What follows belongs to an exercise in optimizing a design on an open flow for small area, a short achievable clock period and few clock cycles per item; a production flow would make more cautious choices. At most, simulation tests tie the RTL to the original design; equivalence was not proved. Not every run is shown, and edits may drop behaviour that the tests do not exercise. Function not checked in runs 2 to 7: the RTL went through the layout flow alone.

**design/flow/run.sh**
```bash
#!/bin/bash
# synth_recipe.tcl (not shown) runs the flow's synth.tcl, then flattens the netlist and writes it again
# the make line also repeats each setting of config.mk as NAME=value (left out here)
make -C /OpenROAD-flow-scripts/flow DESIGN_CONFIG=/design/flow/config.mk WORK_HOME=/design/flow/orfs CLKGATE_MAP_FILE= SYNTH_SCRIPT=/design/flow/synth_recipe.tcl finish
```
**design/flow/config.mk**
```make
export PLATFORM = sky130hd
export DESIGN_NAME = SHA256
export DESIGN_NICKNAME = SHA256
export VERILOG_FILES = /design/flow/design.v
export SDC_FILE = /design/flow/constraint.sdc
export NUM_CORES = 4
export LEC_CHECK = 0
export CAP_MARGIN = 20
export CORE_MARGIN = 2
export CORE_UTILIZATION = 40
export SLEW_MARGIN = 20
export SYNTH_MEMORY_MAX_BITS = 8192
```
**design/flow/constraint.sdc**
```tcl
create_clock -name core_clock -period 15.0 [get_ports {clk}]
set_input_delay 3.0000 -clock core_clock [delete_from_list [all_inputs] [get_ports {clk}]]
set_output_delay 3.0000 -clock core_clock [all_outputs]
set_load 0.01 [all_outputs]
```
**design/flow/design.v**
```verilog
`timescale 1ns / 1ps
module SHA256(
  input clk,
  input [2:0] P,
  input [255:0] passwd_hash,  
  input [71:0] start,  
  output [71:0] hash,
  output done  
    );
localparam [2:0] S_MAIN_INIT = 0, S_MAIN_BTN = 1, S_MAIN_CALCULATE = 2,
                 S_MAIN_SHOW = 3;
reg [31:0] H0;
reg [31:0] H1;
reg [31:0] H2;
reg [31:0] H3;
reg [31:0] H4;
reg [31:0] H5;
reg [31:0] H6;
reg [31:0] H7;
reg [31:0] K [0:63];
reg [31:0] W [0:63];
reg [31:0] a, b, c, d, e, f, g, h;
reg [31:0] temp1, temp2;
reg cnt;
reg [71:0] curnum;
reg [255:0] H_out;
integer i;
assign done = (i==131);
assign hash = curnum;
always @(posedge clk) begin
  if (P == S_MAIN_INIT) begin
    curnum <= start;
    i <= 0;
    a <= 32'h6a09e667; b <= 32'hbb67ae85; c <= 32'h3c6ef372; d <= 32'ha54ff53a;
    e <= 32'h510e527f; f <= 32'h9b05688c; g <= 32'h1f83d9ab; h <= 32'h5be0cd19;
    cnt <= 0;
    H_out <= 0;
    H0 <= 32'h6a09e667;
    H1 <= 32'hbb67ae85;
    H2 <= 32'h3c6ef372;
    H3 <= 32'ha54ff53a;
    H4 <= 32'h510e527f;
    H5 <= 32'h9b05688c;
    H6 <= 32'h1f83d9ab;
    H7 <= 32'h5be0cd19;
    K[ 0] <= 32'h428a2f98;
    K[ 1] <= 32'h71374491;
    K[ 2] <= 32'hb5c0fbcf;
    K[ 3] <= 32'he9b5dba5;
    K[ 4] <= 32'h3956c25b;
    K[ 5] <= 32'h59f111f1;
    K[ 6] <= 32'h923f82a4;
    K[ 7] <= 32'hab1c5ed5;
    K[ 8] <= 32'hd807aa98;
    K[ 9] <= 32'h12835b01;
    K[10] <= 32'h243185be;
    K[11] <= 32'h550c7dc3;
    K[12] <= 32'h72be5d74;
    K[13] <= 32'h80deb1fe;
    K[14] <= 32'h9bdc06a7;
    K[15] <= 32'hc19bf174;
    K[16] <= 32'he49b69c1;
    K[17] <= 32'hefbe4786;
    K[18] <= 32'h0fc19dc6;
    K[19] <= 32'h240ca1cc;
    K[20] <= 32'h2de92c6f;
    K[21] <= 32'h4a7484aa;
    K[22] <= 32'h5cb0a9dc;
    K[23] <= 32'h76f988da;
    K[24] <= 32'h983e5152;
    K[25] <= 32'ha831c66d;
    K[26] <= 32'hb00327c8;
    K[27] <= 32'hbf597fc7;
    K[28] <= 32'hc6e00bf3;
    K[29] <= 32'hd5a79147;
    K[30] <= 32'h06ca6351;
    K[31] <= 32'h14292967;
    K[32] <= 32'h27b70a85;
    K[33] <= 32'h2e1b2138;
    K[34] <= 32'h4d2c6dfc;
    K[35] <= 32'h53380d13;
    K[36] <= 32'h650a7354;
    K[37] <= 32'h766a0abb;
    K[38] <= 32'h81c2c92e;
    K[39] <= 32'h92722c85;
    K[40] <= 32'ha2bfe8a1;
    K[41] <= 32'ha81a664b;
    K[42] <= 32'hc24b8b70;
    K[43] <= 32'hc76c51a3;
    K[44] <= 32'hd192e819;
    K[45] <= 32'hd6990624;
    K[46] <= 32'hf40e3585;
    K[47] <= 32'h106aa070;
    K[48] <= 32'h19a4c116;
    K[49] <= 32'h1e376c08;
    K[50] <= 32'h2748774c;
    K[51] <= 32'h34b0bcb5;
    K[52] <= 32'h391c0cb3;
    K[53] <= 32'h4ed8aa4a;
    K[54] <= 32'h5b9cca4f;
    K[55] <= 32'h682e6ff3;
    K[56] <= 32'h748f82ee;
    K[57] <= 32'h78a5636f;
    K[58] <= 32'h84c87814;
    K[59] <= 32'h8cc70208;
    K[60] <= 32'h90befffa;
    K[61] <= 32'ha4506ceb;
    K[62] <= 32'hbef9a3f7;
    K[63] <= 32'hc67178f2;
  end else if(P == S_MAIN_CALCULATE && i<16) begin  
    W[0] <= curnum[71:40];
    W[1] <= curnum[39:8];
    W[2] <= {curnum[7:0],24'b100000000000000000000000};
    W[3] <= 32'd0;
    W[4] <= 32'd0;
    W[5] <= 32'd0;
    W[6] <= 32'd0;
    W[7] <= 32'd0;
    W[8] <= 32'd0;
    W[9] <= 32'd0;
    W[10] <= 32'd0;
    W[11] <= 32'd0;
    W[12] <= 32'd0;
    W[13] <= 32'd0;
    W[14] <= 32'd0;
    W[15] <= 32'b00000000_00000000_00000000_01001000;  
    i <= 16;
  end else if(P == S_MAIN_CALCULATE && i<64) begin  
    W[i] <= W[i-16] + 
            ({W[i-15][ 6:0], W[i-15][31: 7]} ^ {W[i-15][17:0], W[i-15][31:18]} ^ ((W[i-15] >>  3))) +  
            W[i- 7] +
            ({W[i- 2][16:0], W[i- 2][31:17]} ^ {W[i- 2][18:0], W[i- 2][31:19]} ^ ((W[i- 2] >> 10)));   
    i <= i+1;
  end else if(P == S_MAIN_CALCULATE && i<128) begin
    case(cnt)
    0:begin
      temp1 <= h + 
              ({e[5:0], e[31:6]} ^ {e[10:0], e[31:11]} ^ {e[24:0], e[31:25]}) +  
              ((e & f) ^ (~e & g)) +  
              W[i-64] + K[i-64];
      temp2 <= ({a[1:0], a[31:2]} ^ {a[12:0], a[31:13]} ^ {a[21:0], a[31:22]}) +  
              ((a & b) ^ (a & c) ^ (b & c));  
      cnt <= 1;
    end
    1:begin
      a <= temp1 + temp2;
      b <= a;
      c <= b;
      d <= c;
      e <= d + temp1;
      f <= e;
      g <= f;
      h <= g;
      cnt <= 0;
      i <= i+1;
    end
    endcase
  end else if(P == S_MAIN_CALCULATE && i==128) begin
            H0 <= H0 + a;
            H1 <= H1 + b;
            H2 <= H2 + c;
            H3 <= H3 + d;
            H4 <= H4 + e;
            H5 <= H5 + f;
            H6 <= H6 + g;
            H7 <= H7 + h;
            i  <= i+1;
  end else if(P == S_MAIN_CALCULATE && i==129) begin
    H_out <= {H0, H1, H2, H3, H4, H5, H6, H7};
    i <= i+1;
  end else if(P == S_MAIN_CALCULATE && i==130) begin
    if(passwd_hash == H_out) i <= 131;
    else begin
      i <= 0;
      H0 <= 32'h6a09e667;
      H1 <= 32'hbb67ae85;
      H2 <= 32'h3c6ef372;
      H3 <= 32'ha54ff53a;
      H4 <= 32'h510e527f;
      H5 <= 32'h9b05688c;
      H6 <= 32'h1f83d9ab;
      H7 <= 32'h5be0cd19;
      a <= 32'h6a09e667;
      b <= 32'hbb67ae85;
      c <= 32'h3c6ef372;
      d <= 32'ha54ff53a;
      e <= 32'h510e527f;
      f <= 32'h9b05688c;
      g <= 32'h1f83d9ab;
      h <= 32'h5be0cd19;
      cnt <= 0;
      if(curnum[7:0] == "9") begin  
        curnum[7:0] <= "0";
        if(curnum[15:8] == "9") begin
          curnum[15:8] <= "0";
            if(curnum[23:16] == "9") begin
            curnum[23:16] <= "0";
              if(curnum[31:24] == "9") begin
              curnum[31:24] <= "0";
                if(curnum[39:32] == "9") begin
                curnum[39:32] <= "0";
                  if(curnum[47:40] == "9") begin
                  curnum[47:40] <= "0";
                    if(curnum[55:48] == "9") begin
                    curnum[55:48] <= "0";
                      if(curnum[63:56] == "9") begin
                      curnum[63:56] <= "0";
                        if(curnum[71:64] == "9") begin
                        curnum[71:64] <= "0";
                      end else
                        curnum[71:64] <= curnum[71:64]+1;
                    end else
                      curnum[63:56] <= curnum[63:56]+1;
                  end else
                    curnum[55:48] <= curnum[55:48]+1;
                end else
                  curnum[47:40] <= curnum[47:40]+1;
              end else
                curnum[39:32] <= curnum[39:32]+1;
            end else
              curnum[31:24] <= curnum[31:24]+1;
          end else
            curnum[23:16] <= curnum[23:16]+1;
        end else
          curnum[15:8] <= curnum[15:8]+1;
      end else 
        curnum <= curnum+1;
    end 
  end
end
endmodule
```
Run 1, placement view:
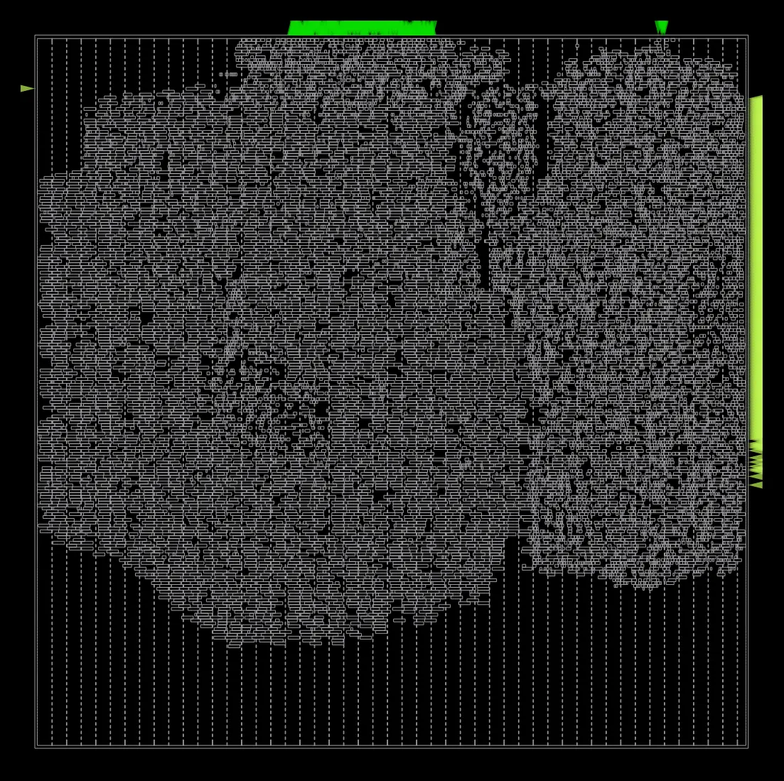
sequential share of cell area: 0.404
Finished Layout Cells: 19.7k
num tapcells: 5952

Run 1, I/O nets highlighted:
Scale: 1 px per µm.
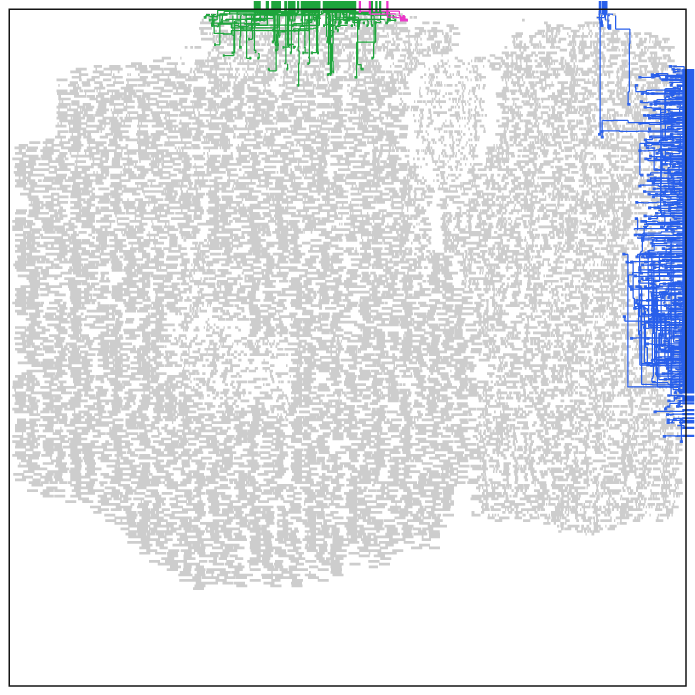
colour	port	direction	end cells	wire
blue	`passwd_hash`	input	259	11400 µm
magenta	`P`	input	3	131 µm
green	`start`	input	72	3680 µm

==> summary.txt, run 1 <==
Timing
  • Final Cycle Share: 0.788
  • Final setup fails: 0

Die
  • DIE AREA: 456000 µm²
  • Initial Util: 0.402
  • I/O pins: 405
  • Row count: 246

Clock network
  • Clk buf depth: 4
  • CTS buffer count: 329
  • CTS H-tree depth: 5

Logic synthesis
  • Synth Flop Type: edfxtp_1
  • Yosys warns: 2
  • Post-synthesis instance area: 180000 µm²
  • Count of different cell masters after synthesis: 97

Hold path
  • Min-Delay Path Class: register to register

GRT
  • Tot GR Track Use: 0.302
  • Grt total ovfl: 0

Routing
  • Vias: 129k
  • Avg WL per Cell: 35.7 µm
  • # DRC: 0

Run status
  • Status: no timing/DRC/antenna violations

Worst setup path
  • CP peak stage delay: 0.94 ns

Final layout
  • Most frequent cells in the layout: edfxtp_1 (2184), mux4_2 (2003), nand2_1 (1196), nor2_1 (889), dfxtp_1 (795)
Testbench counts for the RTL of run 1, summed over its fixed seeds: cycles 579,252, items 3,217.
Run 1, wiring by layer:
Scale: 1 px per µm. Only two layers are drawn.
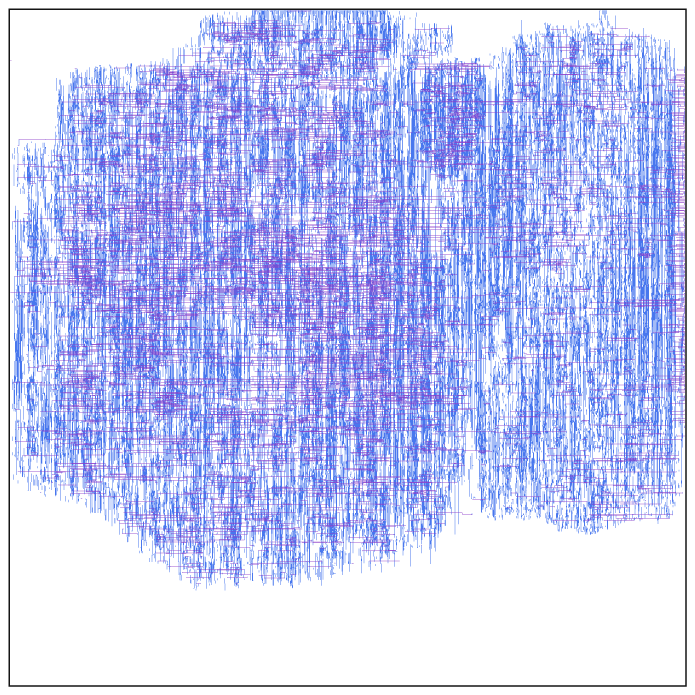
colour	layer	wire length
blue	M2	305 mm
purple	M3	82.9 mm

Run 1, placed cells, one colour a class:
Scale: 1 px per µm. Fill, decap, tap and diode cells in grey.
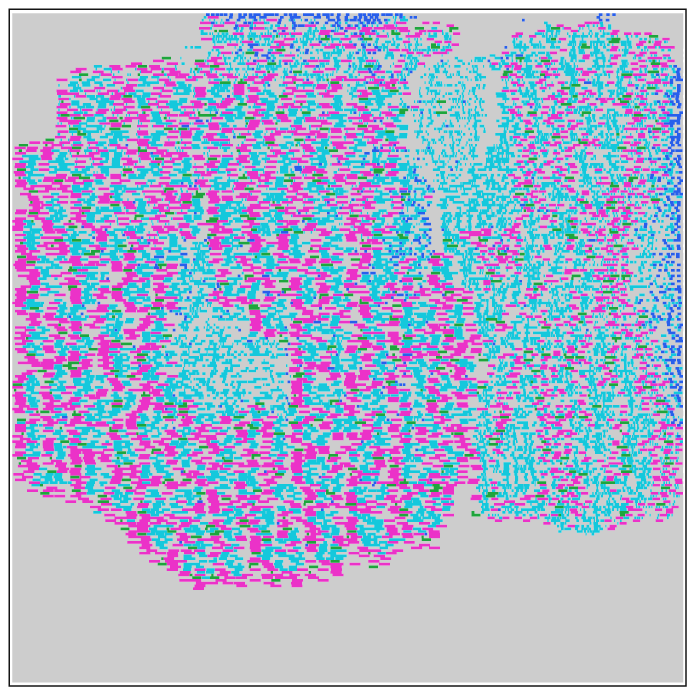
colour	class	cells	share of their area
green	clock drivers and dummy loads	597	5.7%
cyan	remaining logic cells	9394	49%
blue	remaining buffers and delay cells	730	3.5%
magenta	registers	2985	42%

## run 1: sequential cells by signal (all words and copies together) (netlist names)
name	count
h	32
f	32
d	32
H_out	256
a	32
H7	32
W	2048
e	32
H4	32
H2	32
temp2	32
H1	32
temp1	32
H5	32
c	32
H6	32
curnum	72
g	32
b	32
cnt	1
H0	32
H3	32
i	32
## run 1: through the flow
stage,cells,area (µm²),setup slack (ns)
6_report,19700,202000,3.17
5_1_grt,19700,202000,2.62
4_1_cts,19700,202000,3.24
3_5_place_dp,19100,191000,3.28
3_3_place_gp,19100,191000,3.34
2_1_floorplan,13300,180000,4.67
## run 1: final timing paths
check                           startpoint         end  slack, ns  depth (start not counted)
worst min-delay path            H_out[237]  H_out[237]       0.46                          2
worst max register to register        i[0]   W[54][29]       3.17                         24
worst max-delay path                  i[0]   W[54][29]       3.17                         24
worst min register to register  H_out[237]  H_out[237]       0.46                          2
## run 1: per-layer routing
metal  up-vias  part of all wire  GRT usage
met5         -           0.00020          0
li1      52600                 -          -
met3      1819              0.12     0.0739
met4        22             0.088      0.212
met2      8999              0.43      0.451
met1     66000              0.36      0.388
## run 1: cell type report
type | instances | area (µm²) | area share
Antenna cell | 12 | 30.0 | 0.000148
Clock buffer | 390 | 8810 | 0.0436
Clock inverter | 207 | 2240 | 0.0111
Inverter | 352 | 1330 | 0.00657
Multi-Input combinational cell | 9042 | 93900 | 0.464
Sequential cell | 2985 | 81600 | 0.404
Tap cell | 5952 | 7450 | 0.0368
Timing Repair Buffer | 730 | 6860 | 0.0339
## run 1: kinds of logic (layout without fill, tap and decap cells)
kind of cell / count (synthesis) / after routing / synth area share
DFF: 2985 / 2985 / 0.453
and+or+nand+nor: 2920 / 2920 / 0.0706
muxes: 2363 / 2363 / 0.272
AOI/OAI and AO/OA: 2245 / 2245 / 0.0793
buffers and inverters: 1307 / 1679 / 0.0318
xor gates and xnor gates: 880 / 880 / 0.0433
adders and majority gates: 634 / 634 / 0.0505
other: 0 / 12 / 0
Run 1, I/O pins on the die edge:
Pins as bars across the die edge, other pins in grey.
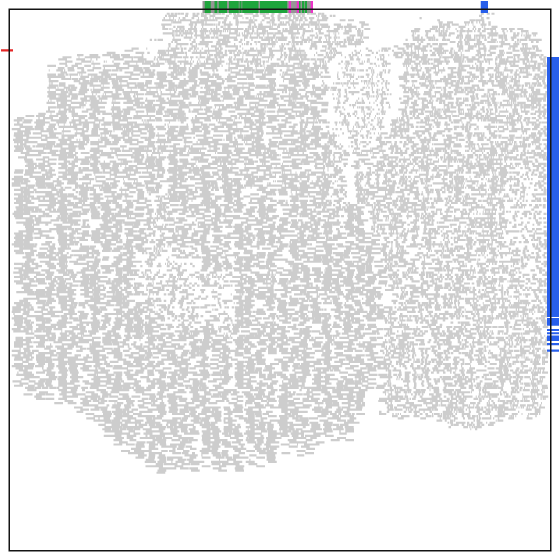

==> run 2: a larger rewrite; changed files in full <==
==> design/flow/design.v <==
`timescale 1ns / 1ps
module SHA256(
  input clk,
  input [2:0] P,
  input [255:0] passwd_hash,
  input [71:0] start,
  output [71:0] hash,
  output done
);
localparam [31:0] IV0 = 32'h6a09e667, IV1 = 32'hbb67ae85, IV2 = 32'h3c6ef372, IV3 = 32'ha54ff53a,
                  IV4 = 32'h510e527f, IV5 = 32'h9b05688c, IV6 = 32'h1f83d9ab, IV7 = 32'h5be0cd19;
localparam [1:0] S_LOAD = 2'd0, S_RUN = 2'd1, S_DONE = 2'd2;
function [31:0] kconst(input [5:0] n);
  case (n)
    6'd0: kconst = 32'h9e6afcb1;
    6'd1: kconst = 32'h71374491; 6'd2: kconst = 32'hb5c0fbcf; 6'd3: kconst = 32'he9b5dba5;
    6'd4: kconst = 32'h3956c25b; 6'd5: kconst = 32'h59f111f1; 6'd6: kconst = 32'h923f82a4; 6'd7: kconst = 32'hab1c5ed5;
    6'd8: kconst = 32'hd807aa98; 6'd9: kconst = 32'h12835b01; 6'd10: kconst = 32'h243185be; 6'd11: kconst = 32'h550c7dc3;
    6'd12: kconst = 32'h72be5d74; 6'd13: kconst = 32'h80deb1fe; 6'd14: kconst = 32'h9bdc06a7; 6'd15: kconst = 32'hc19bf174;
    6'd16: kconst = 32'he49b69c1; 6'd17: kconst = 32'hefbe4786; 6'd18: kconst = 32'h0fc19dc6; 6'd19: kconst = 32'h240ca1cc;
    6'd20: kconst = 32'h2de92c6f; 6'd21: kconst = 32'h4a7484aa; 6'd22: kconst = 32'h5cb0a9dc; 6'd23: kconst = 32'h76f988da;
    6'd24: kconst = 32'h983e5152; 6'd25: kconst = 32'ha831c66d; 6'd26: kconst = 32'hb00327c8; 6'd27: kconst = 32'hbf597fc7;
    6'd28: kconst = 32'hc6e00bf3; 6'd29: kconst = 32'hd5a79147; 6'd30: kconst = 32'h06ca6351; 6'd31: kconst = 32'h14292967;
    6'd32: kconst = 32'h27b70a85; 6'd33: kconst = 32'h2e1b2138; 6'd34: kconst = 32'h4d2c6dfc; 6'd35: kconst = 32'h53380d13;
    6'd36: kconst = 32'h650a7354; 6'd37: kconst = 32'h766a0abb; 6'd38: kconst = 32'h81c2c92e; 6'd39: kconst = 32'h92722c85;
    6'd40: kconst = 32'ha2bfe8a1; 6'd41: kconst = 32'ha81a664b; 6'd42: kconst = 32'hc24b8b70; 6'd43: kconst = 32'hc76c51a3;
    6'd44: kconst = 32'hd192e819; 6'd45: kconst = 32'hd6990624; 6'd46: kconst = 32'hf40e3585; 6'd47: kconst = 32'h106aa070;
    6'd48: kconst = 32'h19a4c116; 6'd49: kconst = 32'h1e376c08; 6'd50: kconst = 32'h2748774c; 6'd51: kconst = 32'h34b0bcb5;
    6'd52: kconst = 32'h391c0cb3; 6'd53: kconst = 32'h4ed8aa4a; 6'd54: kconst = 32'h5b9cca4f; 6'd55: kconst = 32'h682e6ff3;
    6'd56: kconst = 32'h748f82ee; 6'd57: kconst = 32'h78a5636f; 6'd58: kconst = 32'h84c87814; 6'd59: kconst = 32'h8cc70208;
    6'd60: kconst = 32'h90befffa; 6'd61: kconst = 32'ha4506ceb; 6'd62: kconst = 32'hbef9a3f7; default: kconst = 32'hc67178f2;
  endcase
endfunction
function eqsum(input [31:0] x, input [31:0] y, input [31:0] p);
  reg [31:0] cy;
  begin
    cy = (x & y) | ((x | y) & ~p);
    eqsum = ((x ^ y ^ p) == {cy[30:0], 1'b0});
  end
endfunction
function [35:0] incdig(input [35:0] x);
  integer k;
  reg cyin;
  begin
    cyin = 1'b1;
    for (k = 0; k < 9; k = k + 1) begin
      if (cyin) begin
        if (x[4*k +: 4] == 4'd9) incdig[4*k +: 4] = 4'd0;
        else begin incdig[4*k +: 4] = x[4*k +: 4] + 4'd1; cyin = 1'b0; end
      end else incdig[4*k +: 4] = x[4*k +: 4];
    end
  end
endfunction
reg [35:0] dig;            
reg [31:0] a, b, c, d, e, f, g, hk;
reg [511:0] w;             
reg [6:0] n;               
reg [5:0] rc;              
reg [1:0] st;
reg first;
reg done_r;
assign done = done_r;
assign hash = {4'h3, dig[35:32], 4'h3, dig[31:28], 4'h3, dig[27:24], 4'h3, dig[23:20],
               4'h3, dig[19:16], 4'h3, dig[15:12], 4'h3, dig[11:8], 4'h3, dig[7:4],
               4'h3, dig[3:0]};
wire init = (P == 3'd0);
wire step = (P == 3'd2) && (rc == 6'd0);
wire rot  = !init && !step;
wire ld   = (st == S_LOAD);
wire [35:0] nxt = first ? dig : incdig(dig);
wire [31:0] w0n = {4'h3, nxt[35:32], 4'h3, nxt[31:28], 4'h3, nxt[27:24], 4'h3, nxt[23:20]};
wire [31:0] w1  = {4'h3, dig[19:16], 4'h3, dig[15:12], 4'h3, dig[11:8], 4'h3, dig[7:4]};
wire [31:0] w2  = {4'h3, dig[3:0], 24'h800000};
wire [31:0] wm16 = w[31:0], wm15 = w[63:32], wm7 = w[319:288], wm2 = w[479:448];
wire [31:0] sg0 = {wm15[6:0], wm15[31:7]} ^ {wm15[17:0], wm15[31:18]} ^ (wm15 >> 3);
wire [31:0] sg1 = {wm2[16:0], wm2[31:17]} ^ {wm2[18:0], wm2[31:19]} ^ (wm2 >> 10);
wire [31:0] sch = sg1 + wm7 + sg0 + wm16;
reg [31:0] msg;
always @(*) begin
  case (n)
    7'd1: msg = w1;
    7'd2: msg = w2;
    7'd15: msg = 32'h00000048;
    default: msg = 32'd0;
  endcase
end
wire [31:0] went = ld ? w0n : (n < 7'd16 ? msg : sch);
wire [31:0] gm = ld ? 32'd0 : g;
wire [31:0] hk_sum = gm + kconst(ld ? 6'd0 : n[5:0]) + went;
wire [31:0] S1 = {e[5:0], e[31:6]} ^ {e[10:0], e[31:11]} ^ {e[24:0], e[31:25]};
wire [31:0] S0 = {a[1:0], a[31:2]} ^ {a[12:0], a[31:13]} ^ {a[21:0], a[31:22]};
wire [31:0] ch = (e & f) ^ (~e & g);
wire [31:0] mj = (a & b) ^ (a & c) ^ (b & c);
wire [31:0] t1 = hk + S1 + ch;
wire [31:0] e_new = d + t1;
wire [31:0] a_new = t1 + S0 + mj;
reg [31:0] pa, pe, ia, ie;
always @(*) begin
  case (n[1:0])
    2'd2: begin pa = passwd_hash[159:128]; ia = IV3; pe = passwd_hash[31:0];   ie = IV7; end
    2'd3: begin pa = passwd_hash[191:160]; ia = IV2; pe = passwd_hash[63:32];  ie = IV6; end
    2'd0: begin pa = passwd_hash[223:192]; ia = IV1; pe = passwd_hash[95:64];  ie = IV5; end
    default: begin pa = passwd_hash[255:224]; ia = IV0; pe = passwd_hash[127:96]; ie = IV4; end
  endcase
end
wire hit = eqsum(a, ia, pa) && eqsum(e, ie, pe);
always @(posedge clk) begin
  a <= ld ? IV0 : (rot ? d : a_new);
  b <= ld ? IV1 : a;
  c <= ld ? IV2 : b;
  d <= ld ? IV3 : c;
  e <= ld ? IV4 : (rot ? g : e_new);
  f <= ld ? IV5 : e;
  g <= ld ? IV6 : f;
  if (!rot) hk <= hk_sum;
  w <= {(rot ? w[31:0] : went), w[511:32]};
  if (init) rc <= 6'd0;
  else if (rot) rc <= (rc == 6'd47) ? 6'd0 : rc + 6'd1;
  if (init) begin
    dig <= {start[67:64], start[59:56], start[51:48], start[43:40], start[35:32],
            start[27:24], start[19:16], start[11:8], start[3:0]};
    first <= 1'b1;
    st <= S_LOAD;
    done_r <= 1'b0;
  end else if (step) begin
    case (st)
      S_LOAD: begin
        dig <= nxt;
        first <= 1'b0;
        n <= 7'd1;
        st <= S_RUN;
      end
      S_RUN: begin
        n <= n + 7'd1;
        if (n >= 7'd62) begin
          if (!hit) st <= S_LOAD;
          else if (n == 7'd65) begin
            st <= S_DONE;
            done_r <= 1'b1;
          end
        end
      end
      default: ;
    endcase
  end
end
endmodule
Run 2, I/O pins on the die edge:
Scale: 1.5 px per µm. Pins as bars across the die edge, other pins in grey.
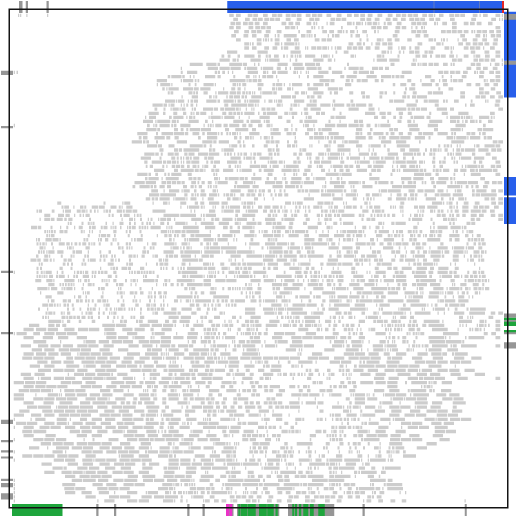
colour	port	pins	direction	edge
magenta	`P`	3	input	bottom
green	`start`	72	input	68 bottom, 4 right
blue	`passwd_hash`	256	input	197 top, 59 right
red	`clk`	1	input	top

Run 2, I/O nets highlighted:
Scale: 1.5 px per µm.
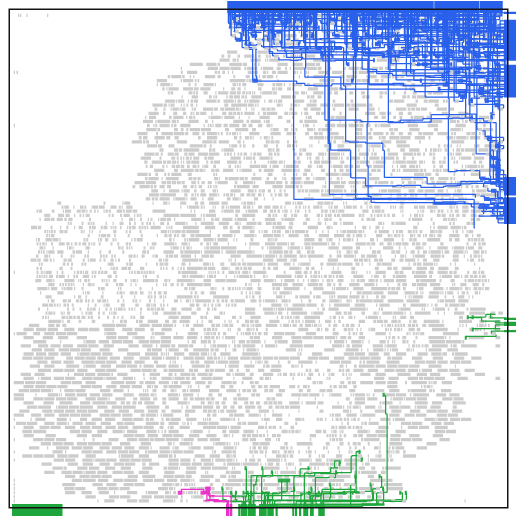
colour	port	direction	end cells	wire
blue	`passwd_hash`	input	128	12500 µm
green	`start`	input	36	1580 µm
magenta	`P`	input	4	121 µm

Run 2, wiring by layer:
Scale: 1.5 px per µm. Only two layers are drawn.
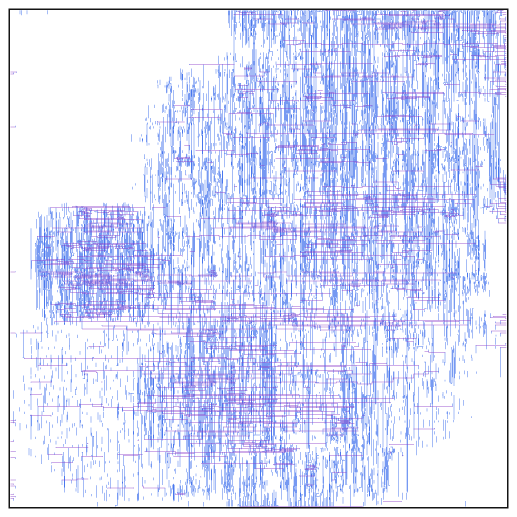
colour	layer	wire length
purple	M3	15200 µm
blue	M2	62.0 mm

Run 2, placed cells, one colour a class:
Scale: 1.5 px per µm. Fill, decap, tap and diode cells in grey.
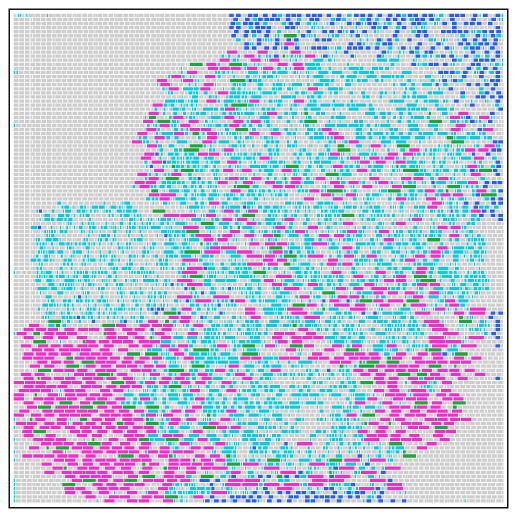
colour	class	cells	share of their area
blue	remaining buffers and delay cells	378	7.6%
magenta	registers	821	35%
cyan	remaining logic cells	3467	51%
green	clock drivers and dummy loads	163	6.2%

==> run 2 against run 1 <==
Compared with the run above: die area down 76%; synthesized cell count down 66%; wire length down 78%; sequential cell count down 2164; critical path depth unchanged; non-clock buffer count down 352; maximum frequency up 40%; synthesized area down 76%; critical path type unchanged; largest cell class unchanged; highest routed layer unchanged.
==> summary.txt, run 2 <==
Logic synthesis
  • Ys async rst share: 0
  • Synth Flop Type: dfxtp_1
  • Area leader, netlist: dfxtp_1
  • Count of different cell masters after synthesis: 91
  • Yosys warns: 1
  • Post-synthesis instance area: 42900 µm²

Clock network
  • Clk buf depth: 3
  • CTS H-tree depth: 3
  • Hold-fix buffers, CTS: 0
  • Reg clk slew, reported paths: 0.06 ns
  • Setup bufs post-CTS: 0

Die
  • Row count: 120
  • I/O pins: 405
  • Initial Util: 0.402
  • DIE AREA: 110000 µm²

Placement
  • Post-DP Area: 47400 µm²

Routing
  • Avg WL per Cell: 24.5 µm
  • # DRC: 0
  • Vias: 33.7k

Run status
  • Status: no timing/DRC/antenna violations

Timing
  • Final hold vios: 0
  • Final setup fails: 0
  • Worst Skew: 0.0522 ns
  • Final Cycle Share: 0.562

Final layout
  • Max reg flops: 512
  • Largest regs: w (512), dig (36)
  • Nets: 5513
  • Most frequent cells in the layout: dfxtp_1 (746), inv_1 (436), nand2_1 (377), clkdlybuf4s50_1 (332), xnor2_1 (321)
  • Largest register by flop count: w

Hold path
  • Min-Delay Path Class: register to register

GRT
  • Tot GR Track Use: 0.271
  • Grt total ovfl: 0

Worst setup path
  • CP peak stage delay: 0.76 ns
  • CP startpoint kind: register
[run 2: changes by cell type in the layout (fill, tap and decap cells not counted), moves of 158 or more]
| cell | previous run | this run |
|---|---|---|
| ha_1 | 435 | 211 |
| edfxtp_1 | 2184 | 75 |
| nor2_1 | 889 | 263 |
| buf_4 | 296 | 44 |
| nand2_1 | 1196 | 377 |
| mux4_2 | 2003 | 1 |
| mux2i_1 | 306 | 37 |
| clkbuf_16 | 337 | 87 |
| o21ai_0 | 436 | 278 |
| xnor2_1 | 556 | 321 |
| a21oi_1 | 747 | 292 |
[run 2: area by class of cell]
| type | count | area (µm²) |
|---|---|---|
| clock inverter | 49 | 647 |
| antenna | 8 | 20.0 |
| multi-input combinational | 3027 | 23200 |
| sequential | 821 | 17200 |
| inverter | 440 | 1660 |
| timing repair buffer | 378 | 3680 |
| tap | 1403 | 1760 |
| fill | 10200 | 56100 |
| clock buffer | 114 | 2390 |
[run 2: worst max-delay path, delay by kind of cell (launching register included)]
kind,cells,cell delay (ns)
AO/OA/AOI/OAI,10,3.06
buffers and inverters,4,0.81
AND/OR/NAND/NOR,3,1.19
adder cells (fa/ha/maj),5,2.15
XOR/XNOR,2,0.31
flip-flops,1,0.62
[run 2: metrics by stage]
step	utilization	setup slack, ns	std cells
6_report	0.474	6.57	6240
5_1_grt	0.473	6.09	6233
4_1_cts	0.473	6.76	6231
3_5_place_dp	0.445	6.77	6068
3_3_place_gp	0.445	6.77	6068
2_1_floorplan	-	8.74	4529
[run 2: cell families after synthesis]
logic type / count (synthesis) / synth area share
buf+inv: 681 / 0.0629
other cells: 2 / 0.000175
flops: 821 / 0.401
xor+xnor: 477 / 0.0978
simple gates: 1026 / 0.112
mux: 47 / 0.0118
compound gates: 1007 / 0.151
fa+ha+maj: 434 / 0.163
[run 2: layer usage]
layer / routed length (µm) / up-vias / track usage
li1: - / 15600 / -
met1: 72600 / 16400 / 0.415
met2: 62000 / 1539 / 0.383
met3: 15200 / 173 / 0.0662
met4: 3210 / 6 / 0.0556
met5: 34 / - / 0
[run 2: final timing paths]
check / from / endpoint / slack (ns) / depth (start not counted)
worst min register to register: w[117] / w[85] / 0.31 / 0
worst max-delay path: st[0] / hk[31] / 6.57 / 24
worst max register to register: st[0] / hk[31] / 6.57 / 24
worst min-delay path: w[117] / w[85] / 0.31 / 0
Run 2, placement view:
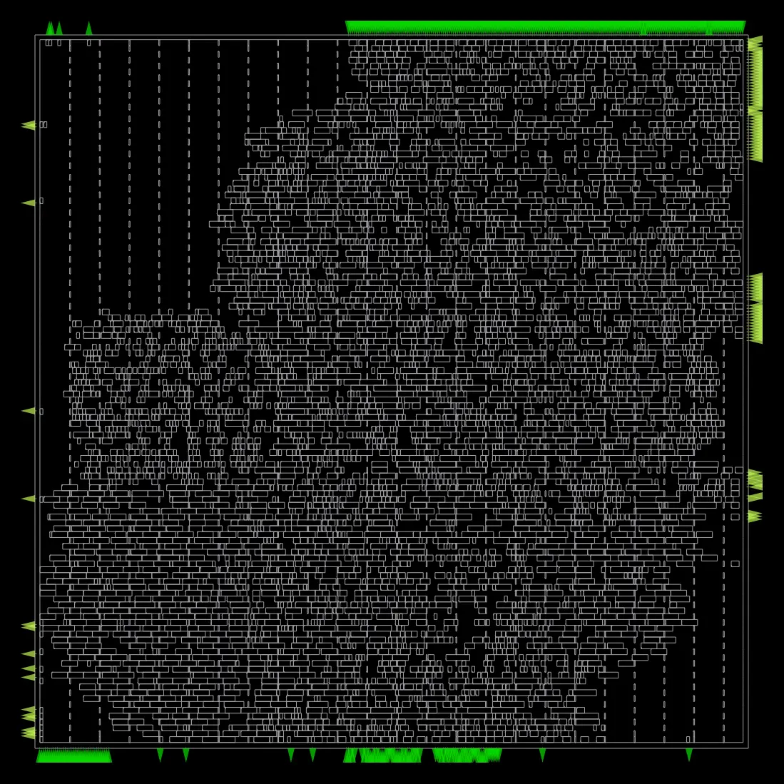

## Run 3: files that changed since run 2, shown whole
==> design/flow/design.v <==
`timescale 1ns / 1ps
module SHA256(
  input clk,
  input [2:0] P,
  input [255:0] passwd_hash,
  input [71:0] start,
  output [71:0] hash,
  output done
);
localparam [31:0] IV0 = 32'h6a09e667, IV1 = 32'hbb67ae85, IV2 = 32'h3c6ef372, IV3 = 32'ha54ff53a,
                  IV4 = 32'h510e527f, IV5 = 32'h9b05688c, IV6 = 32'h1f83d9ab, IV7 = 32'h5be0cd19;
localparam [1:0] S_LOAD = 2'd0, S_RUN = 2'd1, S_DONE = 2'd2;
localparam [2047:0] KT = {
  32'hc67178f2, 32'hbef9a3f7, 32'ha4506ceb, 32'h90befffa,
  32'h8cc70208, 32'h84c87814, 32'h78a5636f, 32'h748f82ee,
  32'h682e6ff3, 32'h5b9cca4f, 32'h4ed8aa4a, 32'h391c0cb3,
  32'h34b0bcb5, 32'h2748774c, 32'h1e376c08, 32'h19a4c116,
  32'h106aa070, 32'hf40e3585, 32'hd6990624, 32'hd192e819,
  32'hc76c51a3, 32'hc24b8b70, 32'ha81a664b, 32'ha2bfe8a1,
  32'h92722c85, 32'h81c2c92e, 32'h766a0abb, 32'h650a7354,
  32'h53380d13, 32'h4d2c6dfc, 32'h2e1b2138, 32'h27b70a85,
  32'h14292967, 32'h06ca6351, 32'hd5a79147, 32'hc6e00bf3,
  32'hbf597fc7, 32'hb00327c8, 32'ha831c66d, 32'h983e5152,
  32'h76f988da, 32'h5cb0a9dc, 32'h4a7484aa, 32'h2de92c6f,
  32'h240ca1cc, 32'h0fc19dc6, 32'hefbe4786, 32'he49b69c1,
  32'hc19bf174, 32'h9bdc06a7, 32'h80deb1fe, 32'h72be5d74,
  32'h550c7dc3, 32'h243185be, 32'h12835b01, 32'hd807aa98,
  32'hab1c5ed5, 32'h923f82a4, 32'h59f111f1, 32'h3956c25b,
  32'he9b5dba5, 32'hb5c0fbcf, 32'h71374491, 32'h9e6afcb1};
function eqsum(input [31:0] x, input [31:0] y, input [31:0] p);
  reg [31:0] cy;
  begin
    cy = (x & y) | ((x | y) & ~p);
    eqsum = ((x ^ y ^ p) == {cy[30:0], 1'b0});
  end
endfunction
function [35:0] incdig(input [35:0] x);
  integer k;
  reg cyin;
  begin
    cyin = 1'b1;
    for (k = 0; k < 9; k = k + 1) begin
      if (cyin) begin
        if (x[4*k +: 4] == 4'd9) incdig[4*k +: 4] = 4'd0;
        else begin incdig[4*k +: 4] = x[4*k +: 4] + 4'd1; cyin = 1'b0; end
      end else incdig[4*k +: 4] = x[4*k +: 4];
    end
  end
endfunction
reg [35:0] dig;            
reg [31:0] a, b, c, d, e, f, g, hk;
reg [511:0] w;             
reg [6:0] n;               
reg [5:0] rc;              
reg [1:0] st;
reg first;
reg done_r;
assign done = done_r;
assign hash = {4'h3, dig[35:32], 4'h3, dig[31:28], 4'h3, dig[27:24], 4'h3, dig[23:20],
               4'h3, dig[19:16], 4'h3, dig[15:12], 4'h3, dig[11:8], 4'h3, dig[7:4],
               4'h3, dig[3:0]};
wire init = (P == 3'd0);
wire step = (P == 3'd2) && (rc == 6'd0);
wire rot  = !init && !step;
wire ld   = (st == S_LOAD);
wire [35:0] nxt = first ? dig : incdig(dig);
wire [31:0] w0n = {4'h3, nxt[35:32], 4'h3, nxt[31:28], 4'h3, nxt[27:24], 4'h3, nxt[23:20]};
wire [31:0] w1n = {4'h3, nxt[19:16], 4'h3, nxt[15:12], 4'h3, nxt[11:8], 4'h3, nxt[7:4]};
wire [31:0] w2  = {4'h3, dig[3:0], 24'h800000};
wire [31:0] wm15 = w[31:0], wm14 = w[63:32], wm6 = w[319:288], wm1 = w[479:448];
wire [31:0] sg0 = {wm14[6:0], wm14[31:7]} ^ {wm14[17:0], wm14[31:18]} ^ (wm14 >> 3);
wire [31:0] sg1 = {wm1[16:0], wm1[31:17]} ^ {wm1[18:0], wm1[31:19]} ^ (wm1 >> 10);
wire [31:0] sch = sg1 + wm6 + sg0 + wm15;
reg [31:0] msg;
always @(*) begin
  case (n)
    7'd1: msg = w2;
    7'd14: msg = 32'h00000048;
    default: msg = 32'd0;
  endcase
end
wire [31:0] went = ld ? w1n : (n < 7'd15 ? msg : sch);
wire [31:0] gm = ld ? 32'd0 : g;
wire [31:0] wn = ld ? w0n : w[511:480];
wire [31:0] hk_sum = gm + KT[{n[5:0], 5'd0} +: 32] + wn;
wire [31:0] S1 = {e[5:0], e[31:6]} ^ {e[10:0], e[31:11]} ^ {e[24:0], e[31:25]};
wire [31:0] S0 = {a[1:0], a[31:2]} ^ {a[12:0], a[31:13]} ^ {a[21:0], a[31:22]};
wire [31:0] ch = (e & f) ^ (~e & g);
wire [31:0] mj = (a & b) ^ (a & c) ^ (b & c);
wire [31:0] t1s = hk ^ S1 ^ ch;
wire [31:0] t1c = {(hk[30:0] & S1[30:0]) | (hk[30:0] & ch[30:0]) | (S1[30:0] & ch[30:0]), 1'b0};
wire [31:0] es = t1s ^ t1c ^ d;
wire [31:0] ec = {(t1s[30:0] & t1c[30:0]) | (t1s[30:0] & d[30:0]) | (t1c[30:0] & d[30:0]), 1'b0};
wire [31:0] e_new = es + ec;
wire [31:0] x2s = t1s ^ t1c ^ S0;
wire [31:0] x2c = {(t1s[30:0] & t1c[30:0]) | (t1s[30:0] & S0[30:0]) | (t1c[30:0] & S0[30:0]), 1'b0};
wire [31:0] x3s = x2s ^ x2c ^ mj;
wire [31:0] x3c = {(x2s[30:0] & x2c[30:0]) | (x2s[30:0] & mj[30:0]) | (x2c[30:0] & mj[30:0]), 1'b0};
wire [31:0] a_new = x3s + x3c;
reg [31:0] pa, pe, ia, ie;
always @(*) begin
  case (n[1:0])
    2'd2: begin pa = passwd_hash[159:128]; ia = IV3; pe = passwd_hash[31:0];   ie = IV7; end
    2'd3: begin pa = passwd_hash[191:160]; ia = IV2; pe = passwd_hash[63:32];  ie = IV6; end
    2'd0: begin pa = passwd_hash[223:192]; ia = IV1; pe = passwd_hash[95:64];  ie = IV5; end
    default: begin pa = passwd_hash[255:224]; ia = IV0; pe = passwd_hash[127:96]; ie = IV4; end
  endcase
end
wire hit = eqsum(a, ia, pa) && eqsum(e, ie, pe);
always @(posedge clk) begin
  a <= ld ? IV0 : (rot ? d : a_new);
  b <= ld ? IV1 : a;
  c <= ld ? IV2 : b;
  d <= ld ? IV3 : c;
  e <= ld ? IV4 : (rot ? g : e_new);
  f <= ld ? IV5 : e;
  g <= ld ? IV6 : f;
  if (!rot) hk <= hk_sum;
  w[511:480] <= rot ? w[31:0] : went;
  w[479:448] <= ld ? w0n : w[511:480];
  w[447:0] <= w[479:32];
  if (init) rc <= 6'd0;
  else if (rot) rc <= (rc == 6'd47) ? 6'd0 : rc + 6'd1;
  if (init) begin
    dig <= {start[67:64], start[59:56], start[51:48], start[43:40], start[35:32],
            start[27:24], start[19:16], start[11:8], start[3:0]};
    first <= 1'b1;
    n <= 7'd0;
    st <= S_LOAD;
    done_r <= 1'b0;
  end else if (step) begin
    case (st)
      S_LOAD: begin
        dig <= nxt;
        first <= 1'b0;
        n <= 7'd1;
        st <= S_RUN;
      end
      S_RUN: begin
        if (n >= 7'd62 && !hit) begin
          st <= S_LOAD;
          n <= 7'd0;
        end else begin
          n <= n + 7'd1;
          if (n == 7'd65) begin
            st <= S_DONE;
            done_r <= 1'b1;
          end
        end
      end
      default: ;
    endcase
  end
end
endmodule
Run 3, placement view:
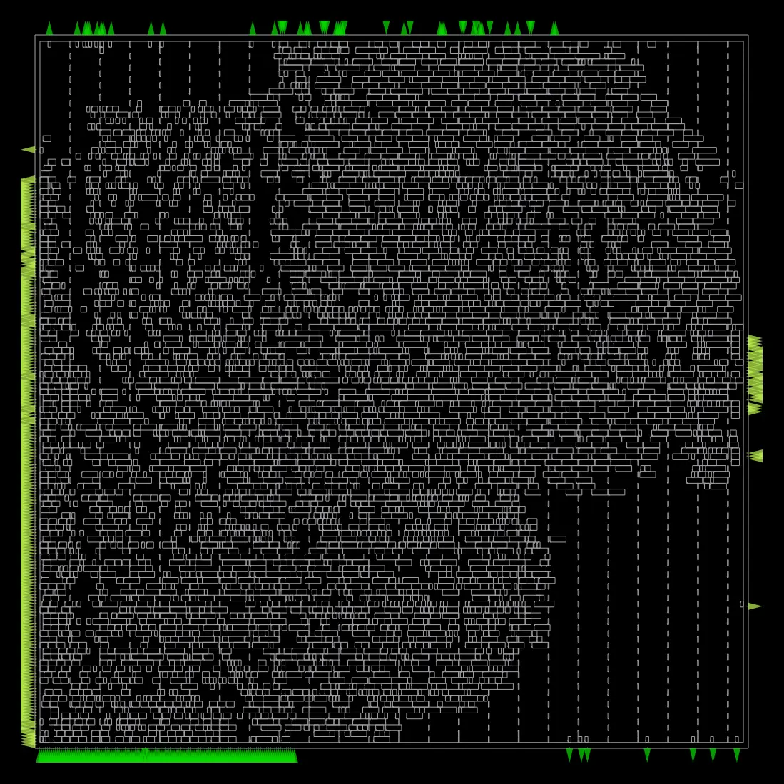
row count: 119
Core ar.: 105000 µm²
seq_cells: 821
Finished Layout Cells: 5994
num tapcells: 1391

Run 3, I/O pins on the die edge:
Scale: 1.5 px per µm. Pins as bars across the die edge, other pins in grey.
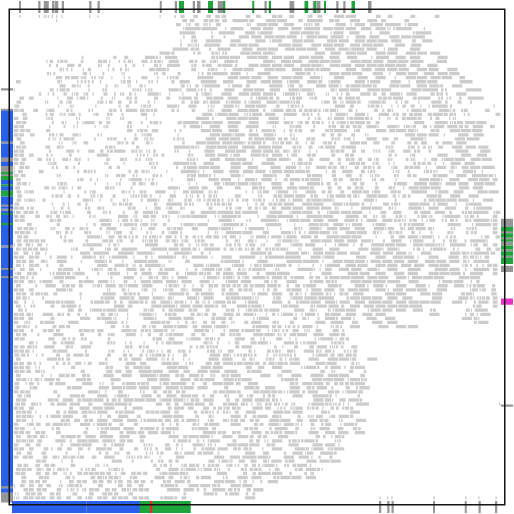
colour	port	pins	direction	edge
blue	`passwd_hash`	256	input	165 left, 91 bottom
red	`clk`	1	input	bottom
green	`start`	72	input	36 bottom, 15 top, 12 right, 9 left
magenta	`P`	3	input	right

==> run 3 against run 2 <==
Compared with the run above: sequential share of layout area increased by 0.45 points; clock skew increased by 0.0043 ns; die area decreased by 1.2%; critical path type unchanged; global-route usage decreased by 0.67 points; largest cell class unchanged.
==> summary.txt, run 3 <==
Worst setup path
  • CP peak stage delay: 0.96 ns
  • Critical-path cell list: buf_4 -> inv_1 -> ha_2 -> nor2_1 -> nor3_1 -> a211oi_1 -> nor4_2 -> fa_1 -> inv_1 -> ha_1 -> fa_1 -> a21o_1 -> a21oi_2 -> o21ai_0 -> a31o_2 -> o2111a_1 -> nor4_2 -> o31ai_1 -> a21oi_1 -> xnor2_1
  • CP startpoint kind: register
  • WP data required: 15.39 ns

Placement
  • Port Buffers: 332
  • Inst Count DP: 5838
  • Post-DP Area: 46800 µm²

Logic synthesis
  • Count of different cell masters after synthesis: 92
  • Ys async rst share: 0
  • Yosys warns: 1
  • Synth Flop Type: dfxtp_1
  • Area leader, netlist: dfxtp_1

Routing
  • Vias: 32.2k
  • # DRC: 0

Clock network
  • Reg clk slew, reported paths: 0.07 ns
  • Clk buf depth: 3
  • Hold-fix buffers, CTS: 0
  • CTS H-tree depth: 3

Die
  • Initial Util: 0.403
  • I/O pins: 405
  • DIE AREA: 108000 µm²

Timing
  • Final hold vios: 0
  • Final Cycle Share: 0.465
  • Worst Skew: 0.0565 ns
  • Final setup fails: 0

Run status
  • Status: no timing/DRC/antenna violations

Hold path
  • Min-Delay Path Class: register to register

GRT
  • Vias in the first global route: 31.6k
  • Grt total ovfl: 0
  • Tot GR Track Use: 0.265

Final layout
  • Max reg flops: 512
  • Filler cells: 9956
  • Most frequent cells in the layout: dfxtp_1 (750), inv_1 (369), clkdlybuf4s50_1 (332), xnor2_1 (321), nand2_1 (320)
  • Layout area overhead: 17.2%
  • Design Area, Final: 49600 µm²
  • Largest regs: w (512), dig (36)
  • Largest register by flop count: w
  • Nets: 5293
Run 3, wiring by layer:
Scale: 1.5 px per µm. Only two layers are drawn.
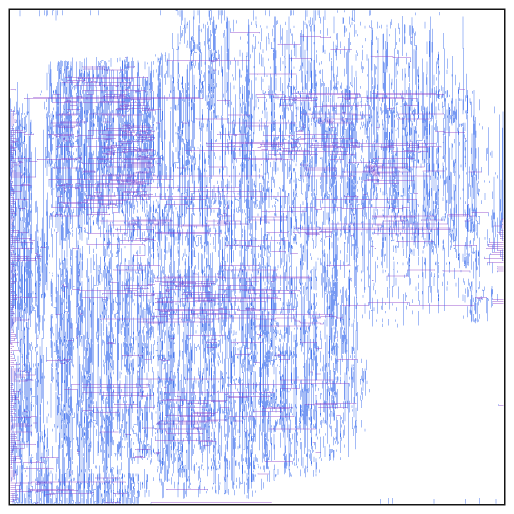
colour	layer	wire length
blue	M2	68.3 mm
purple	M3	10800 µm

Run 3, placed cells, one colour a class:
Scale: 1.5 px per µm. Fill, decap, tap and diode cells in grey.
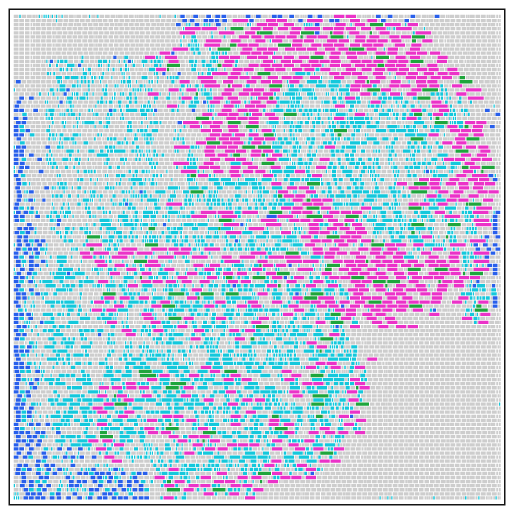
colour	class	cells	share of their area
green	clock drivers and dummy loads	152	5.9%
cyan	remaining logic cells	3255	51%
blue	remaining buffers and delay cells	371	7.6%
magenta	registers	821	36%

==> run 3: stage by stage <==
step	worst slack, ns	utilization
final	8.03	0.472
after global routing	7.73	0.472
after CTS	8.15	0.472
after detailed placement	8.04	0.445
after global placement	8.02	0.445
after floorplan	8.28	-
==> run 3: worst paths after layout <==
check | from | to | slack (ns) | cells after the start
max | n[0] | hk[29] | 8.03 | 20
min | w[373] | w[341] | 0.31 | 0
max reg2reg | n[0] | hk[29] | 8.03 | 20
min reg2reg | w[373] | w[341] | 0.31 | 0
==> run 3: layout make-up <==
class                   instances  area (µm²)  area share
inverters                     375        1410      0.0284
repair buffers                371        3630      0.0731
well taps                    1391        1740      0.0351
diodes                          4        10.0    0.000202
clock inverters                39         478     0.00963
multi-input cells            2880       22900       0.461
clock buffers                 113        2350      0.0474
flip-flops and latches        821       17100       0.345
==> run 3: logic make-up after synthesis <==
logic type,Yosys count,share of synthesized area
AOI/OAI and AO/OA,910,0.141
buffers and inverters,634,0.0595
and+or+nand+nor,999,0.113
adders and majority gates,458,0.181
DFF,821,0.404
other,2,0.000177
muxes,45,0.0118
xor gates and xnor gates,432,0.0894
==> run 3: per-layer routing <==
metal,global-route usage,up-vias,routed length [µm]
li1,-,14900,-
met1,0.358,15700,62500
met2,0.439,1370,68300
met3,0.0403,209,10800
met4,0.0752,0,4210
met5,0,-,0
Run 3, I/O nets highlighted:
Scale: 1.5 px per µm.
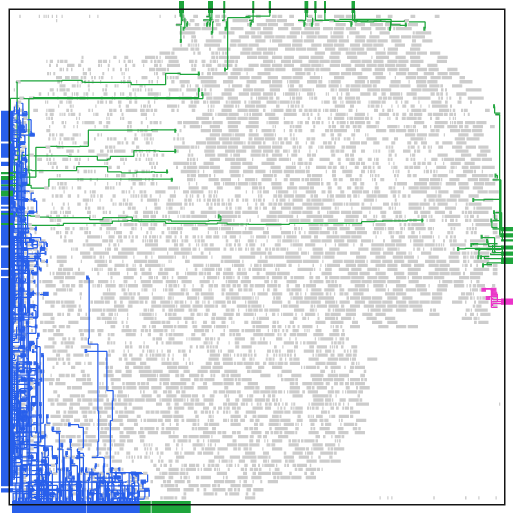

==> inputs of run 4 (changes only) <==
--- a/design/flow/design.v
+++ b/design/flow/design.v
@@ -52,17 +52,15 @@
 reg [511:0] w;             
 reg [6:0] n;               
 reg [5:0] rc;              
-reg [1:0] st;
-reg first;
+reg mv;                    
+reg ld, run, dn, first;
 reg done_r;
 assign done = done_r;
 assign hash = {4'h3, dig[35:32], 4'h3, dig[31:28], 4'h3, dig[27:24], 4'h3, dig[23:20],
                4'h3, dig[19:16], 4'h3, dig[15:12], 4'h3, dig[11:8], 4'h3, dig[7:4],
                4'h3, dig[3:0]};
 wire init = (P == 3'd0);
-wire step = (P == 3'd2) && (rc == 6'd0);
-wire rot  = !init && !step;
-wire ld   = (st == S_LOAD);
+wire srch = (P == 3'd2);
 wire [35:0] nxt = first ? dig : incdig(dig);
 wire [31:0] w0n = {4'h3, nxt[35:32], 4'h3, nxt[31:28], 4'h3, nxt[27:24], 4'h3, nxt[23:20]};
 wire [31:0] w1n = {4'h3, nxt[19:16], 4'h3, nxt[15:12], 4'h3, nxt[11:8], 4'h3, nxt[7:4]};
@@ -107,49 +105,55 @@
   endcase
 end
 wire hit = eqsum(a, ia, pa) && eqsum(e, ie, pe);
+wire fin = mv && run && (n == 7'd65) && hit;
 always @(posedge clk) begin
-  a <= ld ? IV0 : (rot ? d : a_new);
+  a <= ld ? IV0 : (mv ? a_new : d);
   b <= ld ? IV1 : a;
   c <= ld ? IV2 : b;
   d <= ld ? IV3 : c;
-  e <= ld ? IV4 : (rot ? g : e_new);
+  e <= ld ? IV4 : (mv ? e_new : g);
   f <= ld ? IV5 : e;
   g <= ld ? IV6 : f;
-  if (!rot) hk <= hk_sum;
-  w[511:480] <= rot ? w[31:0] : went;
+  if (mv) hk <= hk_sum;
+  w[511:480] <= mv ? went : w[31:0];
   w[479:448] <= ld ? w0n : w[511:480];
   w[447:0] <= w[479:32];
-  if (init) rc <= 6'd0;
-  else if (rot) rc <= (rc == 6'd47) ? 6'd0 : rc + 6'd1;
   if (init) begin
+    rc <= 6'd47;
+    mv <= 1'b0;
     dig <= {start[67:64], start[59:56], start[51:48], start[43:40], start[35:32],
             start[27:24], start[19:16], start[11:8], start[3:0]};
     first <= 1'b1;
     n <= 7'd0;
-    st <= S_LOAD;
+    ld <= 1'b1;
+    run <= 1'b0;
+    dn <= 1'b0;
     done_r <= 1'b0;
-  end else if (step) begin
-    case (st)
-      S_LOAD: begin
+  end else begin
+    mv <= srch && (mv || rc == 6'd47);
+    if (!mv) rc <= (rc == 6'd47) ? 6'd0 : rc + 6'd1;
+    if (srch && (dn || fin)) done_r <= 1'b1;
+    if (mv) begin
+      if (ld) begin
         dig <= nxt;
         first <= 1'b0;
         n <= 7'd1;
-        st <= S_RUN;
-      end
-      S_RUN: begin
+        ld <= 1'b0;
+        run <= 1'b1;
+      end else if (run) begin
         if (n >= 7'd62 && !hit) begin
-          st <= S_LOAD;
+          ld <= 1'b1;
+          run <= 1'b0;
           n <= 7'd0;
         end else begin
           n <= n + 7'd1;
           if (n == 7'd65) begin
-            st <= S_DONE;
-            done_r <= 1'b1;
+            run <= 1'b0;
+            dn <= 1'b1;
           end
         end
       end
-      default: ;
-    endcase
+    end
   end
 end
 endmodule
==> design/flow/flow/run.sh (new file) <==
#!/bin/bash
# Standard ORFS layout, with repair_timing aiming for more setup slack than the clock needs.
set -euo pipefail
bash standard.sh SETUP_SLACK_MARGIN=10 finish > standard.log 2>&1
==> design/flow/standard.sh (new file) <==
#!/bin/bash
# synth_recipe.tcl (not shown) runs the flow's synth.tcl, then flattens the netlist and writes it again
# the make line also repeats each setting of config.mk as NAME=value (left out here)
make -C /OpenROAD-flow-scripts/flow DESIGN_CONFIG=/design/flow/config.mk WORK_HOME=/design/flow/orfs CLKGATE_MAP_FILE= SYNTH_SCRIPT=/design/flow/synth_recipe.tcl "${@:-finish}"
removed: design/flow/run.sh
Run 4, I/O nets highlighted:
Scale: 1.5 px per µm.
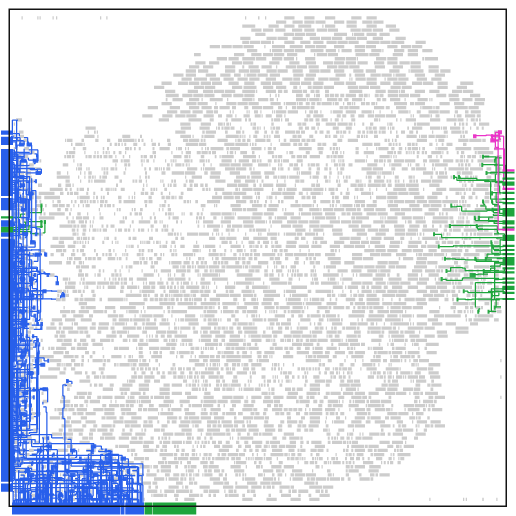
colour	port	direction	end cells	wire
green	`start`	input	36	1110 µm
magenta	`P`	input	4	189 µm
blue	`passwd_hash`	input	129	8290 µm

Run 4, placed cells, one colour a class:
Scale: 1.5 px per µm. Fill, decap, tap and diode cells in grey.
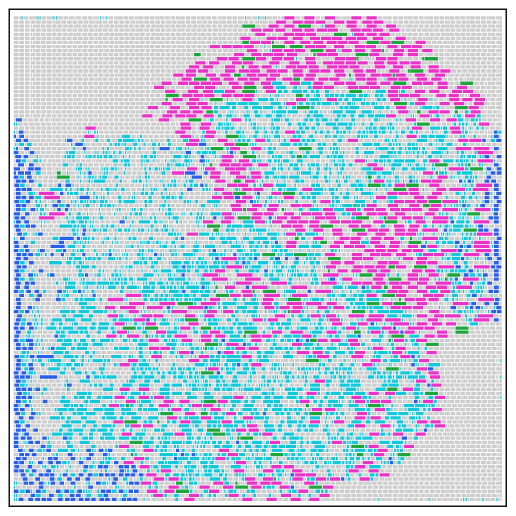
colour	class	cells	share of their area
green	clock drivers and dummy loads	152	5.6%
magenta	registers	823	34%
cyan	remaining logic cells	3270	51%
blue	remaining buffers and delay cells	450	8.9%

==> run 4 against run 3 <==
Compared with the run above: worst hold slack better by 0.0061 ns; global-route usage down 0.24 points; non-clock buffer count up 79; wire length about the same; clock skew down 0.015 ns; final area up 4.2%; critical path depth down 8; via count up 2.3%; setup slack better by 0.75 ns.
==> summary.txt, run 4 <==
Worst setup path
  • Critical path arrival: 6.81 ns
  • CP startpoint kind: input pin
  • WP data required: 15.60 ns
  • FF-to-FF Start: n[1]
  • RR Endpoint: n[6]
  • R2r setup slk: 9.43 ns

Die
  • I/O pins: 405
  • Core ar.: 105000 µm²
  • Row count: 119
  • Initial Util: 0.404
  • DIE AREA: 109000 µm²

Clock network
  • CTS H-tree depth: 3
  • CTS buffer count: 85
  • Reg clk slew, reported paths: 0.07 ns
  • Hold-fix buffers, CTS: 0

Final layout
  • Largest register by flop count: w
  • Nets: 5384
  • Filler cells: 9801
  • Layout area overhead: 21.4%
  • Most frequent cells in the layout: dfxtp_1 (728), inv_1 (355), clkdlybuf4s50_1 (318), nand2_1 (302), xnor2_1 (274)
  • Max reg flops: 512

GRT
  • Tot GR Track Use: 0.262
  • Vias in the first global route: 31.6k

Hold path
  • Critical hold path startpoint: w[91]
  • WHS Path Cells: 0

Timing
  • Final Cycle Share: 0.414
  • Worst Skew: 0.0417 ns
  • Final setup fails: 0
  • Final hold vios: 0
  • Final WS setup: 8.78 ns

Routing
  • # DRC: 0
  • Avg WL per Cell: 24.0 µm
  • Vias: 32.9k

Logic synthesis
  • Ys async rst share: 0
  • Post-synthesis instance area: 42600 µm²
  • Area leader, netlist: dfxtp_1
  • Yosys warns: 1
  • Count of different cell masters after synthesis: 101
  • Synth Flop Type: dfxtp_1

Run status
  • Status: no timing/DRC/antenna violations

Placement
  • Worst slack, placed: 7.43 ns
  • Port Buffers: 332
Run 4, wiring by layer:
Scale: 1.5 px per µm. Only two layers are drawn.
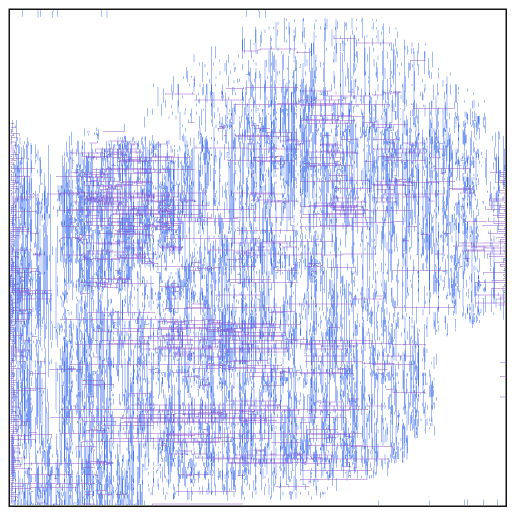
colour	layer	wire length
blue	M2	64.6 mm
purple	M3	12300 µm

Run 4, I/O pins on the die edge:
Scale: 1.5 px per µm. Pins as bars across the die edge, other pins in grey.
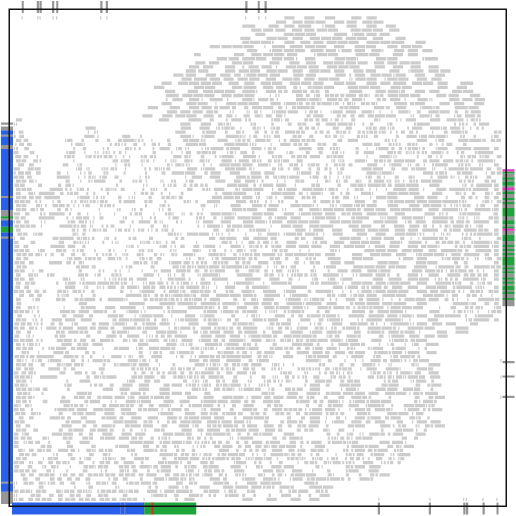
colour	port	pins	direction	edge
green	`start`	72	input	36 bottom, 32 right, 4 left
red	`clk`	1	input	bottom
magenta	`P`	3	input	right
blue	`passwd_hash`	256	input	163 left, 93 bottom
all pins by edge	186 left, 139 bottom, 70 right, 10 top

run 4: cell count changes after synthesis, sizes merged, moves of 19 or more:
cell	delta
and2	-62
buf	+21
mux2i	+27
nand2b	-76
nand3	-19
nor2b	+68
or2	+89
xnor2	-33
run 4: cell type report:
class | instances | area [µm²] | share of cell area
multi-input cells | 2886 | 24000 | 0.465
clock buffers | 118 | 2520 | 0.0487
clock inverters | 34 | 268 | 0.00518
inverters | 384 | 1490 | 0.0288
well taps | 1391 | 1740 | 0.0337
flip-flops and latches | 823 | 17200 | 0.333
diodes | 3 | 7.51 | 0.000145
repair buffers | 450 | 4440 | 0.0858
run 4: critical path, cell delays in order:
cell             delay (ns)
clkdlybuf4s50_1        0.41
a222oi_1               0.76
a21oi_1                0.21
ha_1                   0.35
xor2_1                 0.14
nor4_1                 0.33
nand2_1                0.15
nor4_4                 0.33
a31oi_4                0.21
or2_4                  0.30
or4_1                  0.46
a21oi_1                0.14
run 4: routing by layer:
layer	global-route usage	wire [µm]
met1	0.372	65200
met2	0.406	64600
met3	0.0499	12300
met5	0	12
met4	0.0756	3700
run 4: how the worst max path moves through the flow:
stage	startpoint	end	slack (ns)	cells past startpoint
after global routing	passwd_hash[54]	n[6]	8.70	12
after floorplan	passwd_hash[172]	n[6]	9.07	12
after global placement	passwd_hash[41]	n[6]	7.42	12
final	passwd_hash[46]	n[6]	8.78	12
after detailed placement	passwd_hash[47]	n[6]	7.43	12
after CTS	passwd_hash[41]	n[6]	8.82	13
run 4: per-stage QoR:
step           std cells  hold slack (ns)   util  cell area, µm²
2_1_floorplan       4355            0.310      -           42800
3_3_place_gp        5866            0.310  0.447           47100
3_5_place_dp        5866            0.312  0.447           47100
4_1_cts             6063            0.319  0.485           51100
5_1_grt             6088            0.325  0.491           51700
6_report            6089            0.314  0.491           51700
run 4: cell families after synthesis:
group                    share of synthesized area
multiplexers                                0.0199
XOR/XNOR                                    0.0847
AO/OA/AOI/OAI                                0.140
buffers and inverters                       0.0606
AND/OR/NAND/NOR                              0.113
other                                     0.000176
adder cells (fa/ha/maj)                      0.179
flip-flops                                   0.403
run 4: timing repair:
action                                  in CTS  in global routing
buffers inserted                            43                 23
endpoints found under the hold margin        0                  0
gates resized for setup                    193                118
pin swaps                                   57                 87
cloned                                       2                  0
endpoints found under the setup margin      60                 47
Run 4, placement view:
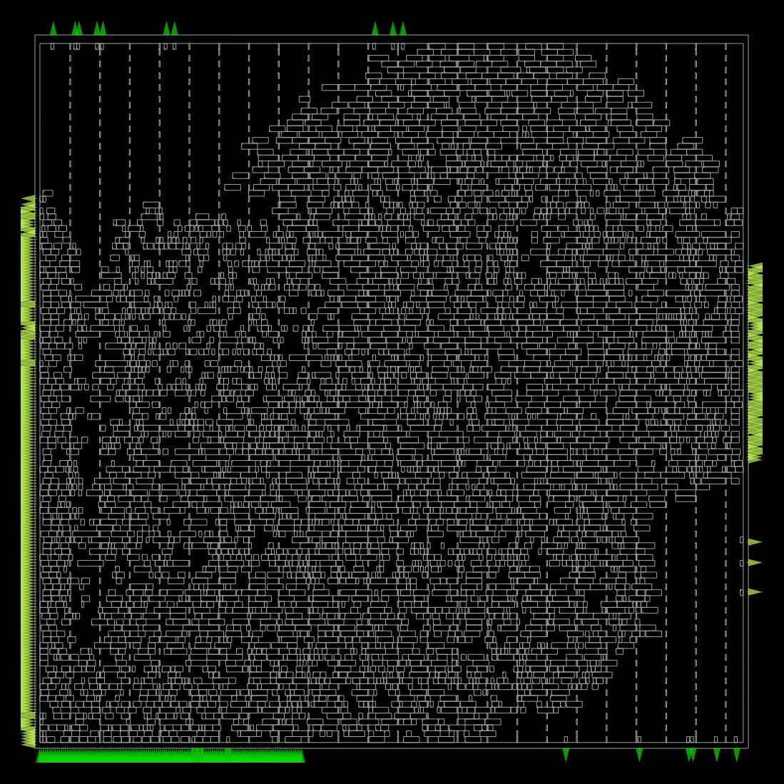

==> inputs of run 5 (changes only) <==
==> design/flow/flow/run.sh (replaced) <==
#!/bin/bash
# Standard ORFS layout, with repair_timing aiming for more setup slack than the clock needs.
set -euo pipefail
bash standard.sh SETUP_SLACK_MARGIN=11 finish > standard.log 2>&1
Run 5, placement view:
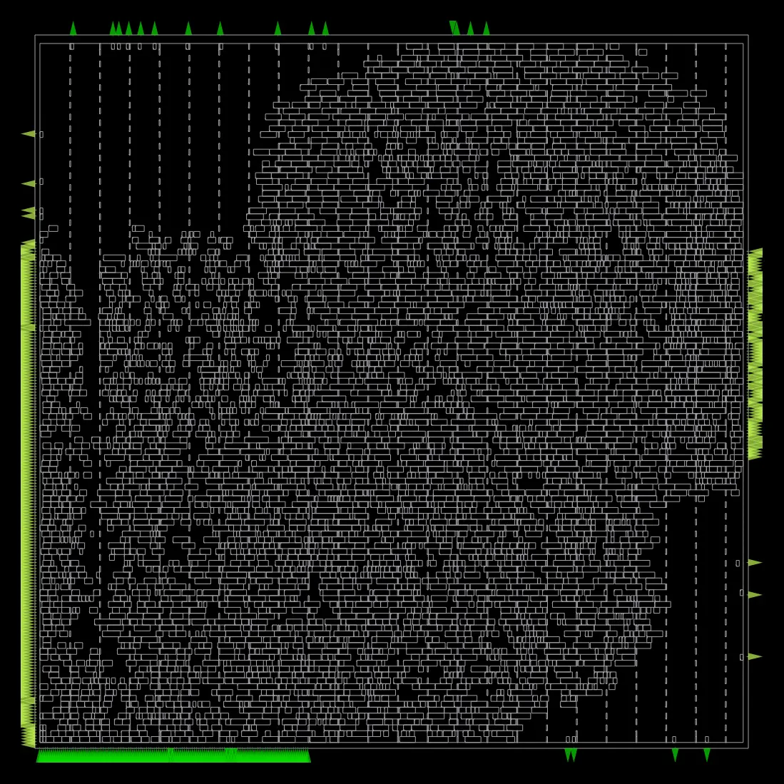
seq_cells: 823
Core Util, Final: 0.522

Run 5, placed cells, one colour a class:
Scale: 1.5 px per µm. Fill, decap, tap and diode cells in grey.
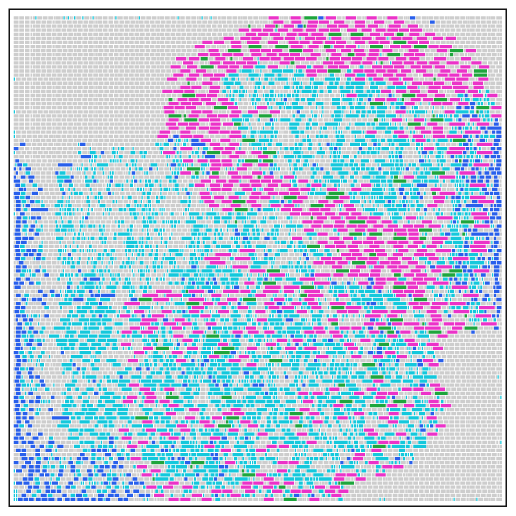
colour	class	cells	share of their area
green	clock drivers and dummy loads	143	5.0%
magenta	registers	823	33%
blue	remaining buffers and delay cells	608	11%
cyan	remaining logic cells	3272	51%

==> run 5 against run 4 <==
Compared with the run above: highest routed layer unchanged; wire length rose by 3.3%; largest cell class unchanged; core utilization rose by 3.1 points; still clean; synthesized area did not move; via count rose by 2.6%; cell count rose by 2.6%.
==> summary.txt, run 5 <==
Final layout
  • Most frequent cells in the layout: dfxtp_1 (700), inv_1 (340), nand2_1 (298), fa_1 (252)
  • Max reg flops: 512
  • Nets: 5539
  • Largest regs: w (512), dig (36)
  • Layout area overhead: 29.1%
  • Largest register by flop count: w
  • Design Area, Final: 55000 µm²

Logic synthesis
  • Yosys warns: 1
  • Post-synthesis instance area: 42600 µm²
  • Area leader, netlist: dfxtp_1
  • Synth Flop Type: dfxtp_1
  • Count of different cell masters after synthesis: 101

Worst setup path
  • Most frequent CP cell: nor4_4
  • WP data required: 15.57 ns
  • RR Endpoint: hk[28]
  • Critical path arrival: 6.62 ns
  • Critical path startpoint: passwd_hash[54]
  • CP Capture Point: n[6]
  • R2r setup slk: 9.56 ns
  • Critical Path Slowest Stage Cell: a222oi_1
  • Largest delay share family, worst path: simple AND/OR/NAND/NOR gates
  • CP startpoint kind: input pin
  • FF-to-FF Start: n[0]
  • Worst-case reg-to-reg path depth: 21
  • Critical-path cell list: buf_2 -> a222oi_1 -> a21oi_2 -> fa_2 -> xnor2_2 -> nor4_4 -> nand4_1 -> nor4_4 -> a31oi_4 -> or2_4 -> or4_1 -> a21oi_1

Die
  • DIE AREA: 109000 µm²
  • Core ar.: 105000 µm²

Routing
  • Avg WL per Cell: 24.1 µm
  • Total Routed Length: 151000 µm
  • # DRC: 0
  • Vias: 33.8k

Clock network
  • Clk buf depth: 3
  • CTS buffer count: 80
  • Reg clk slew, reported paths: 0.07 ns
  • CTS H-tree depth: 3

Timing
  • FMAX: 166 MHz
  • Final setup fails: 0
  • Final hold vios: 0
  • Worst Skew: 0.0456 ns
  • Final Cycle Share: 0.403
  • Min Hold Slack: 0.321 ns

GRT
  • Tot GR Track Use: 0.270
  • Vias in the first global route: 32.6k

Hold path
  • Min-Delay Path Class: register to register

Placement
  • Port Buffers: 332
  • Post-DP Area: 47500 µm²

Run status
  • Status: no timing/DRC/antenna violations
Run 5, wiring by layer:
Scale: 1.5 px per µm. Only two layers are drawn.
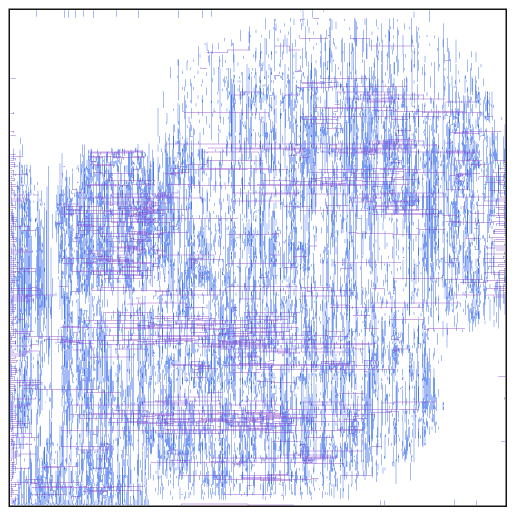
colour	layer	wire length
blue	M2	67.8 mm
purple	M3	13600 µm

Run 5, I/O nets highlighted:
Scale: 1.5 px per µm.
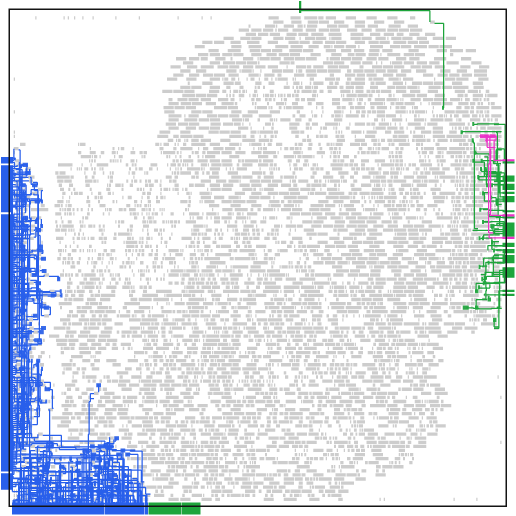
colour	port	direction	end cells	wire
magenta	`P`	input	4	197 µm
green	`start`	input	36	1260 µm
blue	`passwd_hash`	input	129	8440 µm

## run 5: kinds of logic (layout without fill, tap and decap cells)
logic type | count (synthesis) | after routing | synth area share
and+or+nand+nor | 993 | 995 | 0.113
other | 2 | 45 | 0.000176
AOI/OAI and AO/OA | 915 | 915 | 0.140
muxes | 78 | 78 | 0.0199
DFF | 823 | 823 | 0.403
buffers and inverters | 646 | 1135 | 0.0606
adders and majority gates | 453 | 453 | 0.179
xor gates and xnor gates | 411 | 411 | 0.0847
## run 5: worst min path at each step
stage | start | endpoint | slack, ns | cells past startpoint
finish | w[91] | w[59] | 0.32 | 0
global route | w[91] | w[59] | 0.32 | 0
CTS | w[87] | w[55] | 0.32 | 0
detailed placement | w[83] | w[51] | 0.31 | 0
global placement | w[176] | w[144] | 0.31 | 0
floorplan | w[83] | w[51] | 0.31 | 0
## run 5: area by class of cell
| cell class | count | area, µm² |
|---|---|---|
| antenna | 9 | 22.5 |
| clock buffer | 110 | 2330 |
| clock inverter | 33 | 343 |
| fill | 9431 | 50400 |
| inverter | 384 | 1510 |
| multi-input combinational | 2888 | 25700 |
| sequential | 823 | 17300 |
| tap | 1391 | 1740 |
| timing repair buffer | 608 | 5990 |
## run 5: worst reg2reg max path: cells and delay by family, from the launching register on
kind                     cells  cell delay [ns]
AND/OR/NAND/NOR              3             0.51
adder cells (fa/ha/maj)      3             1.13
AO/OA/AOI/OAI               10             2.43
buffers and inverters        5             0.79
flip-flops                   1             0.33
## run 5: metal layers
metal	track usage	wire, µm	vias up
met5	0	12	-
li1	-	-	15500
met4	0.0845	4610	2
met3	0.0614	13600	266
met1	0.370	64600	16500
met2	0.422	67800	1517
## run 5: per-stage QoR
stage / util / setup WS, ns / instances
3_5_place_dp: 0.450 / 7.45 / 5860
3_3_place_gp: 0.450 / 7.46 / 5860
6_report: 0.522 / 8.96 / 6246
2_1_floorplan: - / 9.07 / 4355
5_1_grt: 0.521 / 8.93 / 6239
4_1_cts: 0.506 / 8.89 / 6176
## run 5: timing repair
action,4_1_cts,5_1_grt
resized for setup,617,321
gates cloned,6,0
buffers inserted,167,61
endpoints found under the setup margin,222,168
pin swaps,213,229
Run 5, I/O pins on the die edge:
Scale: 1.5 px per µm. Pins as bars across the die edge, other pins in grey.
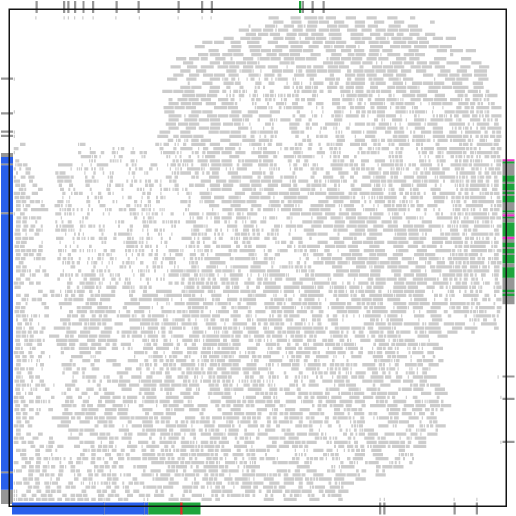

==> inputs of run 6 (changes only) <==
--- a/design/flow/design.v
+++ b/design/flow/design.v
@@ -53,7 +53,10 @@
 reg [6:0] n;               
 reg [5:0] rc;              
 reg mv;                    
-reg ld, run, dn, first;
+reg [5:0] cr;              
+reg ld;                    
+reg run, dn, first, vok;
+reg [7:0] hp;              
 reg done_r;
 assign done = done_r;
 assign hash = {4'h3, dig[35:32], 4'h3, dig[31:28], 4'h3, dig[27:24], 4'h3, dig[23:20],
@@ -61,6 +64,8 @@
                4'h3, dig[3:0]};
 wire init = (P == 3'd0);
 wire srch = (P == 3'd2);
+wire hit = &hp;            
+wire lq = ld || (run && n == 7'd63 && !hit);
 wire [35:0] nxt = first ? dig : incdig(dig);
 wire [31:0] w0n = {4'h3, nxt[35:32], 4'h3, nxt[31:28], 4'h3, nxt[27:24], 4'h3, nxt[23:20]};
 wire [31:0] w1n = {4'h3, nxt[19:16], 4'h3, nxt[15:12], 4'h3, nxt[11:8], 4'h3, nxt[7:4]};
@@ -77,10 +82,11 @@
     default: msg = 32'd0;
   endcase
 end
-wire [31:0] went = ld ? w1n : (n < 7'd15 ? msg : sch);
-wire [31:0] gm = ld ? 32'd0 : g;
-wire [31:0] wn = ld ? w0n : w[511:480];
-wire [31:0] hk_sum = gm + KT[{n[5:0], 5'd0} +: 32] + wn;
+wire [31:0] went = lq ? w1n : (n < 7'd15 ? msg : sch);
+wire [31:0] gm = lq ? 32'd0 : g;
+wire [31:0] wn = lq ? w0n : w[511:480];
+wire [5:0] ki = lq ? 6'd0 : n[5:0];
+wire [31:0] hk_sum = gm + KT[{ki, 5'd0} +: 32] + wn;
 wire [31:0] S1 = {e[5:0], e[31:6]} ^ {e[10:0], e[31:11]} ^ {e[24:0], e[31:25]};
 wire [31:0] S0 = {a[1:0], a[31:2]} ^ {a[12:0], a[31:13]} ^ {a[21:0], a[31:22]};
 wire [31:0] ch = (e & f) ^ (~e & g);
@@ -104,23 +110,27 @@
     default: begin pa = passwd_hash[255:224]; ia = IV0; pe = passwd_hash[127:96]; ie = IV4; end
   endcase
 end
-wire hit = eqsum(a, ia, pa) && eqsum(e, ie, pe);
-wire fin = mv && run && (n == 7'd65) && hit;
+wire [31:0] cya = (a & ia) | ((a | ia) & ~pa);
+wire [31:0] ma = ~(a ^ ia ^ pa ^ {cya[30:0], 1'b0});
+wire [31:0] cye = (e & ie) | ((e | ie) & ~pe);
+wire [31:0] me = ~(e ^ ie ^ pe ^ {cye[30:0], 1'b0});
 always @(posedge clk) begin
-  a <= ld ? IV0 : (mv ? a_new : d);
-  b <= ld ? IV1 : a;
-  c <= ld ? IV2 : b;
-  d <= ld ? IV3 : c;
-  e <= ld ? IV4 : (mv ? e_new : g);
-  f <= ld ? IV5 : e;
-  g <= ld ? IV6 : f;
+  a <= lq ? IV0 : (mv ? a_new : d);
+  b <= lq ? IV1 : a;
+  c <= lq ? IV2 : b;
+  d <= lq ? IV3 : c;
+  e <= lq ? IV4 : (mv ? e_new : g);
+  f <= lq ? IV5 : e;
+  g <= lq ? IV6 : f;
   if (mv) hk <= hk_sum;
   w[511:480] <= mv ? went : w[31:0];
-  w[479:448] <= ld ? w0n : w[511:480];
+  w[479:448] <= lq ? w0n : w[511:480];
   w[447:0] <= w[479:32];
+  if (mv) hp <= {&ma[31:24], &ma[23:16], &ma[15:8], &ma[7:0], &me[31:24], &me[23:16], &me[15:8], &me[7:0]};
   if (init) begin
     rc <= 6'd47;
     mv <= 1'b0;
+    cr <= 6'd0;
     dig <= {start[67:64], start[59:56], start[51:48], start[43:40], start[35:32],
             start[27:24], start[19:16], start[11:8], start[3:0]};
     first <= 1'b1;
@@ -130,26 +140,27 @@
     dn <= 1'b0;
     done_r <= 1'b0;
   end else begin
-    mv <= srch && (mv || rc == 6'd47);
+    cr <= cr + {5'd0, srch} - {5'd0, mv};
+    mv <= (mv || rc == 6'd47) && (srch || cr > {5'd0, mv});
     if (!mv) rc <= (rc == 6'd47) ? 6'd0 : rc + 6'd1;
-    if (srch && (dn || fin)) done_r <= 1'b1;
+    if (srch && (dn || (mv && run && n == 7'd66 && vok && hit))) done_r <= 1'b1;
     if (mv) begin
-      if (ld) begin
+      if (lq) begin
         dig <= nxt;
         first <= 1'b0;
         n <= 7'd1;
         ld <= 1'b0;
         run <= 1'b1;
       end else if (run) begin
-        if (n >= 7'd62 && !hit) begin
-          ld <= 1'b1;
+        n <= n + 7'd1;
+        if (n == 7'd64) vok <= hit;
+        else vok <= vok && hit;
+        if (n == 7'd66) begin
           run <= 1'b0;
-          n <= 7'd0;
-        end else begin
-          n <= n + 7'd1;
-          if (n == 7'd65) begin
-            run <= 1'b0;
-            dn <= 1'b1;
+          if (vok && hit) dn <= 1'b1;
+          else begin
+            ld <= 1'b1;
+            n <= 7'd0;
           end
         end
       end
==> design/flow/run.sh (new file) <==
#!/bin/bash
# synth_recipe.tcl (not shown) runs the flow's synth.tcl, then flattens the netlist and writes it again
# the make line also repeats each setting of config.mk as NAME=value (left out here)
make -C /OpenROAD-flow-scripts/flow DESIGN_CONFIG=/design/flow/config.mk WORK_HOME=/design/flow/orfs CLKGATE_MAP_FILE= SYNTH_SCRIPT=/design/flow/synth_recipe.tcl finish
removed: design/flow/flow/run.sh
removed: design/flow/standard.sh
Run 6, I/O pins on the die edge:
Scale: 1.5 px per µm. Pins as bars across the die edge, other pins in grey.
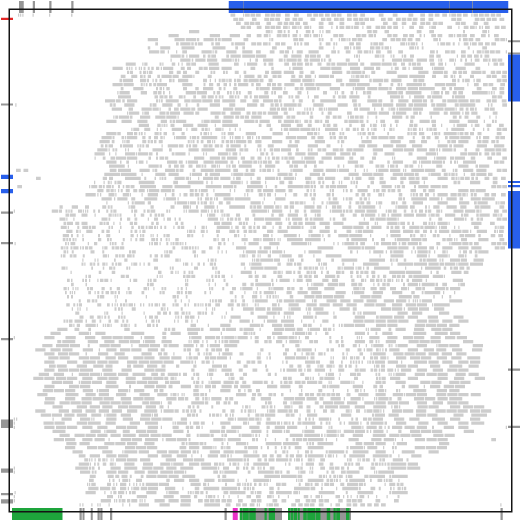
colour	port	pins	direction	edge
blue	`passwd_hash`	256	input	199 top, 53 right, 4 left
red	`clk`	1	input	left
green	`start`	72	input	bottom
magenta	`P`	3	input	bottom

Run 6, placed cells, one colour a class:
Scale: 1.5 px per µm. Fill, decap, tap and diode cells in grey.
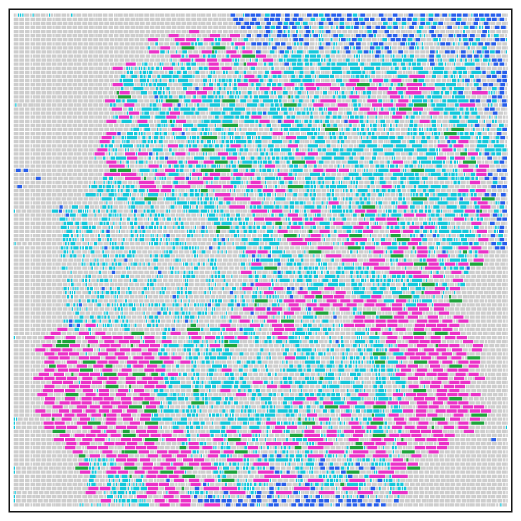
colour	class	cells	share of their area
blue	remaining buffers and delay cells	399	7.8%
green	clock drivers and dummy loads	155	6.0%
cyan	remaining logic cells	3354	51%
magenta	registers	838	36%

==> run 6 against run 5 <==
Compared with the run above: global-route usage up 0.61 points; via count up 2.6%; synthesized area up 2.2%; synthesized cell count up 3.0%; sequential share of layout area is 2.9 points higher; worst hold slack worse by 0.0022 ns; clock skew decreased by 0.023 ns.
==> summary.txt, run 6 <==
Final layout
  • Max reg flops: 512
  • Largest register by flop count: w
  • Most frequent cells in the layout: dfxtp_1 (757), inv_1 (362), clkdlybuf4s50_1 (332), xnor2_1 (309), nand2_1 (297)
  • Layout area overhead: 17.3%
  • Nets: 5448
  • Largest regs: w (512), dig (36)

Logic synthesis
  • Post-synthesis instance area: 43600 µm²
  • Main combinational cell family by area after synthesis: adder cells
  • Xor and xnor area share after synthesis: 0.0895
  • Ys async rst share: 0
  • Synth Area in Simple Gates: 0.112
  • Post-synthesis adder-cell area fraction: 0.179
  • Synth Area in Compound Gates: 0.142
  • Synth Flop Type: dfxtp_1
  • Area leader, netlist: dfxtp_1
  • Post-synthesis mux area share: 0.0131
  • Yosys warns: 1

Worst setup path
  • WP buf/inv: 5
  • Largest delay share family, worst path: compound AO/OA/AOI/OAI gates
  • Most frequent CP cell: buf_4
  • Critical Path Slowest Stage Cell: fa_1
  • CP startpoint kind: register
  • Critical path arrival: 8.83 ns

Routing
  • Vias: 34.7k
  • Avg WL per Cell: 25.3 µm
  • Total Routed Length: 156000 µm

GRT
  • Vias in the first global route: 32.9k
  • Tot GR Track Use: 0.276
  • Grt total ovfl: 0

Die
  • I/O pins: 405
  • DIE AREA: 112000 µm²
  • Initial Util: 0.402
  • Row count: 121

Clock network
  • CTS H-tree depth: 3
  • Post-CTS resize count: 0
  • Hold-fix buffers, CTS: 0
  • Setup bufs post-CTS: 0
  • Clk buf depth: 3
  • Reg clk slew, reported paths: 0.06 ns
  • CTS buffer count: 86

Timing
  • Final Cycle Share: 0.561
  • Min Hold Slack: 0.319 ns
  • Worst Skew: 0.0222 ns
  • Final setup fails: 0

Placement
  • Post-DP Area: 48100 µm²
  • Port Buffers: 332

Run status
  • Status: no timing/DRC/antenna violations

Hold path
  • Min-Delay Path Class: register to register
Run 6, placement view:
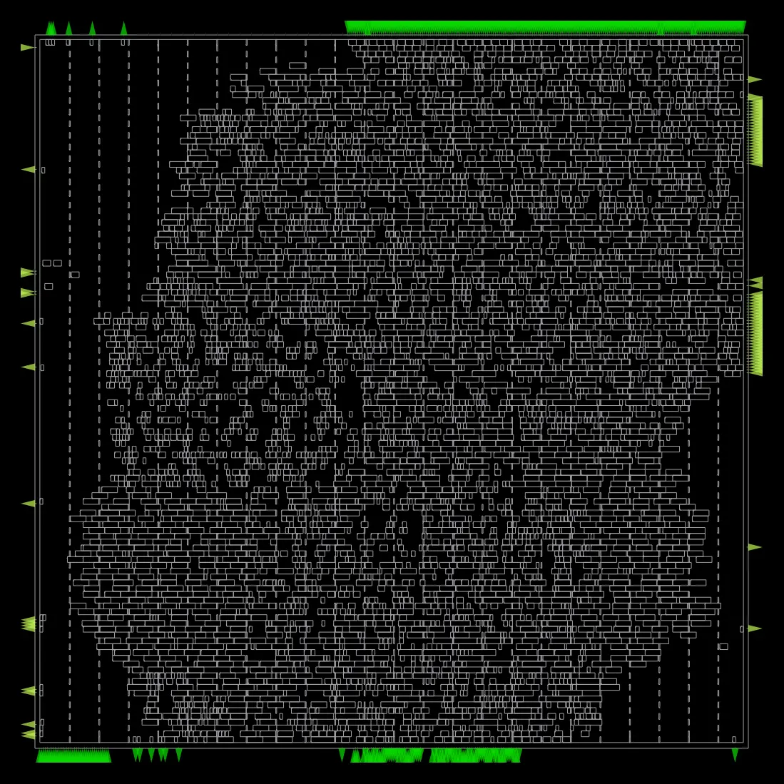
Core ar.: 108000 µm²
Finished Layout Cells: 6172
Filler cells: 10.2k
seq_cells: 838

Run 6, wiring by layer:
Scale: 1.5 px per µm. Only two layers are drawn.
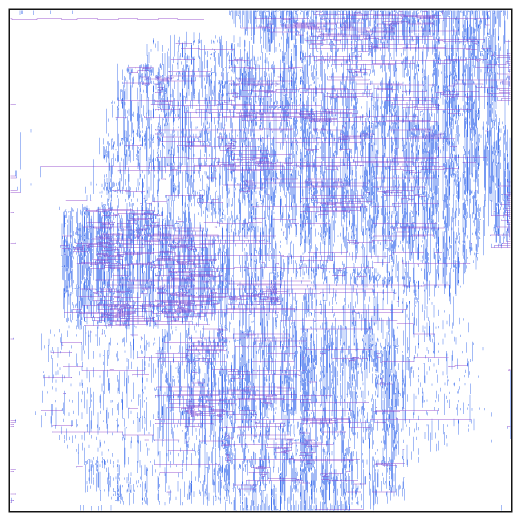
colour	layer	wire length
blue	M2	65.5 mm
purple	M3	15000 µm

-- run 6: changes by cell type in the layout (fill, tap and decap cells not counted), sizes merged, moves of 21 or more --
cell	before	now
nand3	45	70
buf	308	67
nor2b	92	24
nor2	268	289
dlymetal6s2s	41	0
and3	15	86
clkdlybuf4s50	236	332
or3	23	91
or2	95	7
xnor2	288	309
-- run 6: layout make-up --
type	instances	area, µm²
Fill cell	10200	57300
Multi-Input combinational cell	2983	23600
Sequential cell	838	17600
Timing Repair Buffer	399	3830
Clock buffer	120	2550
Tap cell	1414	1770
Inverter	371	1400
Clock inverter	35	403
Antenna cell	12	30.0
-- run 6: final timing paths --
check                            start  slack (ns)      to  cells after the start
worst min-delay path            w[404]        0.32  w[372]                      0
worst max-delay path             hp[0]        6.58  hk[29]                     26
worst max register to register   hp[0]        6.58  hk[29]                     26
worst min register to register  w[404]        0.32  w[372]                      0
-- run 6: through the flow --
stage / utilization / setup slack, ns / instances
2_1_floorplan: - / 8.78 / 4486
3_3_place_gp: 0.444 / 6.75 / 6005
3_5_place_dp: 0.444 / 6.87 / 6005
4_1_cts: 0.471 / 6.83 / 6160
5_1_grt: 0.471 / 6.15 / 6162
6_report: 0.471 / 6.58 / 6172
-- run 6: per-layer routing --
metal | vias to the layer above | global-route usage | routed length [µm]
met5 | - | 0 | 48
met2 | 1628 | 0.400 | 65500
met3 | 214 | 0.0493 | 15000
met1 | 17200 | 0.416 | 71600
li1 | 15600 | - | -
met4 | 6 | 0.0746 | 4020
-- run 6: cells by family after synthesis --
group	count (synthesis)
compound gates	953
xor+xnor	445
fa+ha+maj	469
buf+inv	665
flops	838
mux	57
other cells	2
simple gates	1023
Run 6, I/O nets highlighted:
Scale: 1.5 px per µm.
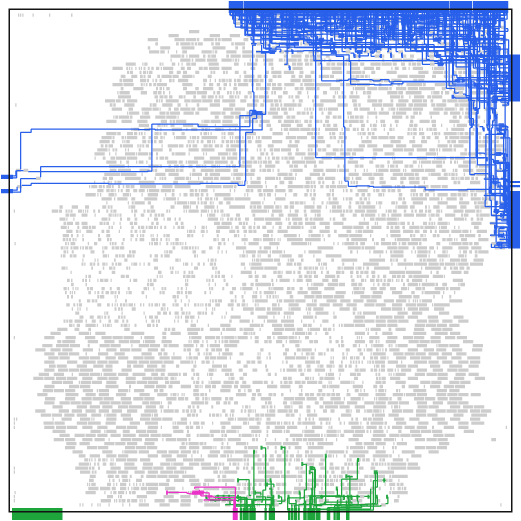

==> inputs of run 7 (changes only) <==
==> design/flow/flow/run.sh (new file) <==
#!/bin/bash
# Standard ORFS layout, with repair_timing aiming for more setup slack than the clock needs.
set -euo pipefail
bash standard.sh SETUP_SLACK_MARGIN=10 finish > standard.log 2>&1
==> design/flow/standard.sh (new file) <==
#!/bin/bash
# synth_recipe.tcl (not shown) runs the flow's synth.tcl, then flattens the netlist and writes it again
# the make line also repeats each setting of config.mk as NAME=value (left out here)
make -C /OpenROAD-flow-scripts/flow DESIGN_CONFIG=/design/flow/config.mk WORK_HOME=/design/flow/orfs CLKGATE_MAP_FILE= SYNTH_SCRIPT=/design/flow/synth_recipe.tcl "${@:-finish}"
removed: design/flow/run.sh
Run 7, I/O nets highlighted:
Scale: 1.5 px per µm.
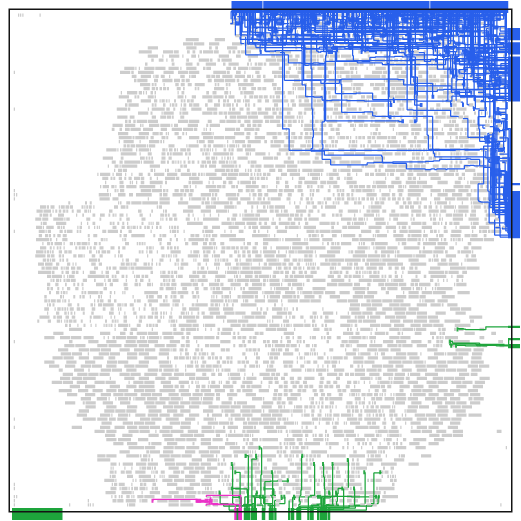
colour	port	direction	end cells	wire
magenta	`P`	input	4	153 µm
blue	`passwd_hash`	input	128	12800 µm
green	`start`	input	36	1190 µm

Run 7, placement view:
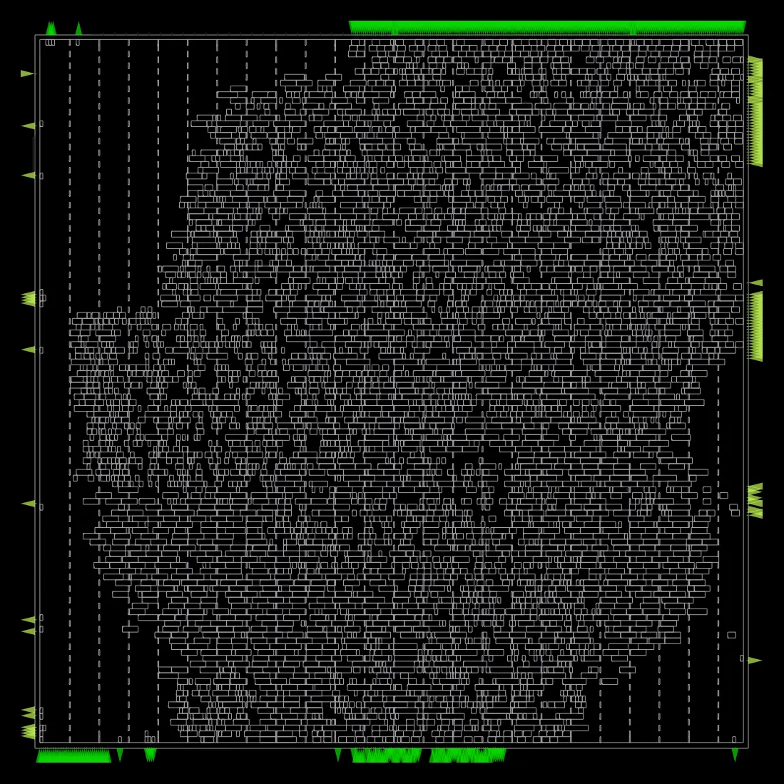
Core Util, Final: 0.490
Finished Layout Cells: 6252
sequential share of cell area: 0.332
row count: 121
Filler cells: 10.0k

Run 7, wiring by layer:
Scale: 1.5 px per µm. Only two layers are drawn.
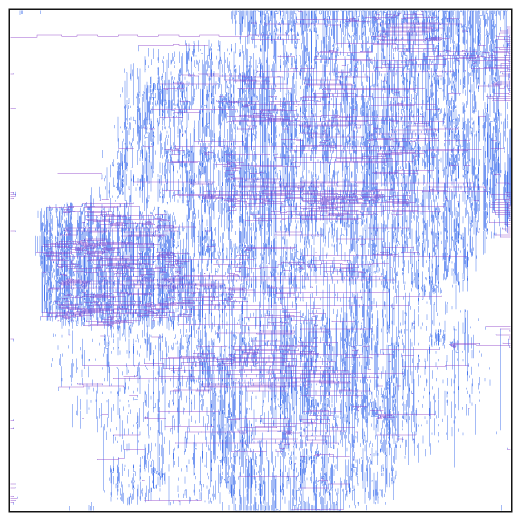
colour	layer	wire length
blue	M2	66.5 mm
purple	M3	15600 µm

Run 7, placed cells, one colour a class:
Scale: 1.5 px per µm. Fill, decap, tap and diode cells in grey.
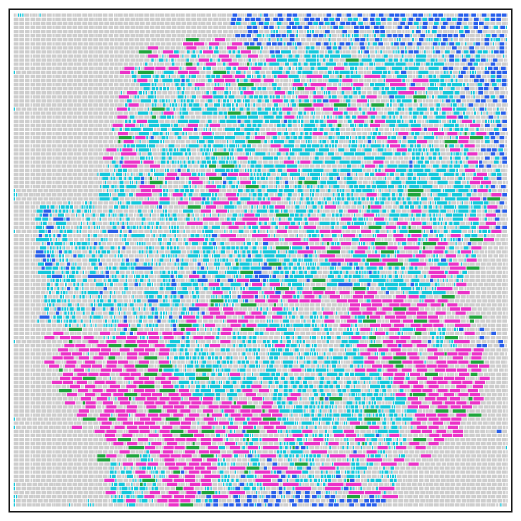
colour	class	cells	share of their area
cyan	remaining logic cells	3354	50%
magenta	registers	838	34%
blue	remaining buffers and delay cells	479	9.2%
green	clock drivers and dummy loads	160	6.0%

==> run 7 against run 6 <==
Compared with the run above: sequential cell count unchanged; count of clock-buffer cells in the layout decreased by 10; first-iteration DRC count rose by 6.5%; final area rose by 3.9%; register-to-register slack better by 2.3 ns; maximum frequency up 38%; wire length rose by 0.44%; highest routed layer unchanged.
==> summary.txt, run 7 <==
Logic synthesis
  • Synth Area in Simple Gates: 0.112
  • Post-synthesis mux area share: 0.0131
  • Synth Flop Type: dfxtp_1
  • Xor and xnor area share after synthesis: 0.0895
  • Area leader, netlist: dfxtp_1
  • Main combinational cell family by area after synthesis: adder cells
  • Synth Area in Compound Gates: 0.142
  • Ys async rst share: 0
  • Post-synthesis instance area: 43600 µm²

Timing
  • Final Cycle Share: 0.406
  • Final setup fails: 0
  • Worst Skew: 0.0409 ns
  • Final hold vios: 0
  • FMAX: 164 MHz

Die
  • Core ar.: 108000 µm²
  • DIE AREA: 112000 µm²
  • I/O pins: 405

Placement
  • Final Wtd Congestion: 0.979
  • DP HPWL: 116000 µm

Final layout
  • Max reg flops: 512
  • Largest regs: w (512), dig (36)
  • Most frequent cells in the layout: dfxtp_1 (738), inv_1 (350), clkdlybuf4s50_1 (332), xnor2_1 (302), nand2_1 (289)
  • Largest register by flop count: w

Clock network
  • Hold-fix buffers, CTS: 0
  • Clk buf depth: 3
  • Reg clk slew, reported paths: 0.06 ns
  • CTS buffer count: 87
  • Post-CTS resize count: 149
  • CTS H-tree depth: 3

Run status
  • Status: no timing/DRC/antenna violations

Worst setup path
  • CP startpoint kind: register
  • Worst-case reg-to-reg path depth: 27
  • WP data required: 15.40 ns
  • Critical path arrival: 6.49 ns

GRT
  • Tot GR Track Use: 0.276
  • Grt total ovfl: 0

Routing
  • # DRC: 0
  • Total Routed Length: 157000 µm
  • Avg WL per Cell: 25.1 µm

Hold path
  • WHS Path Cells: 0
[run 7: changes by cell type in the layout (fill, tap and decap cells not counted), sizes merged]
cell      delta
inv          -7
diode        -5
clkinvlp     +6
bufbuf       +2
bufinv       +3
clkbuf      -10
buf         +78
clkinv      +13
[run 7: through the flow]
step,worst slack [ns],utilization,hold WS [ns],area [µm²],std cells
floorplan,9.61,-,0.310,43900,4486
global placement,7.16,0.445,0.310,48200,5999
detailed placement,7.22,0.445,0.312,48200,5999
CTS,9.12,0.485,0.316,52600,6223
global route,8.74,0.490,0.313,53100,6250
finish,8.91,0.490,0.309,53100,6252
[run 7: kinds of logic (layout without fill, tap and decap cells)]
| kind of cell | Yosys count | after routing |
|---|---|---|
| compound gates | 953 | 953 |
| xor+xnor | 445 | 445 |
| fa+ha+maj | 469 | 469 |
| buf+inv | 665 | 1010 |
| flops | 838 | 838 |
| mux | 57 | 57 |
| other cells | 2 | 43 |
| simple gates | 1023 | 1023 |
[run 7: area by class of cell]
cell class,instances,area (µm²),area share
Sequential cell,838,17600,0.332
Tap cell,1414,1770,0.0333
Inverter,371,1420,0.0268
Clock buffer,110,2500,0.0471
Clock inverter,50,598,0.0113
Multi-Input combinational cell,2983,24400,0.461
Timing Repair Buffer,479,4720,0.0889
Antenna cell,7,17.5,0.000330
[run 7: per-layer routing]
layer	up-vias	global-route usage	share of wire
met5	-	0	0.00017
met3	286	0.0631	0.099
met2	1698	0.403	0.42
met1	17300	0.400	0.44
li1	15800	-	-
met4	4	0.0891	0.032
[run 7: critical path: stages (launching register included)]
cell	delay [ns]
dfxtp_4	0.35
buf_12	0.12
ha_4	0.15
and3b_1	0.18
o211a_4	0.18
nor2_4	0.35
nand2_8	0.12
ha_4	0.32
buf_12	0.15
nor2_4	0.11
nand2_2	0.09
nand3_2	0.09
a21oi_2	0.06
nor3_2	0.26
a31oi_4	0.11
fa_1	0.60
inv_2	0.05
ha_4	0.16
fa_2	0.38
a211oi_4	0.29
o211ai_1	0.17
a32o_2	0.33
a221o_1	0.41
o22ai_4	0.29
o21ai_4	0.11
a21oi_2	0.19
buf_4	0.14
xnor2_1	0.05
[run 7: final timing paths]
path / from / end / slack, ns
hold reg to reg: w[130] / w[98] / 0.31
setup reg to reg: n[1] / hk[27] / 8.91
hold / removal: w[130] / w[98] / 0.31
setup / recovery: n[1] / hk[27] / 8.91
Run 7, I/O pins on the die edge:
Scale: 1.5 px per µm. Pins as bars across the die edge, other pins in grey.
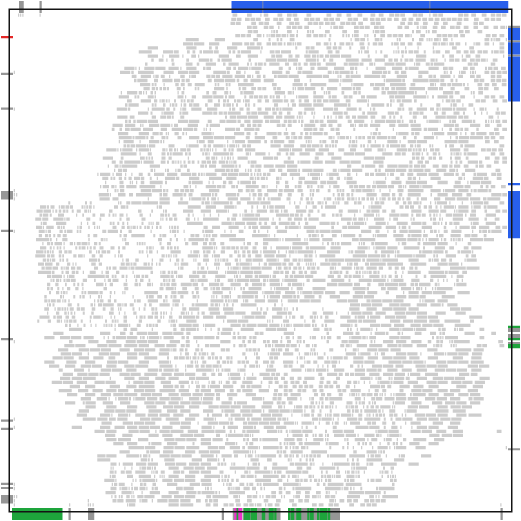

==> inputs of run 8 (changes only) <==
--- a/design/flow/design.v
+++ b/design/flow/design.v
@@ -26,7 +26,7 @@
   32'hc19bf174, 32'h9bdc06a7, 32'h80deb1fe, 32'h72be5d74,
   32'h550c7dc3, 32'h243185be, 32'h12835b01, 32'hd807aa98,
   32'hab1c5ed5, 32'h923f82a4, 32'h59f111f1, 32'h3956c25b,
-  32'he9b5dba5, 32'hb5c0fbcf, 32'h71374491, 32'h9e6afcb1};
+  32'he9b5dba5, 32'hb5c0fbcf, 32'h71374491, 32'h428a2f98};
 function eqsum(input [31:0] x, input [31:0] y, input [31:0] p);
   reg [31:0] cy;
   begin
@@ -83,10 +83,8 @@
   endcase
 end
 wire [31:0] went = lq ? w1n : (n < 7'd15 ? msg : sch);
-wire [31:0] gm = lq ? 32'd0 : g;
-wire [31:0] wn = lq ? w0n : w[511:480];
-wire [5:0] ki = lq ? 6'd0 : n[5:0];
-wire [31:0] hk_sum = gm + KT[{ki, 5'd0} +: 32] + wn;
+wire [31:0] hk_sum = g + KT[{n[5:0], 5'd0} +: 32] + w[511:480];
+wire [31:0] hk_ld = {4'h0, nxt[35:32], 4'h0, nxt[31:28], 4'h0, nxt[27:24], 4'h0, nxt[23:20]} + 32'hce9b2ce1;
 wire [31:0] S1 = {e[5:0], e[31:6]} ^ {e[10:0], e[31:11]} ^ {e[24:0], e[31:25]};
 wire [31:0] S0 = {a[1:0], a[31:2]} ^ {a[12:0], a[31:13]} ^ {a[21:0], a[31:22]};
 wire [31:0] ch = (e & f) ^ (~e & g);
@@ -122,7 +120,7 @@
   e <= lq ? IV4 : (mv ? e_new : g);
   f <= lq ? IV5 : e;
   g <= lq ? IV6 : f;
-  if (mv) hk <= hk_sum;
+  if (mv) hk <= lq ? hk_ld : hk_sum;
   w[511:480] <= mv ? went : w[31:0];
   w[479:448] <= lq ? w0n : w[511:480];
   w[447:0] <= w[479:32];
==> design/flow/flow/run.sh (replaced) <==
#!/bin/bash
# Standard ORFS layout, with repair_timing aiming for more setup slack than the clock needs.
set -euo pipefail
bash standard.sh SETUP_SLACK_MARGIN=10.5 finish > standard.log 2>&1
--- a/design/flow/config.mk
+++ b/design/flow/config.mk
@@ -7,6 +7,6 @@
 export LEC_CHECK = 0
 export CAP_MARGIN = 20
 export CORE_MARGIN = 2
-export CORE_UTILIZATION = 40
+export CORE_UTILIZATION = 55
 export SLEW_MARGIN = 20
 export SYNTH_MEMORY_MAX_BITS = 8192
Run 8, I/O pins on the die edge:
Scale: 1.5 px per µm. Pins as bars across the die edge, other pins in grey.
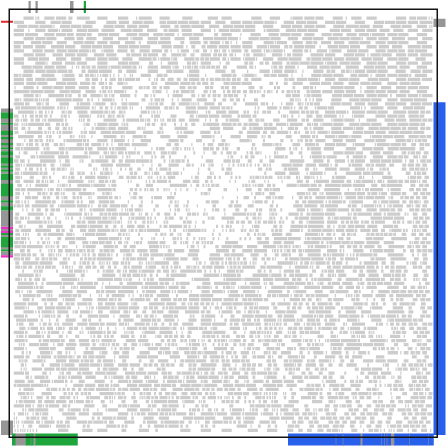
colour	port	pins	direction	edge
blue	`passwd_hash`	256	input	163 right, 93 bottom
green	`start`	72	input	36 bottom, 35 left, 1 top
red	`clk`	1	input	left
magenta	`P`	3	input	left

Run 8, placement view:
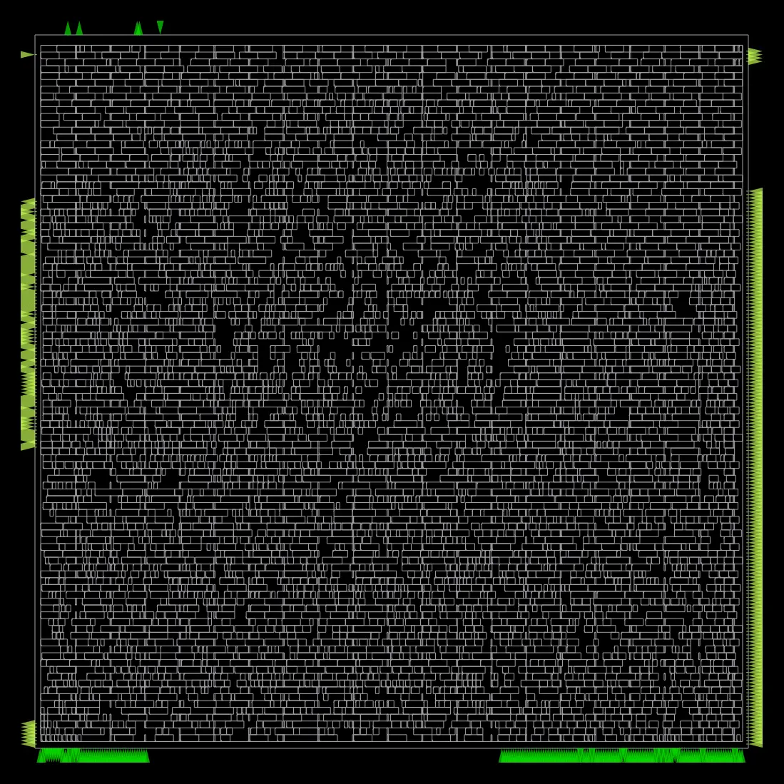
Finished Layout Cells: 5904
Core ar.: 77600 µm²
row count: 102
num tapcells: 1040
Core Util, Final: 0.697

==> run 8 against run 7 <==
Compared with the run above: worst hold slack worse by 0.0063 ns; cell count down 5.6%; non-clock buffer count up 56; synthesized area down 0.80%; sequential cell count unchanged; first-iteration DRC count down 9.5%; highest routed layer unchanged.
==> summary.txt, run 8 <==
Run status
  • Status: no timing/DRC/antenna violations

Logic synthesis
  • Count of different cell masters after synthesis: 85
  • Synth Area in Simple Gates: 0.109
  • Xor and xnor area share after synthesis: 0.0997
  • Post-synthesis instance area: 43200 µm²
  • Post-synthesis adder-cell area fraction: 0.174
  • Main combinational cell family by area after synthesis: adder cells
  • Synth Flop Type: dfxtp_1

Timing
  • Worst Skew: 0.0350 ns
  • FMAX: 195 MHz

Die
  • I/O pins: 405
  • DIE AREA: 80800 µm²
  • Initial Util: 0.557

Clock network
  • CTS buffer count: 84
  • CTS H-tree depth: 3
  • Clk buf depth: 3
  • Setup bufs post-CTS: 123

Routing
  • Met2 wire length: 64300 µm
  • Vias: 34.8k
  • WL met3: 19000 µm
  • DRT met1 WL: 64300 µm
  • DR top layer: met5

Final layout
  • Max reg flops: 512
  • Largest regs: w (512), dig (36)
  • Nets: 5544
  • Largest register by flop count: w

GRT
  • GRT busiest layer: met2
  • Vias in the first global route: 33.0k
  • Grt total ovfl: 0

Worst setup path
  • R2r setup slk: 9.88 ns
  • WP data required: 15.36 ns

Placement
  • Port Buffers: 332
Testbench counts for the RTL of run 8, summed over its fixed seeds: cycles 203,823, items 3,217.
Run 8, placed cells, one colour a class:
Scale: 1.5 px per µm. Fill, decap, tap and diode cells in grey.
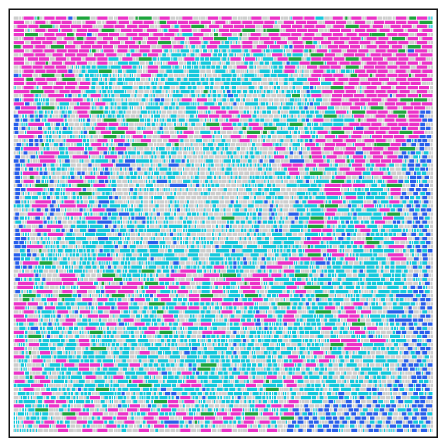
colour	class	cells	share of their area
cyan	remaining logic cells	3335	51%
magenta	registers	838	34%
blue	remaining buffers and delay cells	535	10%
green	clock drivers and dummy loads	152	5.4%

Run 8, wiring by layer:
Scale: 1.5 px per µm. Only two layers are drawn.
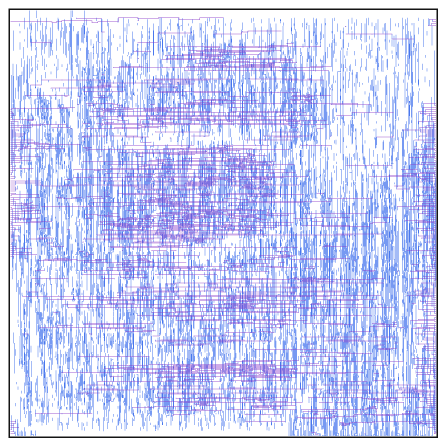
colour	layer	wire length
purple	M3	19000 µm
blue	M2	64.3 mm

-- run 8: changes by cell type after synthesis, sizes merged, moves of 16 or more --
cell	change
nor2	+27
o21ai	+33
and2	+60
nand2	-23
fa	-27
inv	-38
nand2b	+74
or3	-81
clkbuf	-41
a21o	+19
maj3	+16
xnor2	+42
and3	-67
-- run 8: per-stage QoR --
stage	hold slack, ns	instances	instance area [µm²]
global placement	0.309	5582	47500
floorplan	0.310	4434	43800
global route	0.307	5902	54100
finish	0.303	5904	54100
detailed placement	0.312	5582	47500
CTS	0.310	5863	52700
-- run 8: layout make-up --
type / instances / area [µm²] / share of cell area
tap: 1040 / 1300 / 0.0241
sequential: 838 / 17700 / 0.327
multi-input combinational: 3003 / 25600 / 0.473
timing repair inverter: 1 / 8.76 / 0.000162
antenna: 4 / 10.0 / 0.000185
clock buffer: 120 / 2420 / 0.0448
inverter: 331 / 1340 / 0.0248
timing repair buffer: 535 / 5290 / 0.0979
clock inverter: 32 / 443 / 0.00819
-- run 8: critical path, stage by stage (launching register included) --
cell        delay, ns
dfxtp_4          0.38
buf_6            0.13
ha_4             0.17
clkinvlp_4       0.08
buf_12           0.15
buf_4            0.18
ha_4             0.20
o22ai_1          0.10
a221oi_2         0.52
o21ai_2          0.15
fa_1             0.55
ha_4             0.22
a21oi_2          0.23
nor2b_2          0.11
o311ai_4         0.34
a32oi_2          0.23
a32o_2           0.37
o21ai_4          0.21
a21oi_4          0.10
a31oi_2          0.16
xor2_1           0.16
nand2_1          0.07
-- run 8: path summary, 6_finish.rpt --
path            end  depth (start not counted)   start
max          hk[23]                         21    n[1]
min          w[332]                          0  w[364]
max reg2reg  hk[23]                         21    n[1]
min reg2reg  w[332]                          0  w[364]
-- run 8: cell families (layout without fill, tap and decap cells) --
group / after synthesis / count (layout)
and+or+nand+nor: 993 / 994
buffers and inverters: 594 / 1019
AOI/OAI and AO/OA: 953 / 953
other: 2 / 40
DFF: 838 / 838
muxes: 62 / 62
adders and majority gates: 466 / 466
xor gates and xnor gates: 492 / 492
Run 8, I/O nets highlighted:
Scale: 2 px per µm.
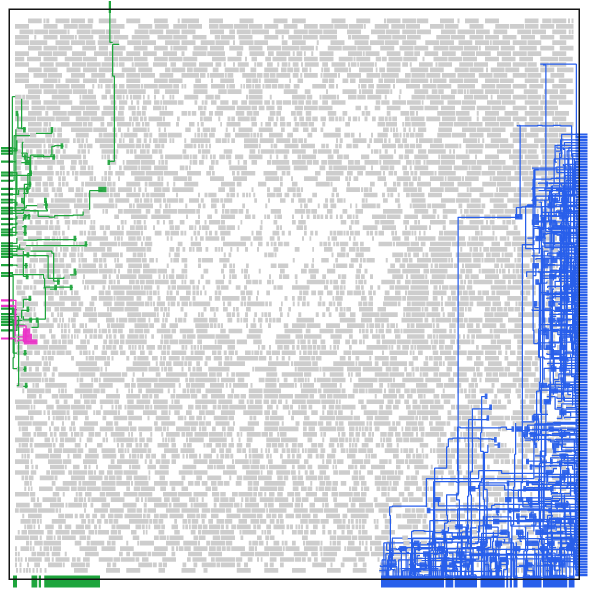

==> inputs of run 9 (changes only) <==
--- a/design/flow/config.mk
+++ b/design/flow/config.mk
@@ -7,6 +7,6 @@
 export LEC_CHECK = 0
 export CAP_MARGIN = 20
 export CORE_MARGIN = 2
-export CORE_UTILIZATION = 55
+export CORE_UTILIZATION = 40
 export SLEW_MARGIN = 20
 export SYNTH_MEMORY_MAX_BITS = 8192
Run 9, I/O nets highlighted:
Scale: 1.5 px per µm.
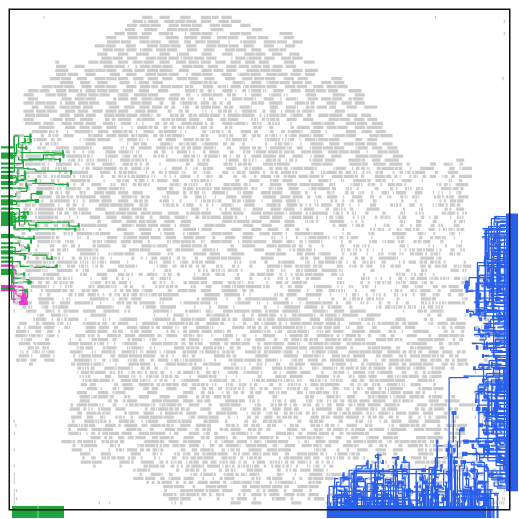
colour	port	direction	end cells	wire
blue	`passwd_hash`	input	130	7710 µm
green	`start`	input	36	803 µm
magenta	`P`	input	4	70.1 µm

Run 9, wiring by layer:
Scale: 1.5 px per µm. Only two layers are drawn.
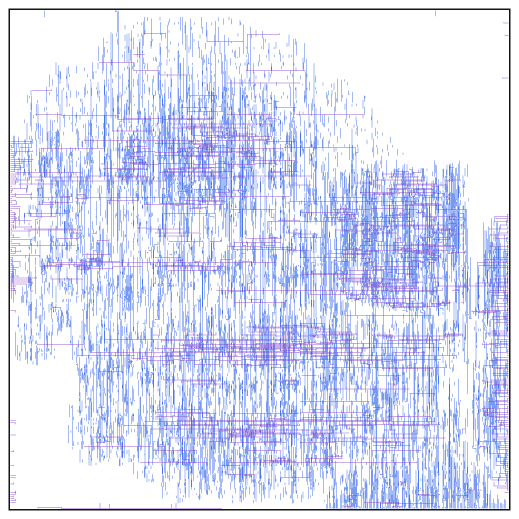
colour	layer	wire length
blue	M2	62.1 mm
purple	M3	13200 µm

Run 9, placed cells, one colour a class:
Scale: 1.5 px per µm. Fill, decap, tap and diode cells in grey.
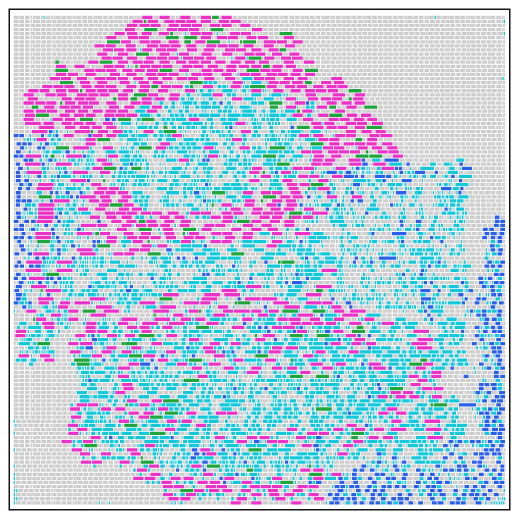
colour	class	cells	share of their area
blue	remaining buffers and delay cells	546	10%
cyan	remaining logic cells	3336	51%
magenta	registers	838	34%
green	clock drivers and dummy loads	149	5.3%

Run 9, I/O pins on the die edge:
Scale: 1.5 px per µm. Pins as bars across the die edge, other pins in grey.
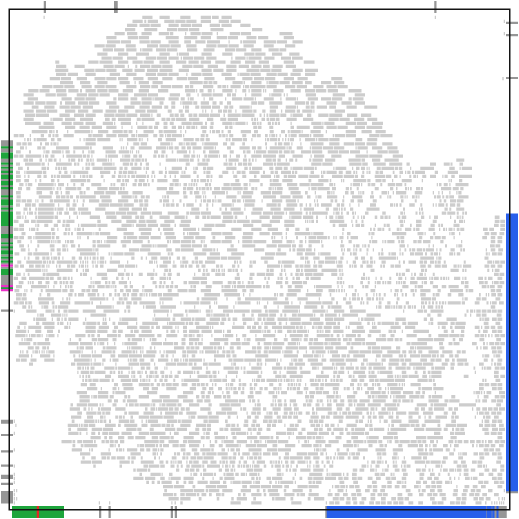
colour	port	pins	direction	edge
red	`clk`	1	input	bottom
green	`start`	72	input	36 left, 36 bottom
magenta	`P`	3	input	left
blue	`passwd_hash`	256	input	136 right, 120 bottom

==> run 9 against run 8 <==
Compared with the run above: still clean on timing, DRC and antenna; count of clock-buffer cells in the layout fell by 8; core utilization shrank 19 points; die area is 37% higher; register-to-register slack improved by 0.095 ns; synthesized area unchanged; wire length fell by 5.5%; final area grew 0.60%; first-iteration DRC count fell by 17%; sequential cell count unchanged; cell count grew 6.3%; largest cell class unchanged.
==> summary.txt, run 9 <==
Final layout
  • Max reg flops: 512
  • Most frequent cells in the layout: dfxtp_1 (704), xnor2_1 (315), inv_1 (305), nor2_1 (301), clkdlybuf4s50_1 (271)

Timing
  • FMAX: 199 MHz

Logic synthesis
  • Synth Flop Type: dfxtp_1
  • Ys async rst share: 0
  • Post-synthesis mux area share: 0.0144
  • Count of different cell masters after synthesis: 85
  • Synth Area in Simple Gates: 0.109

Die
  • DIE AREA: 111000 µm²
  • Core ar.: 107000 µm²
  • I/O pins: 405
  • Row count: 120

Worst setup path
  • Critical path arrival: 5.40 ns
  • R2r setup slk: 9.98 ns
  • CP peak stage delay: 0.57 ns
  • Largest delay share family, worst path: compound AO/OA/AOI/OAI gates

GRT
  • Tot GR Track Use: 0.253
  • Grt total ovfl: 0

Routing
  • Avg WL per Cell: 23.1 µm
  • Total Routed Length: 145000 µm

Clock network
  • CTS H-tree depth: 3
  • Clk buf depth: 3

Run status
  • Status: no timing/DRC/antenna violations
==> run 9: cell counts after synthesis <==
Identical to the previous run, type by type.
==> run 9: area by class of cell <==
| type | count | area (µm²) |
|---|---|---|
| sequential | 838 | 17700 |
| tap | 1403 | 1760 |
| timing repair inverter | 1 | 8.76 |
| multi-input combinational | 3004 | 25500 |
| clock inverter | 37 | 490 |
| inverter | 331 | 1340 |
| timing repair buffer | 546 | 5260 |
| fill | 9718 | 52700 |
| antenna | 2 | 5.00 |
| clock buffer | 112 | 2320 |
==> run 9: through the flow <==
stage / cells / util
6_report: 6274 / 0.508
2_1_floorplan: 4434 / -
3_3_place_gp: 5943 / 0.448
4_1_cts: 6216 / 0.495
3_5_place_dp: 5943 / 0.448
5_1_grt: 6272 / 0.508
==> run 9: what timing repair did <==
| action | 4_1_cts | 5_1_grt |
|---|---|---|
| hold buffers | 0 | 0 |
| pin swaps | 130 | 158 |
| gates resized for setup | 358 | 235 |
| gates cloned | 3 | 2 |
| setup buffers | 121 | 54 |
| endpoints found under the hold margin | 0 | 0 |
| setup endpoints to repair | 155 | 115 |
==> run 9: worst max-delay path by stage <==
stage / end / depth (start not counted) / slack, ns
floorplan: a[28] / 18 / 10.41
finish: hk[30] / 23 / 9.98
detailed placement: hk[30] / 22 / 8.73
global route: hk[23] / 24 / 9.87
global placement: hk[30] / 22 / 8.68
CTS: hk[30] / 23 / 9.97
==> run 9: metal layers <==
layer	part of all wire	vias up	GRT usage
li1	-	15700	-
met4	0.027	2	0.0695
met2	0.43	1483	0.380
met3	0.091	236	0.0497
met1	0.45	16700	0.369
met5	0.00052	-	0

-- static timing again, ports no longer ideal --
The flow's constraints put no driver on any port. The routed layouts listed below were extracted and timed again, unchanged, in two steps.
Step 1: set_driving_cell puts a clkbuf_16 on clk and a buf_2 on each other input, an assumption about the parent block.
Step 2 adds t to the input delays and takes it off the output delays; t is the mean of the earliest and latest rising clock arrival at the registers after step 1. Input paths then give back, and output paths get back, about the clock's delay inside the block.
a / b / c = ideal / step 1 / step 2; a / b = the first two.
run | t (ns) | slack for setup (ns) | hold slack, ns
run 1 | 1.074 | 3.174 / 3.174 / 3.174 | 0.459 / 0.459 / 0.459
run 2 | 0.754 | 6.574 / 6.574 / 6.574 | 0.310 / 0.310 / 0.310
run 3 | 0.704 | 8.031 / 8.031 / 8.031 | 0.308 / 0.308 / 0.308
run 4 | 0.716 | 8.784 / 8.760 / 8.044 | 0.314 / 0.314 / 0.314
run 5 | 0.697 | 8.959 / 8.989 / 8.292 | 0.321 / 0.321 / 0.321
run 6 | 0.739 | 6.582 / 6.582 / 6.582 | 0.319 / 0.319 / 0.319
run 7 | 0.740 | 8.910 / 8.910 / 8.910 | 0.309 / 0.309 / 0.309
run 8 | 0.716 | 9.881 / 9.881 / 9.699 | 0.303 / 0.303 / 0.303
run 9 | 0.715 | 9.976 / 9.976 / 9.787 | 0.308 / 0.308 / 0.308
After both steps setup and hold are still met in every run listed. The setup slack of run 4, which loses most, moves by -0.024 ns with the drivers and by -0.740 ns with both steps.
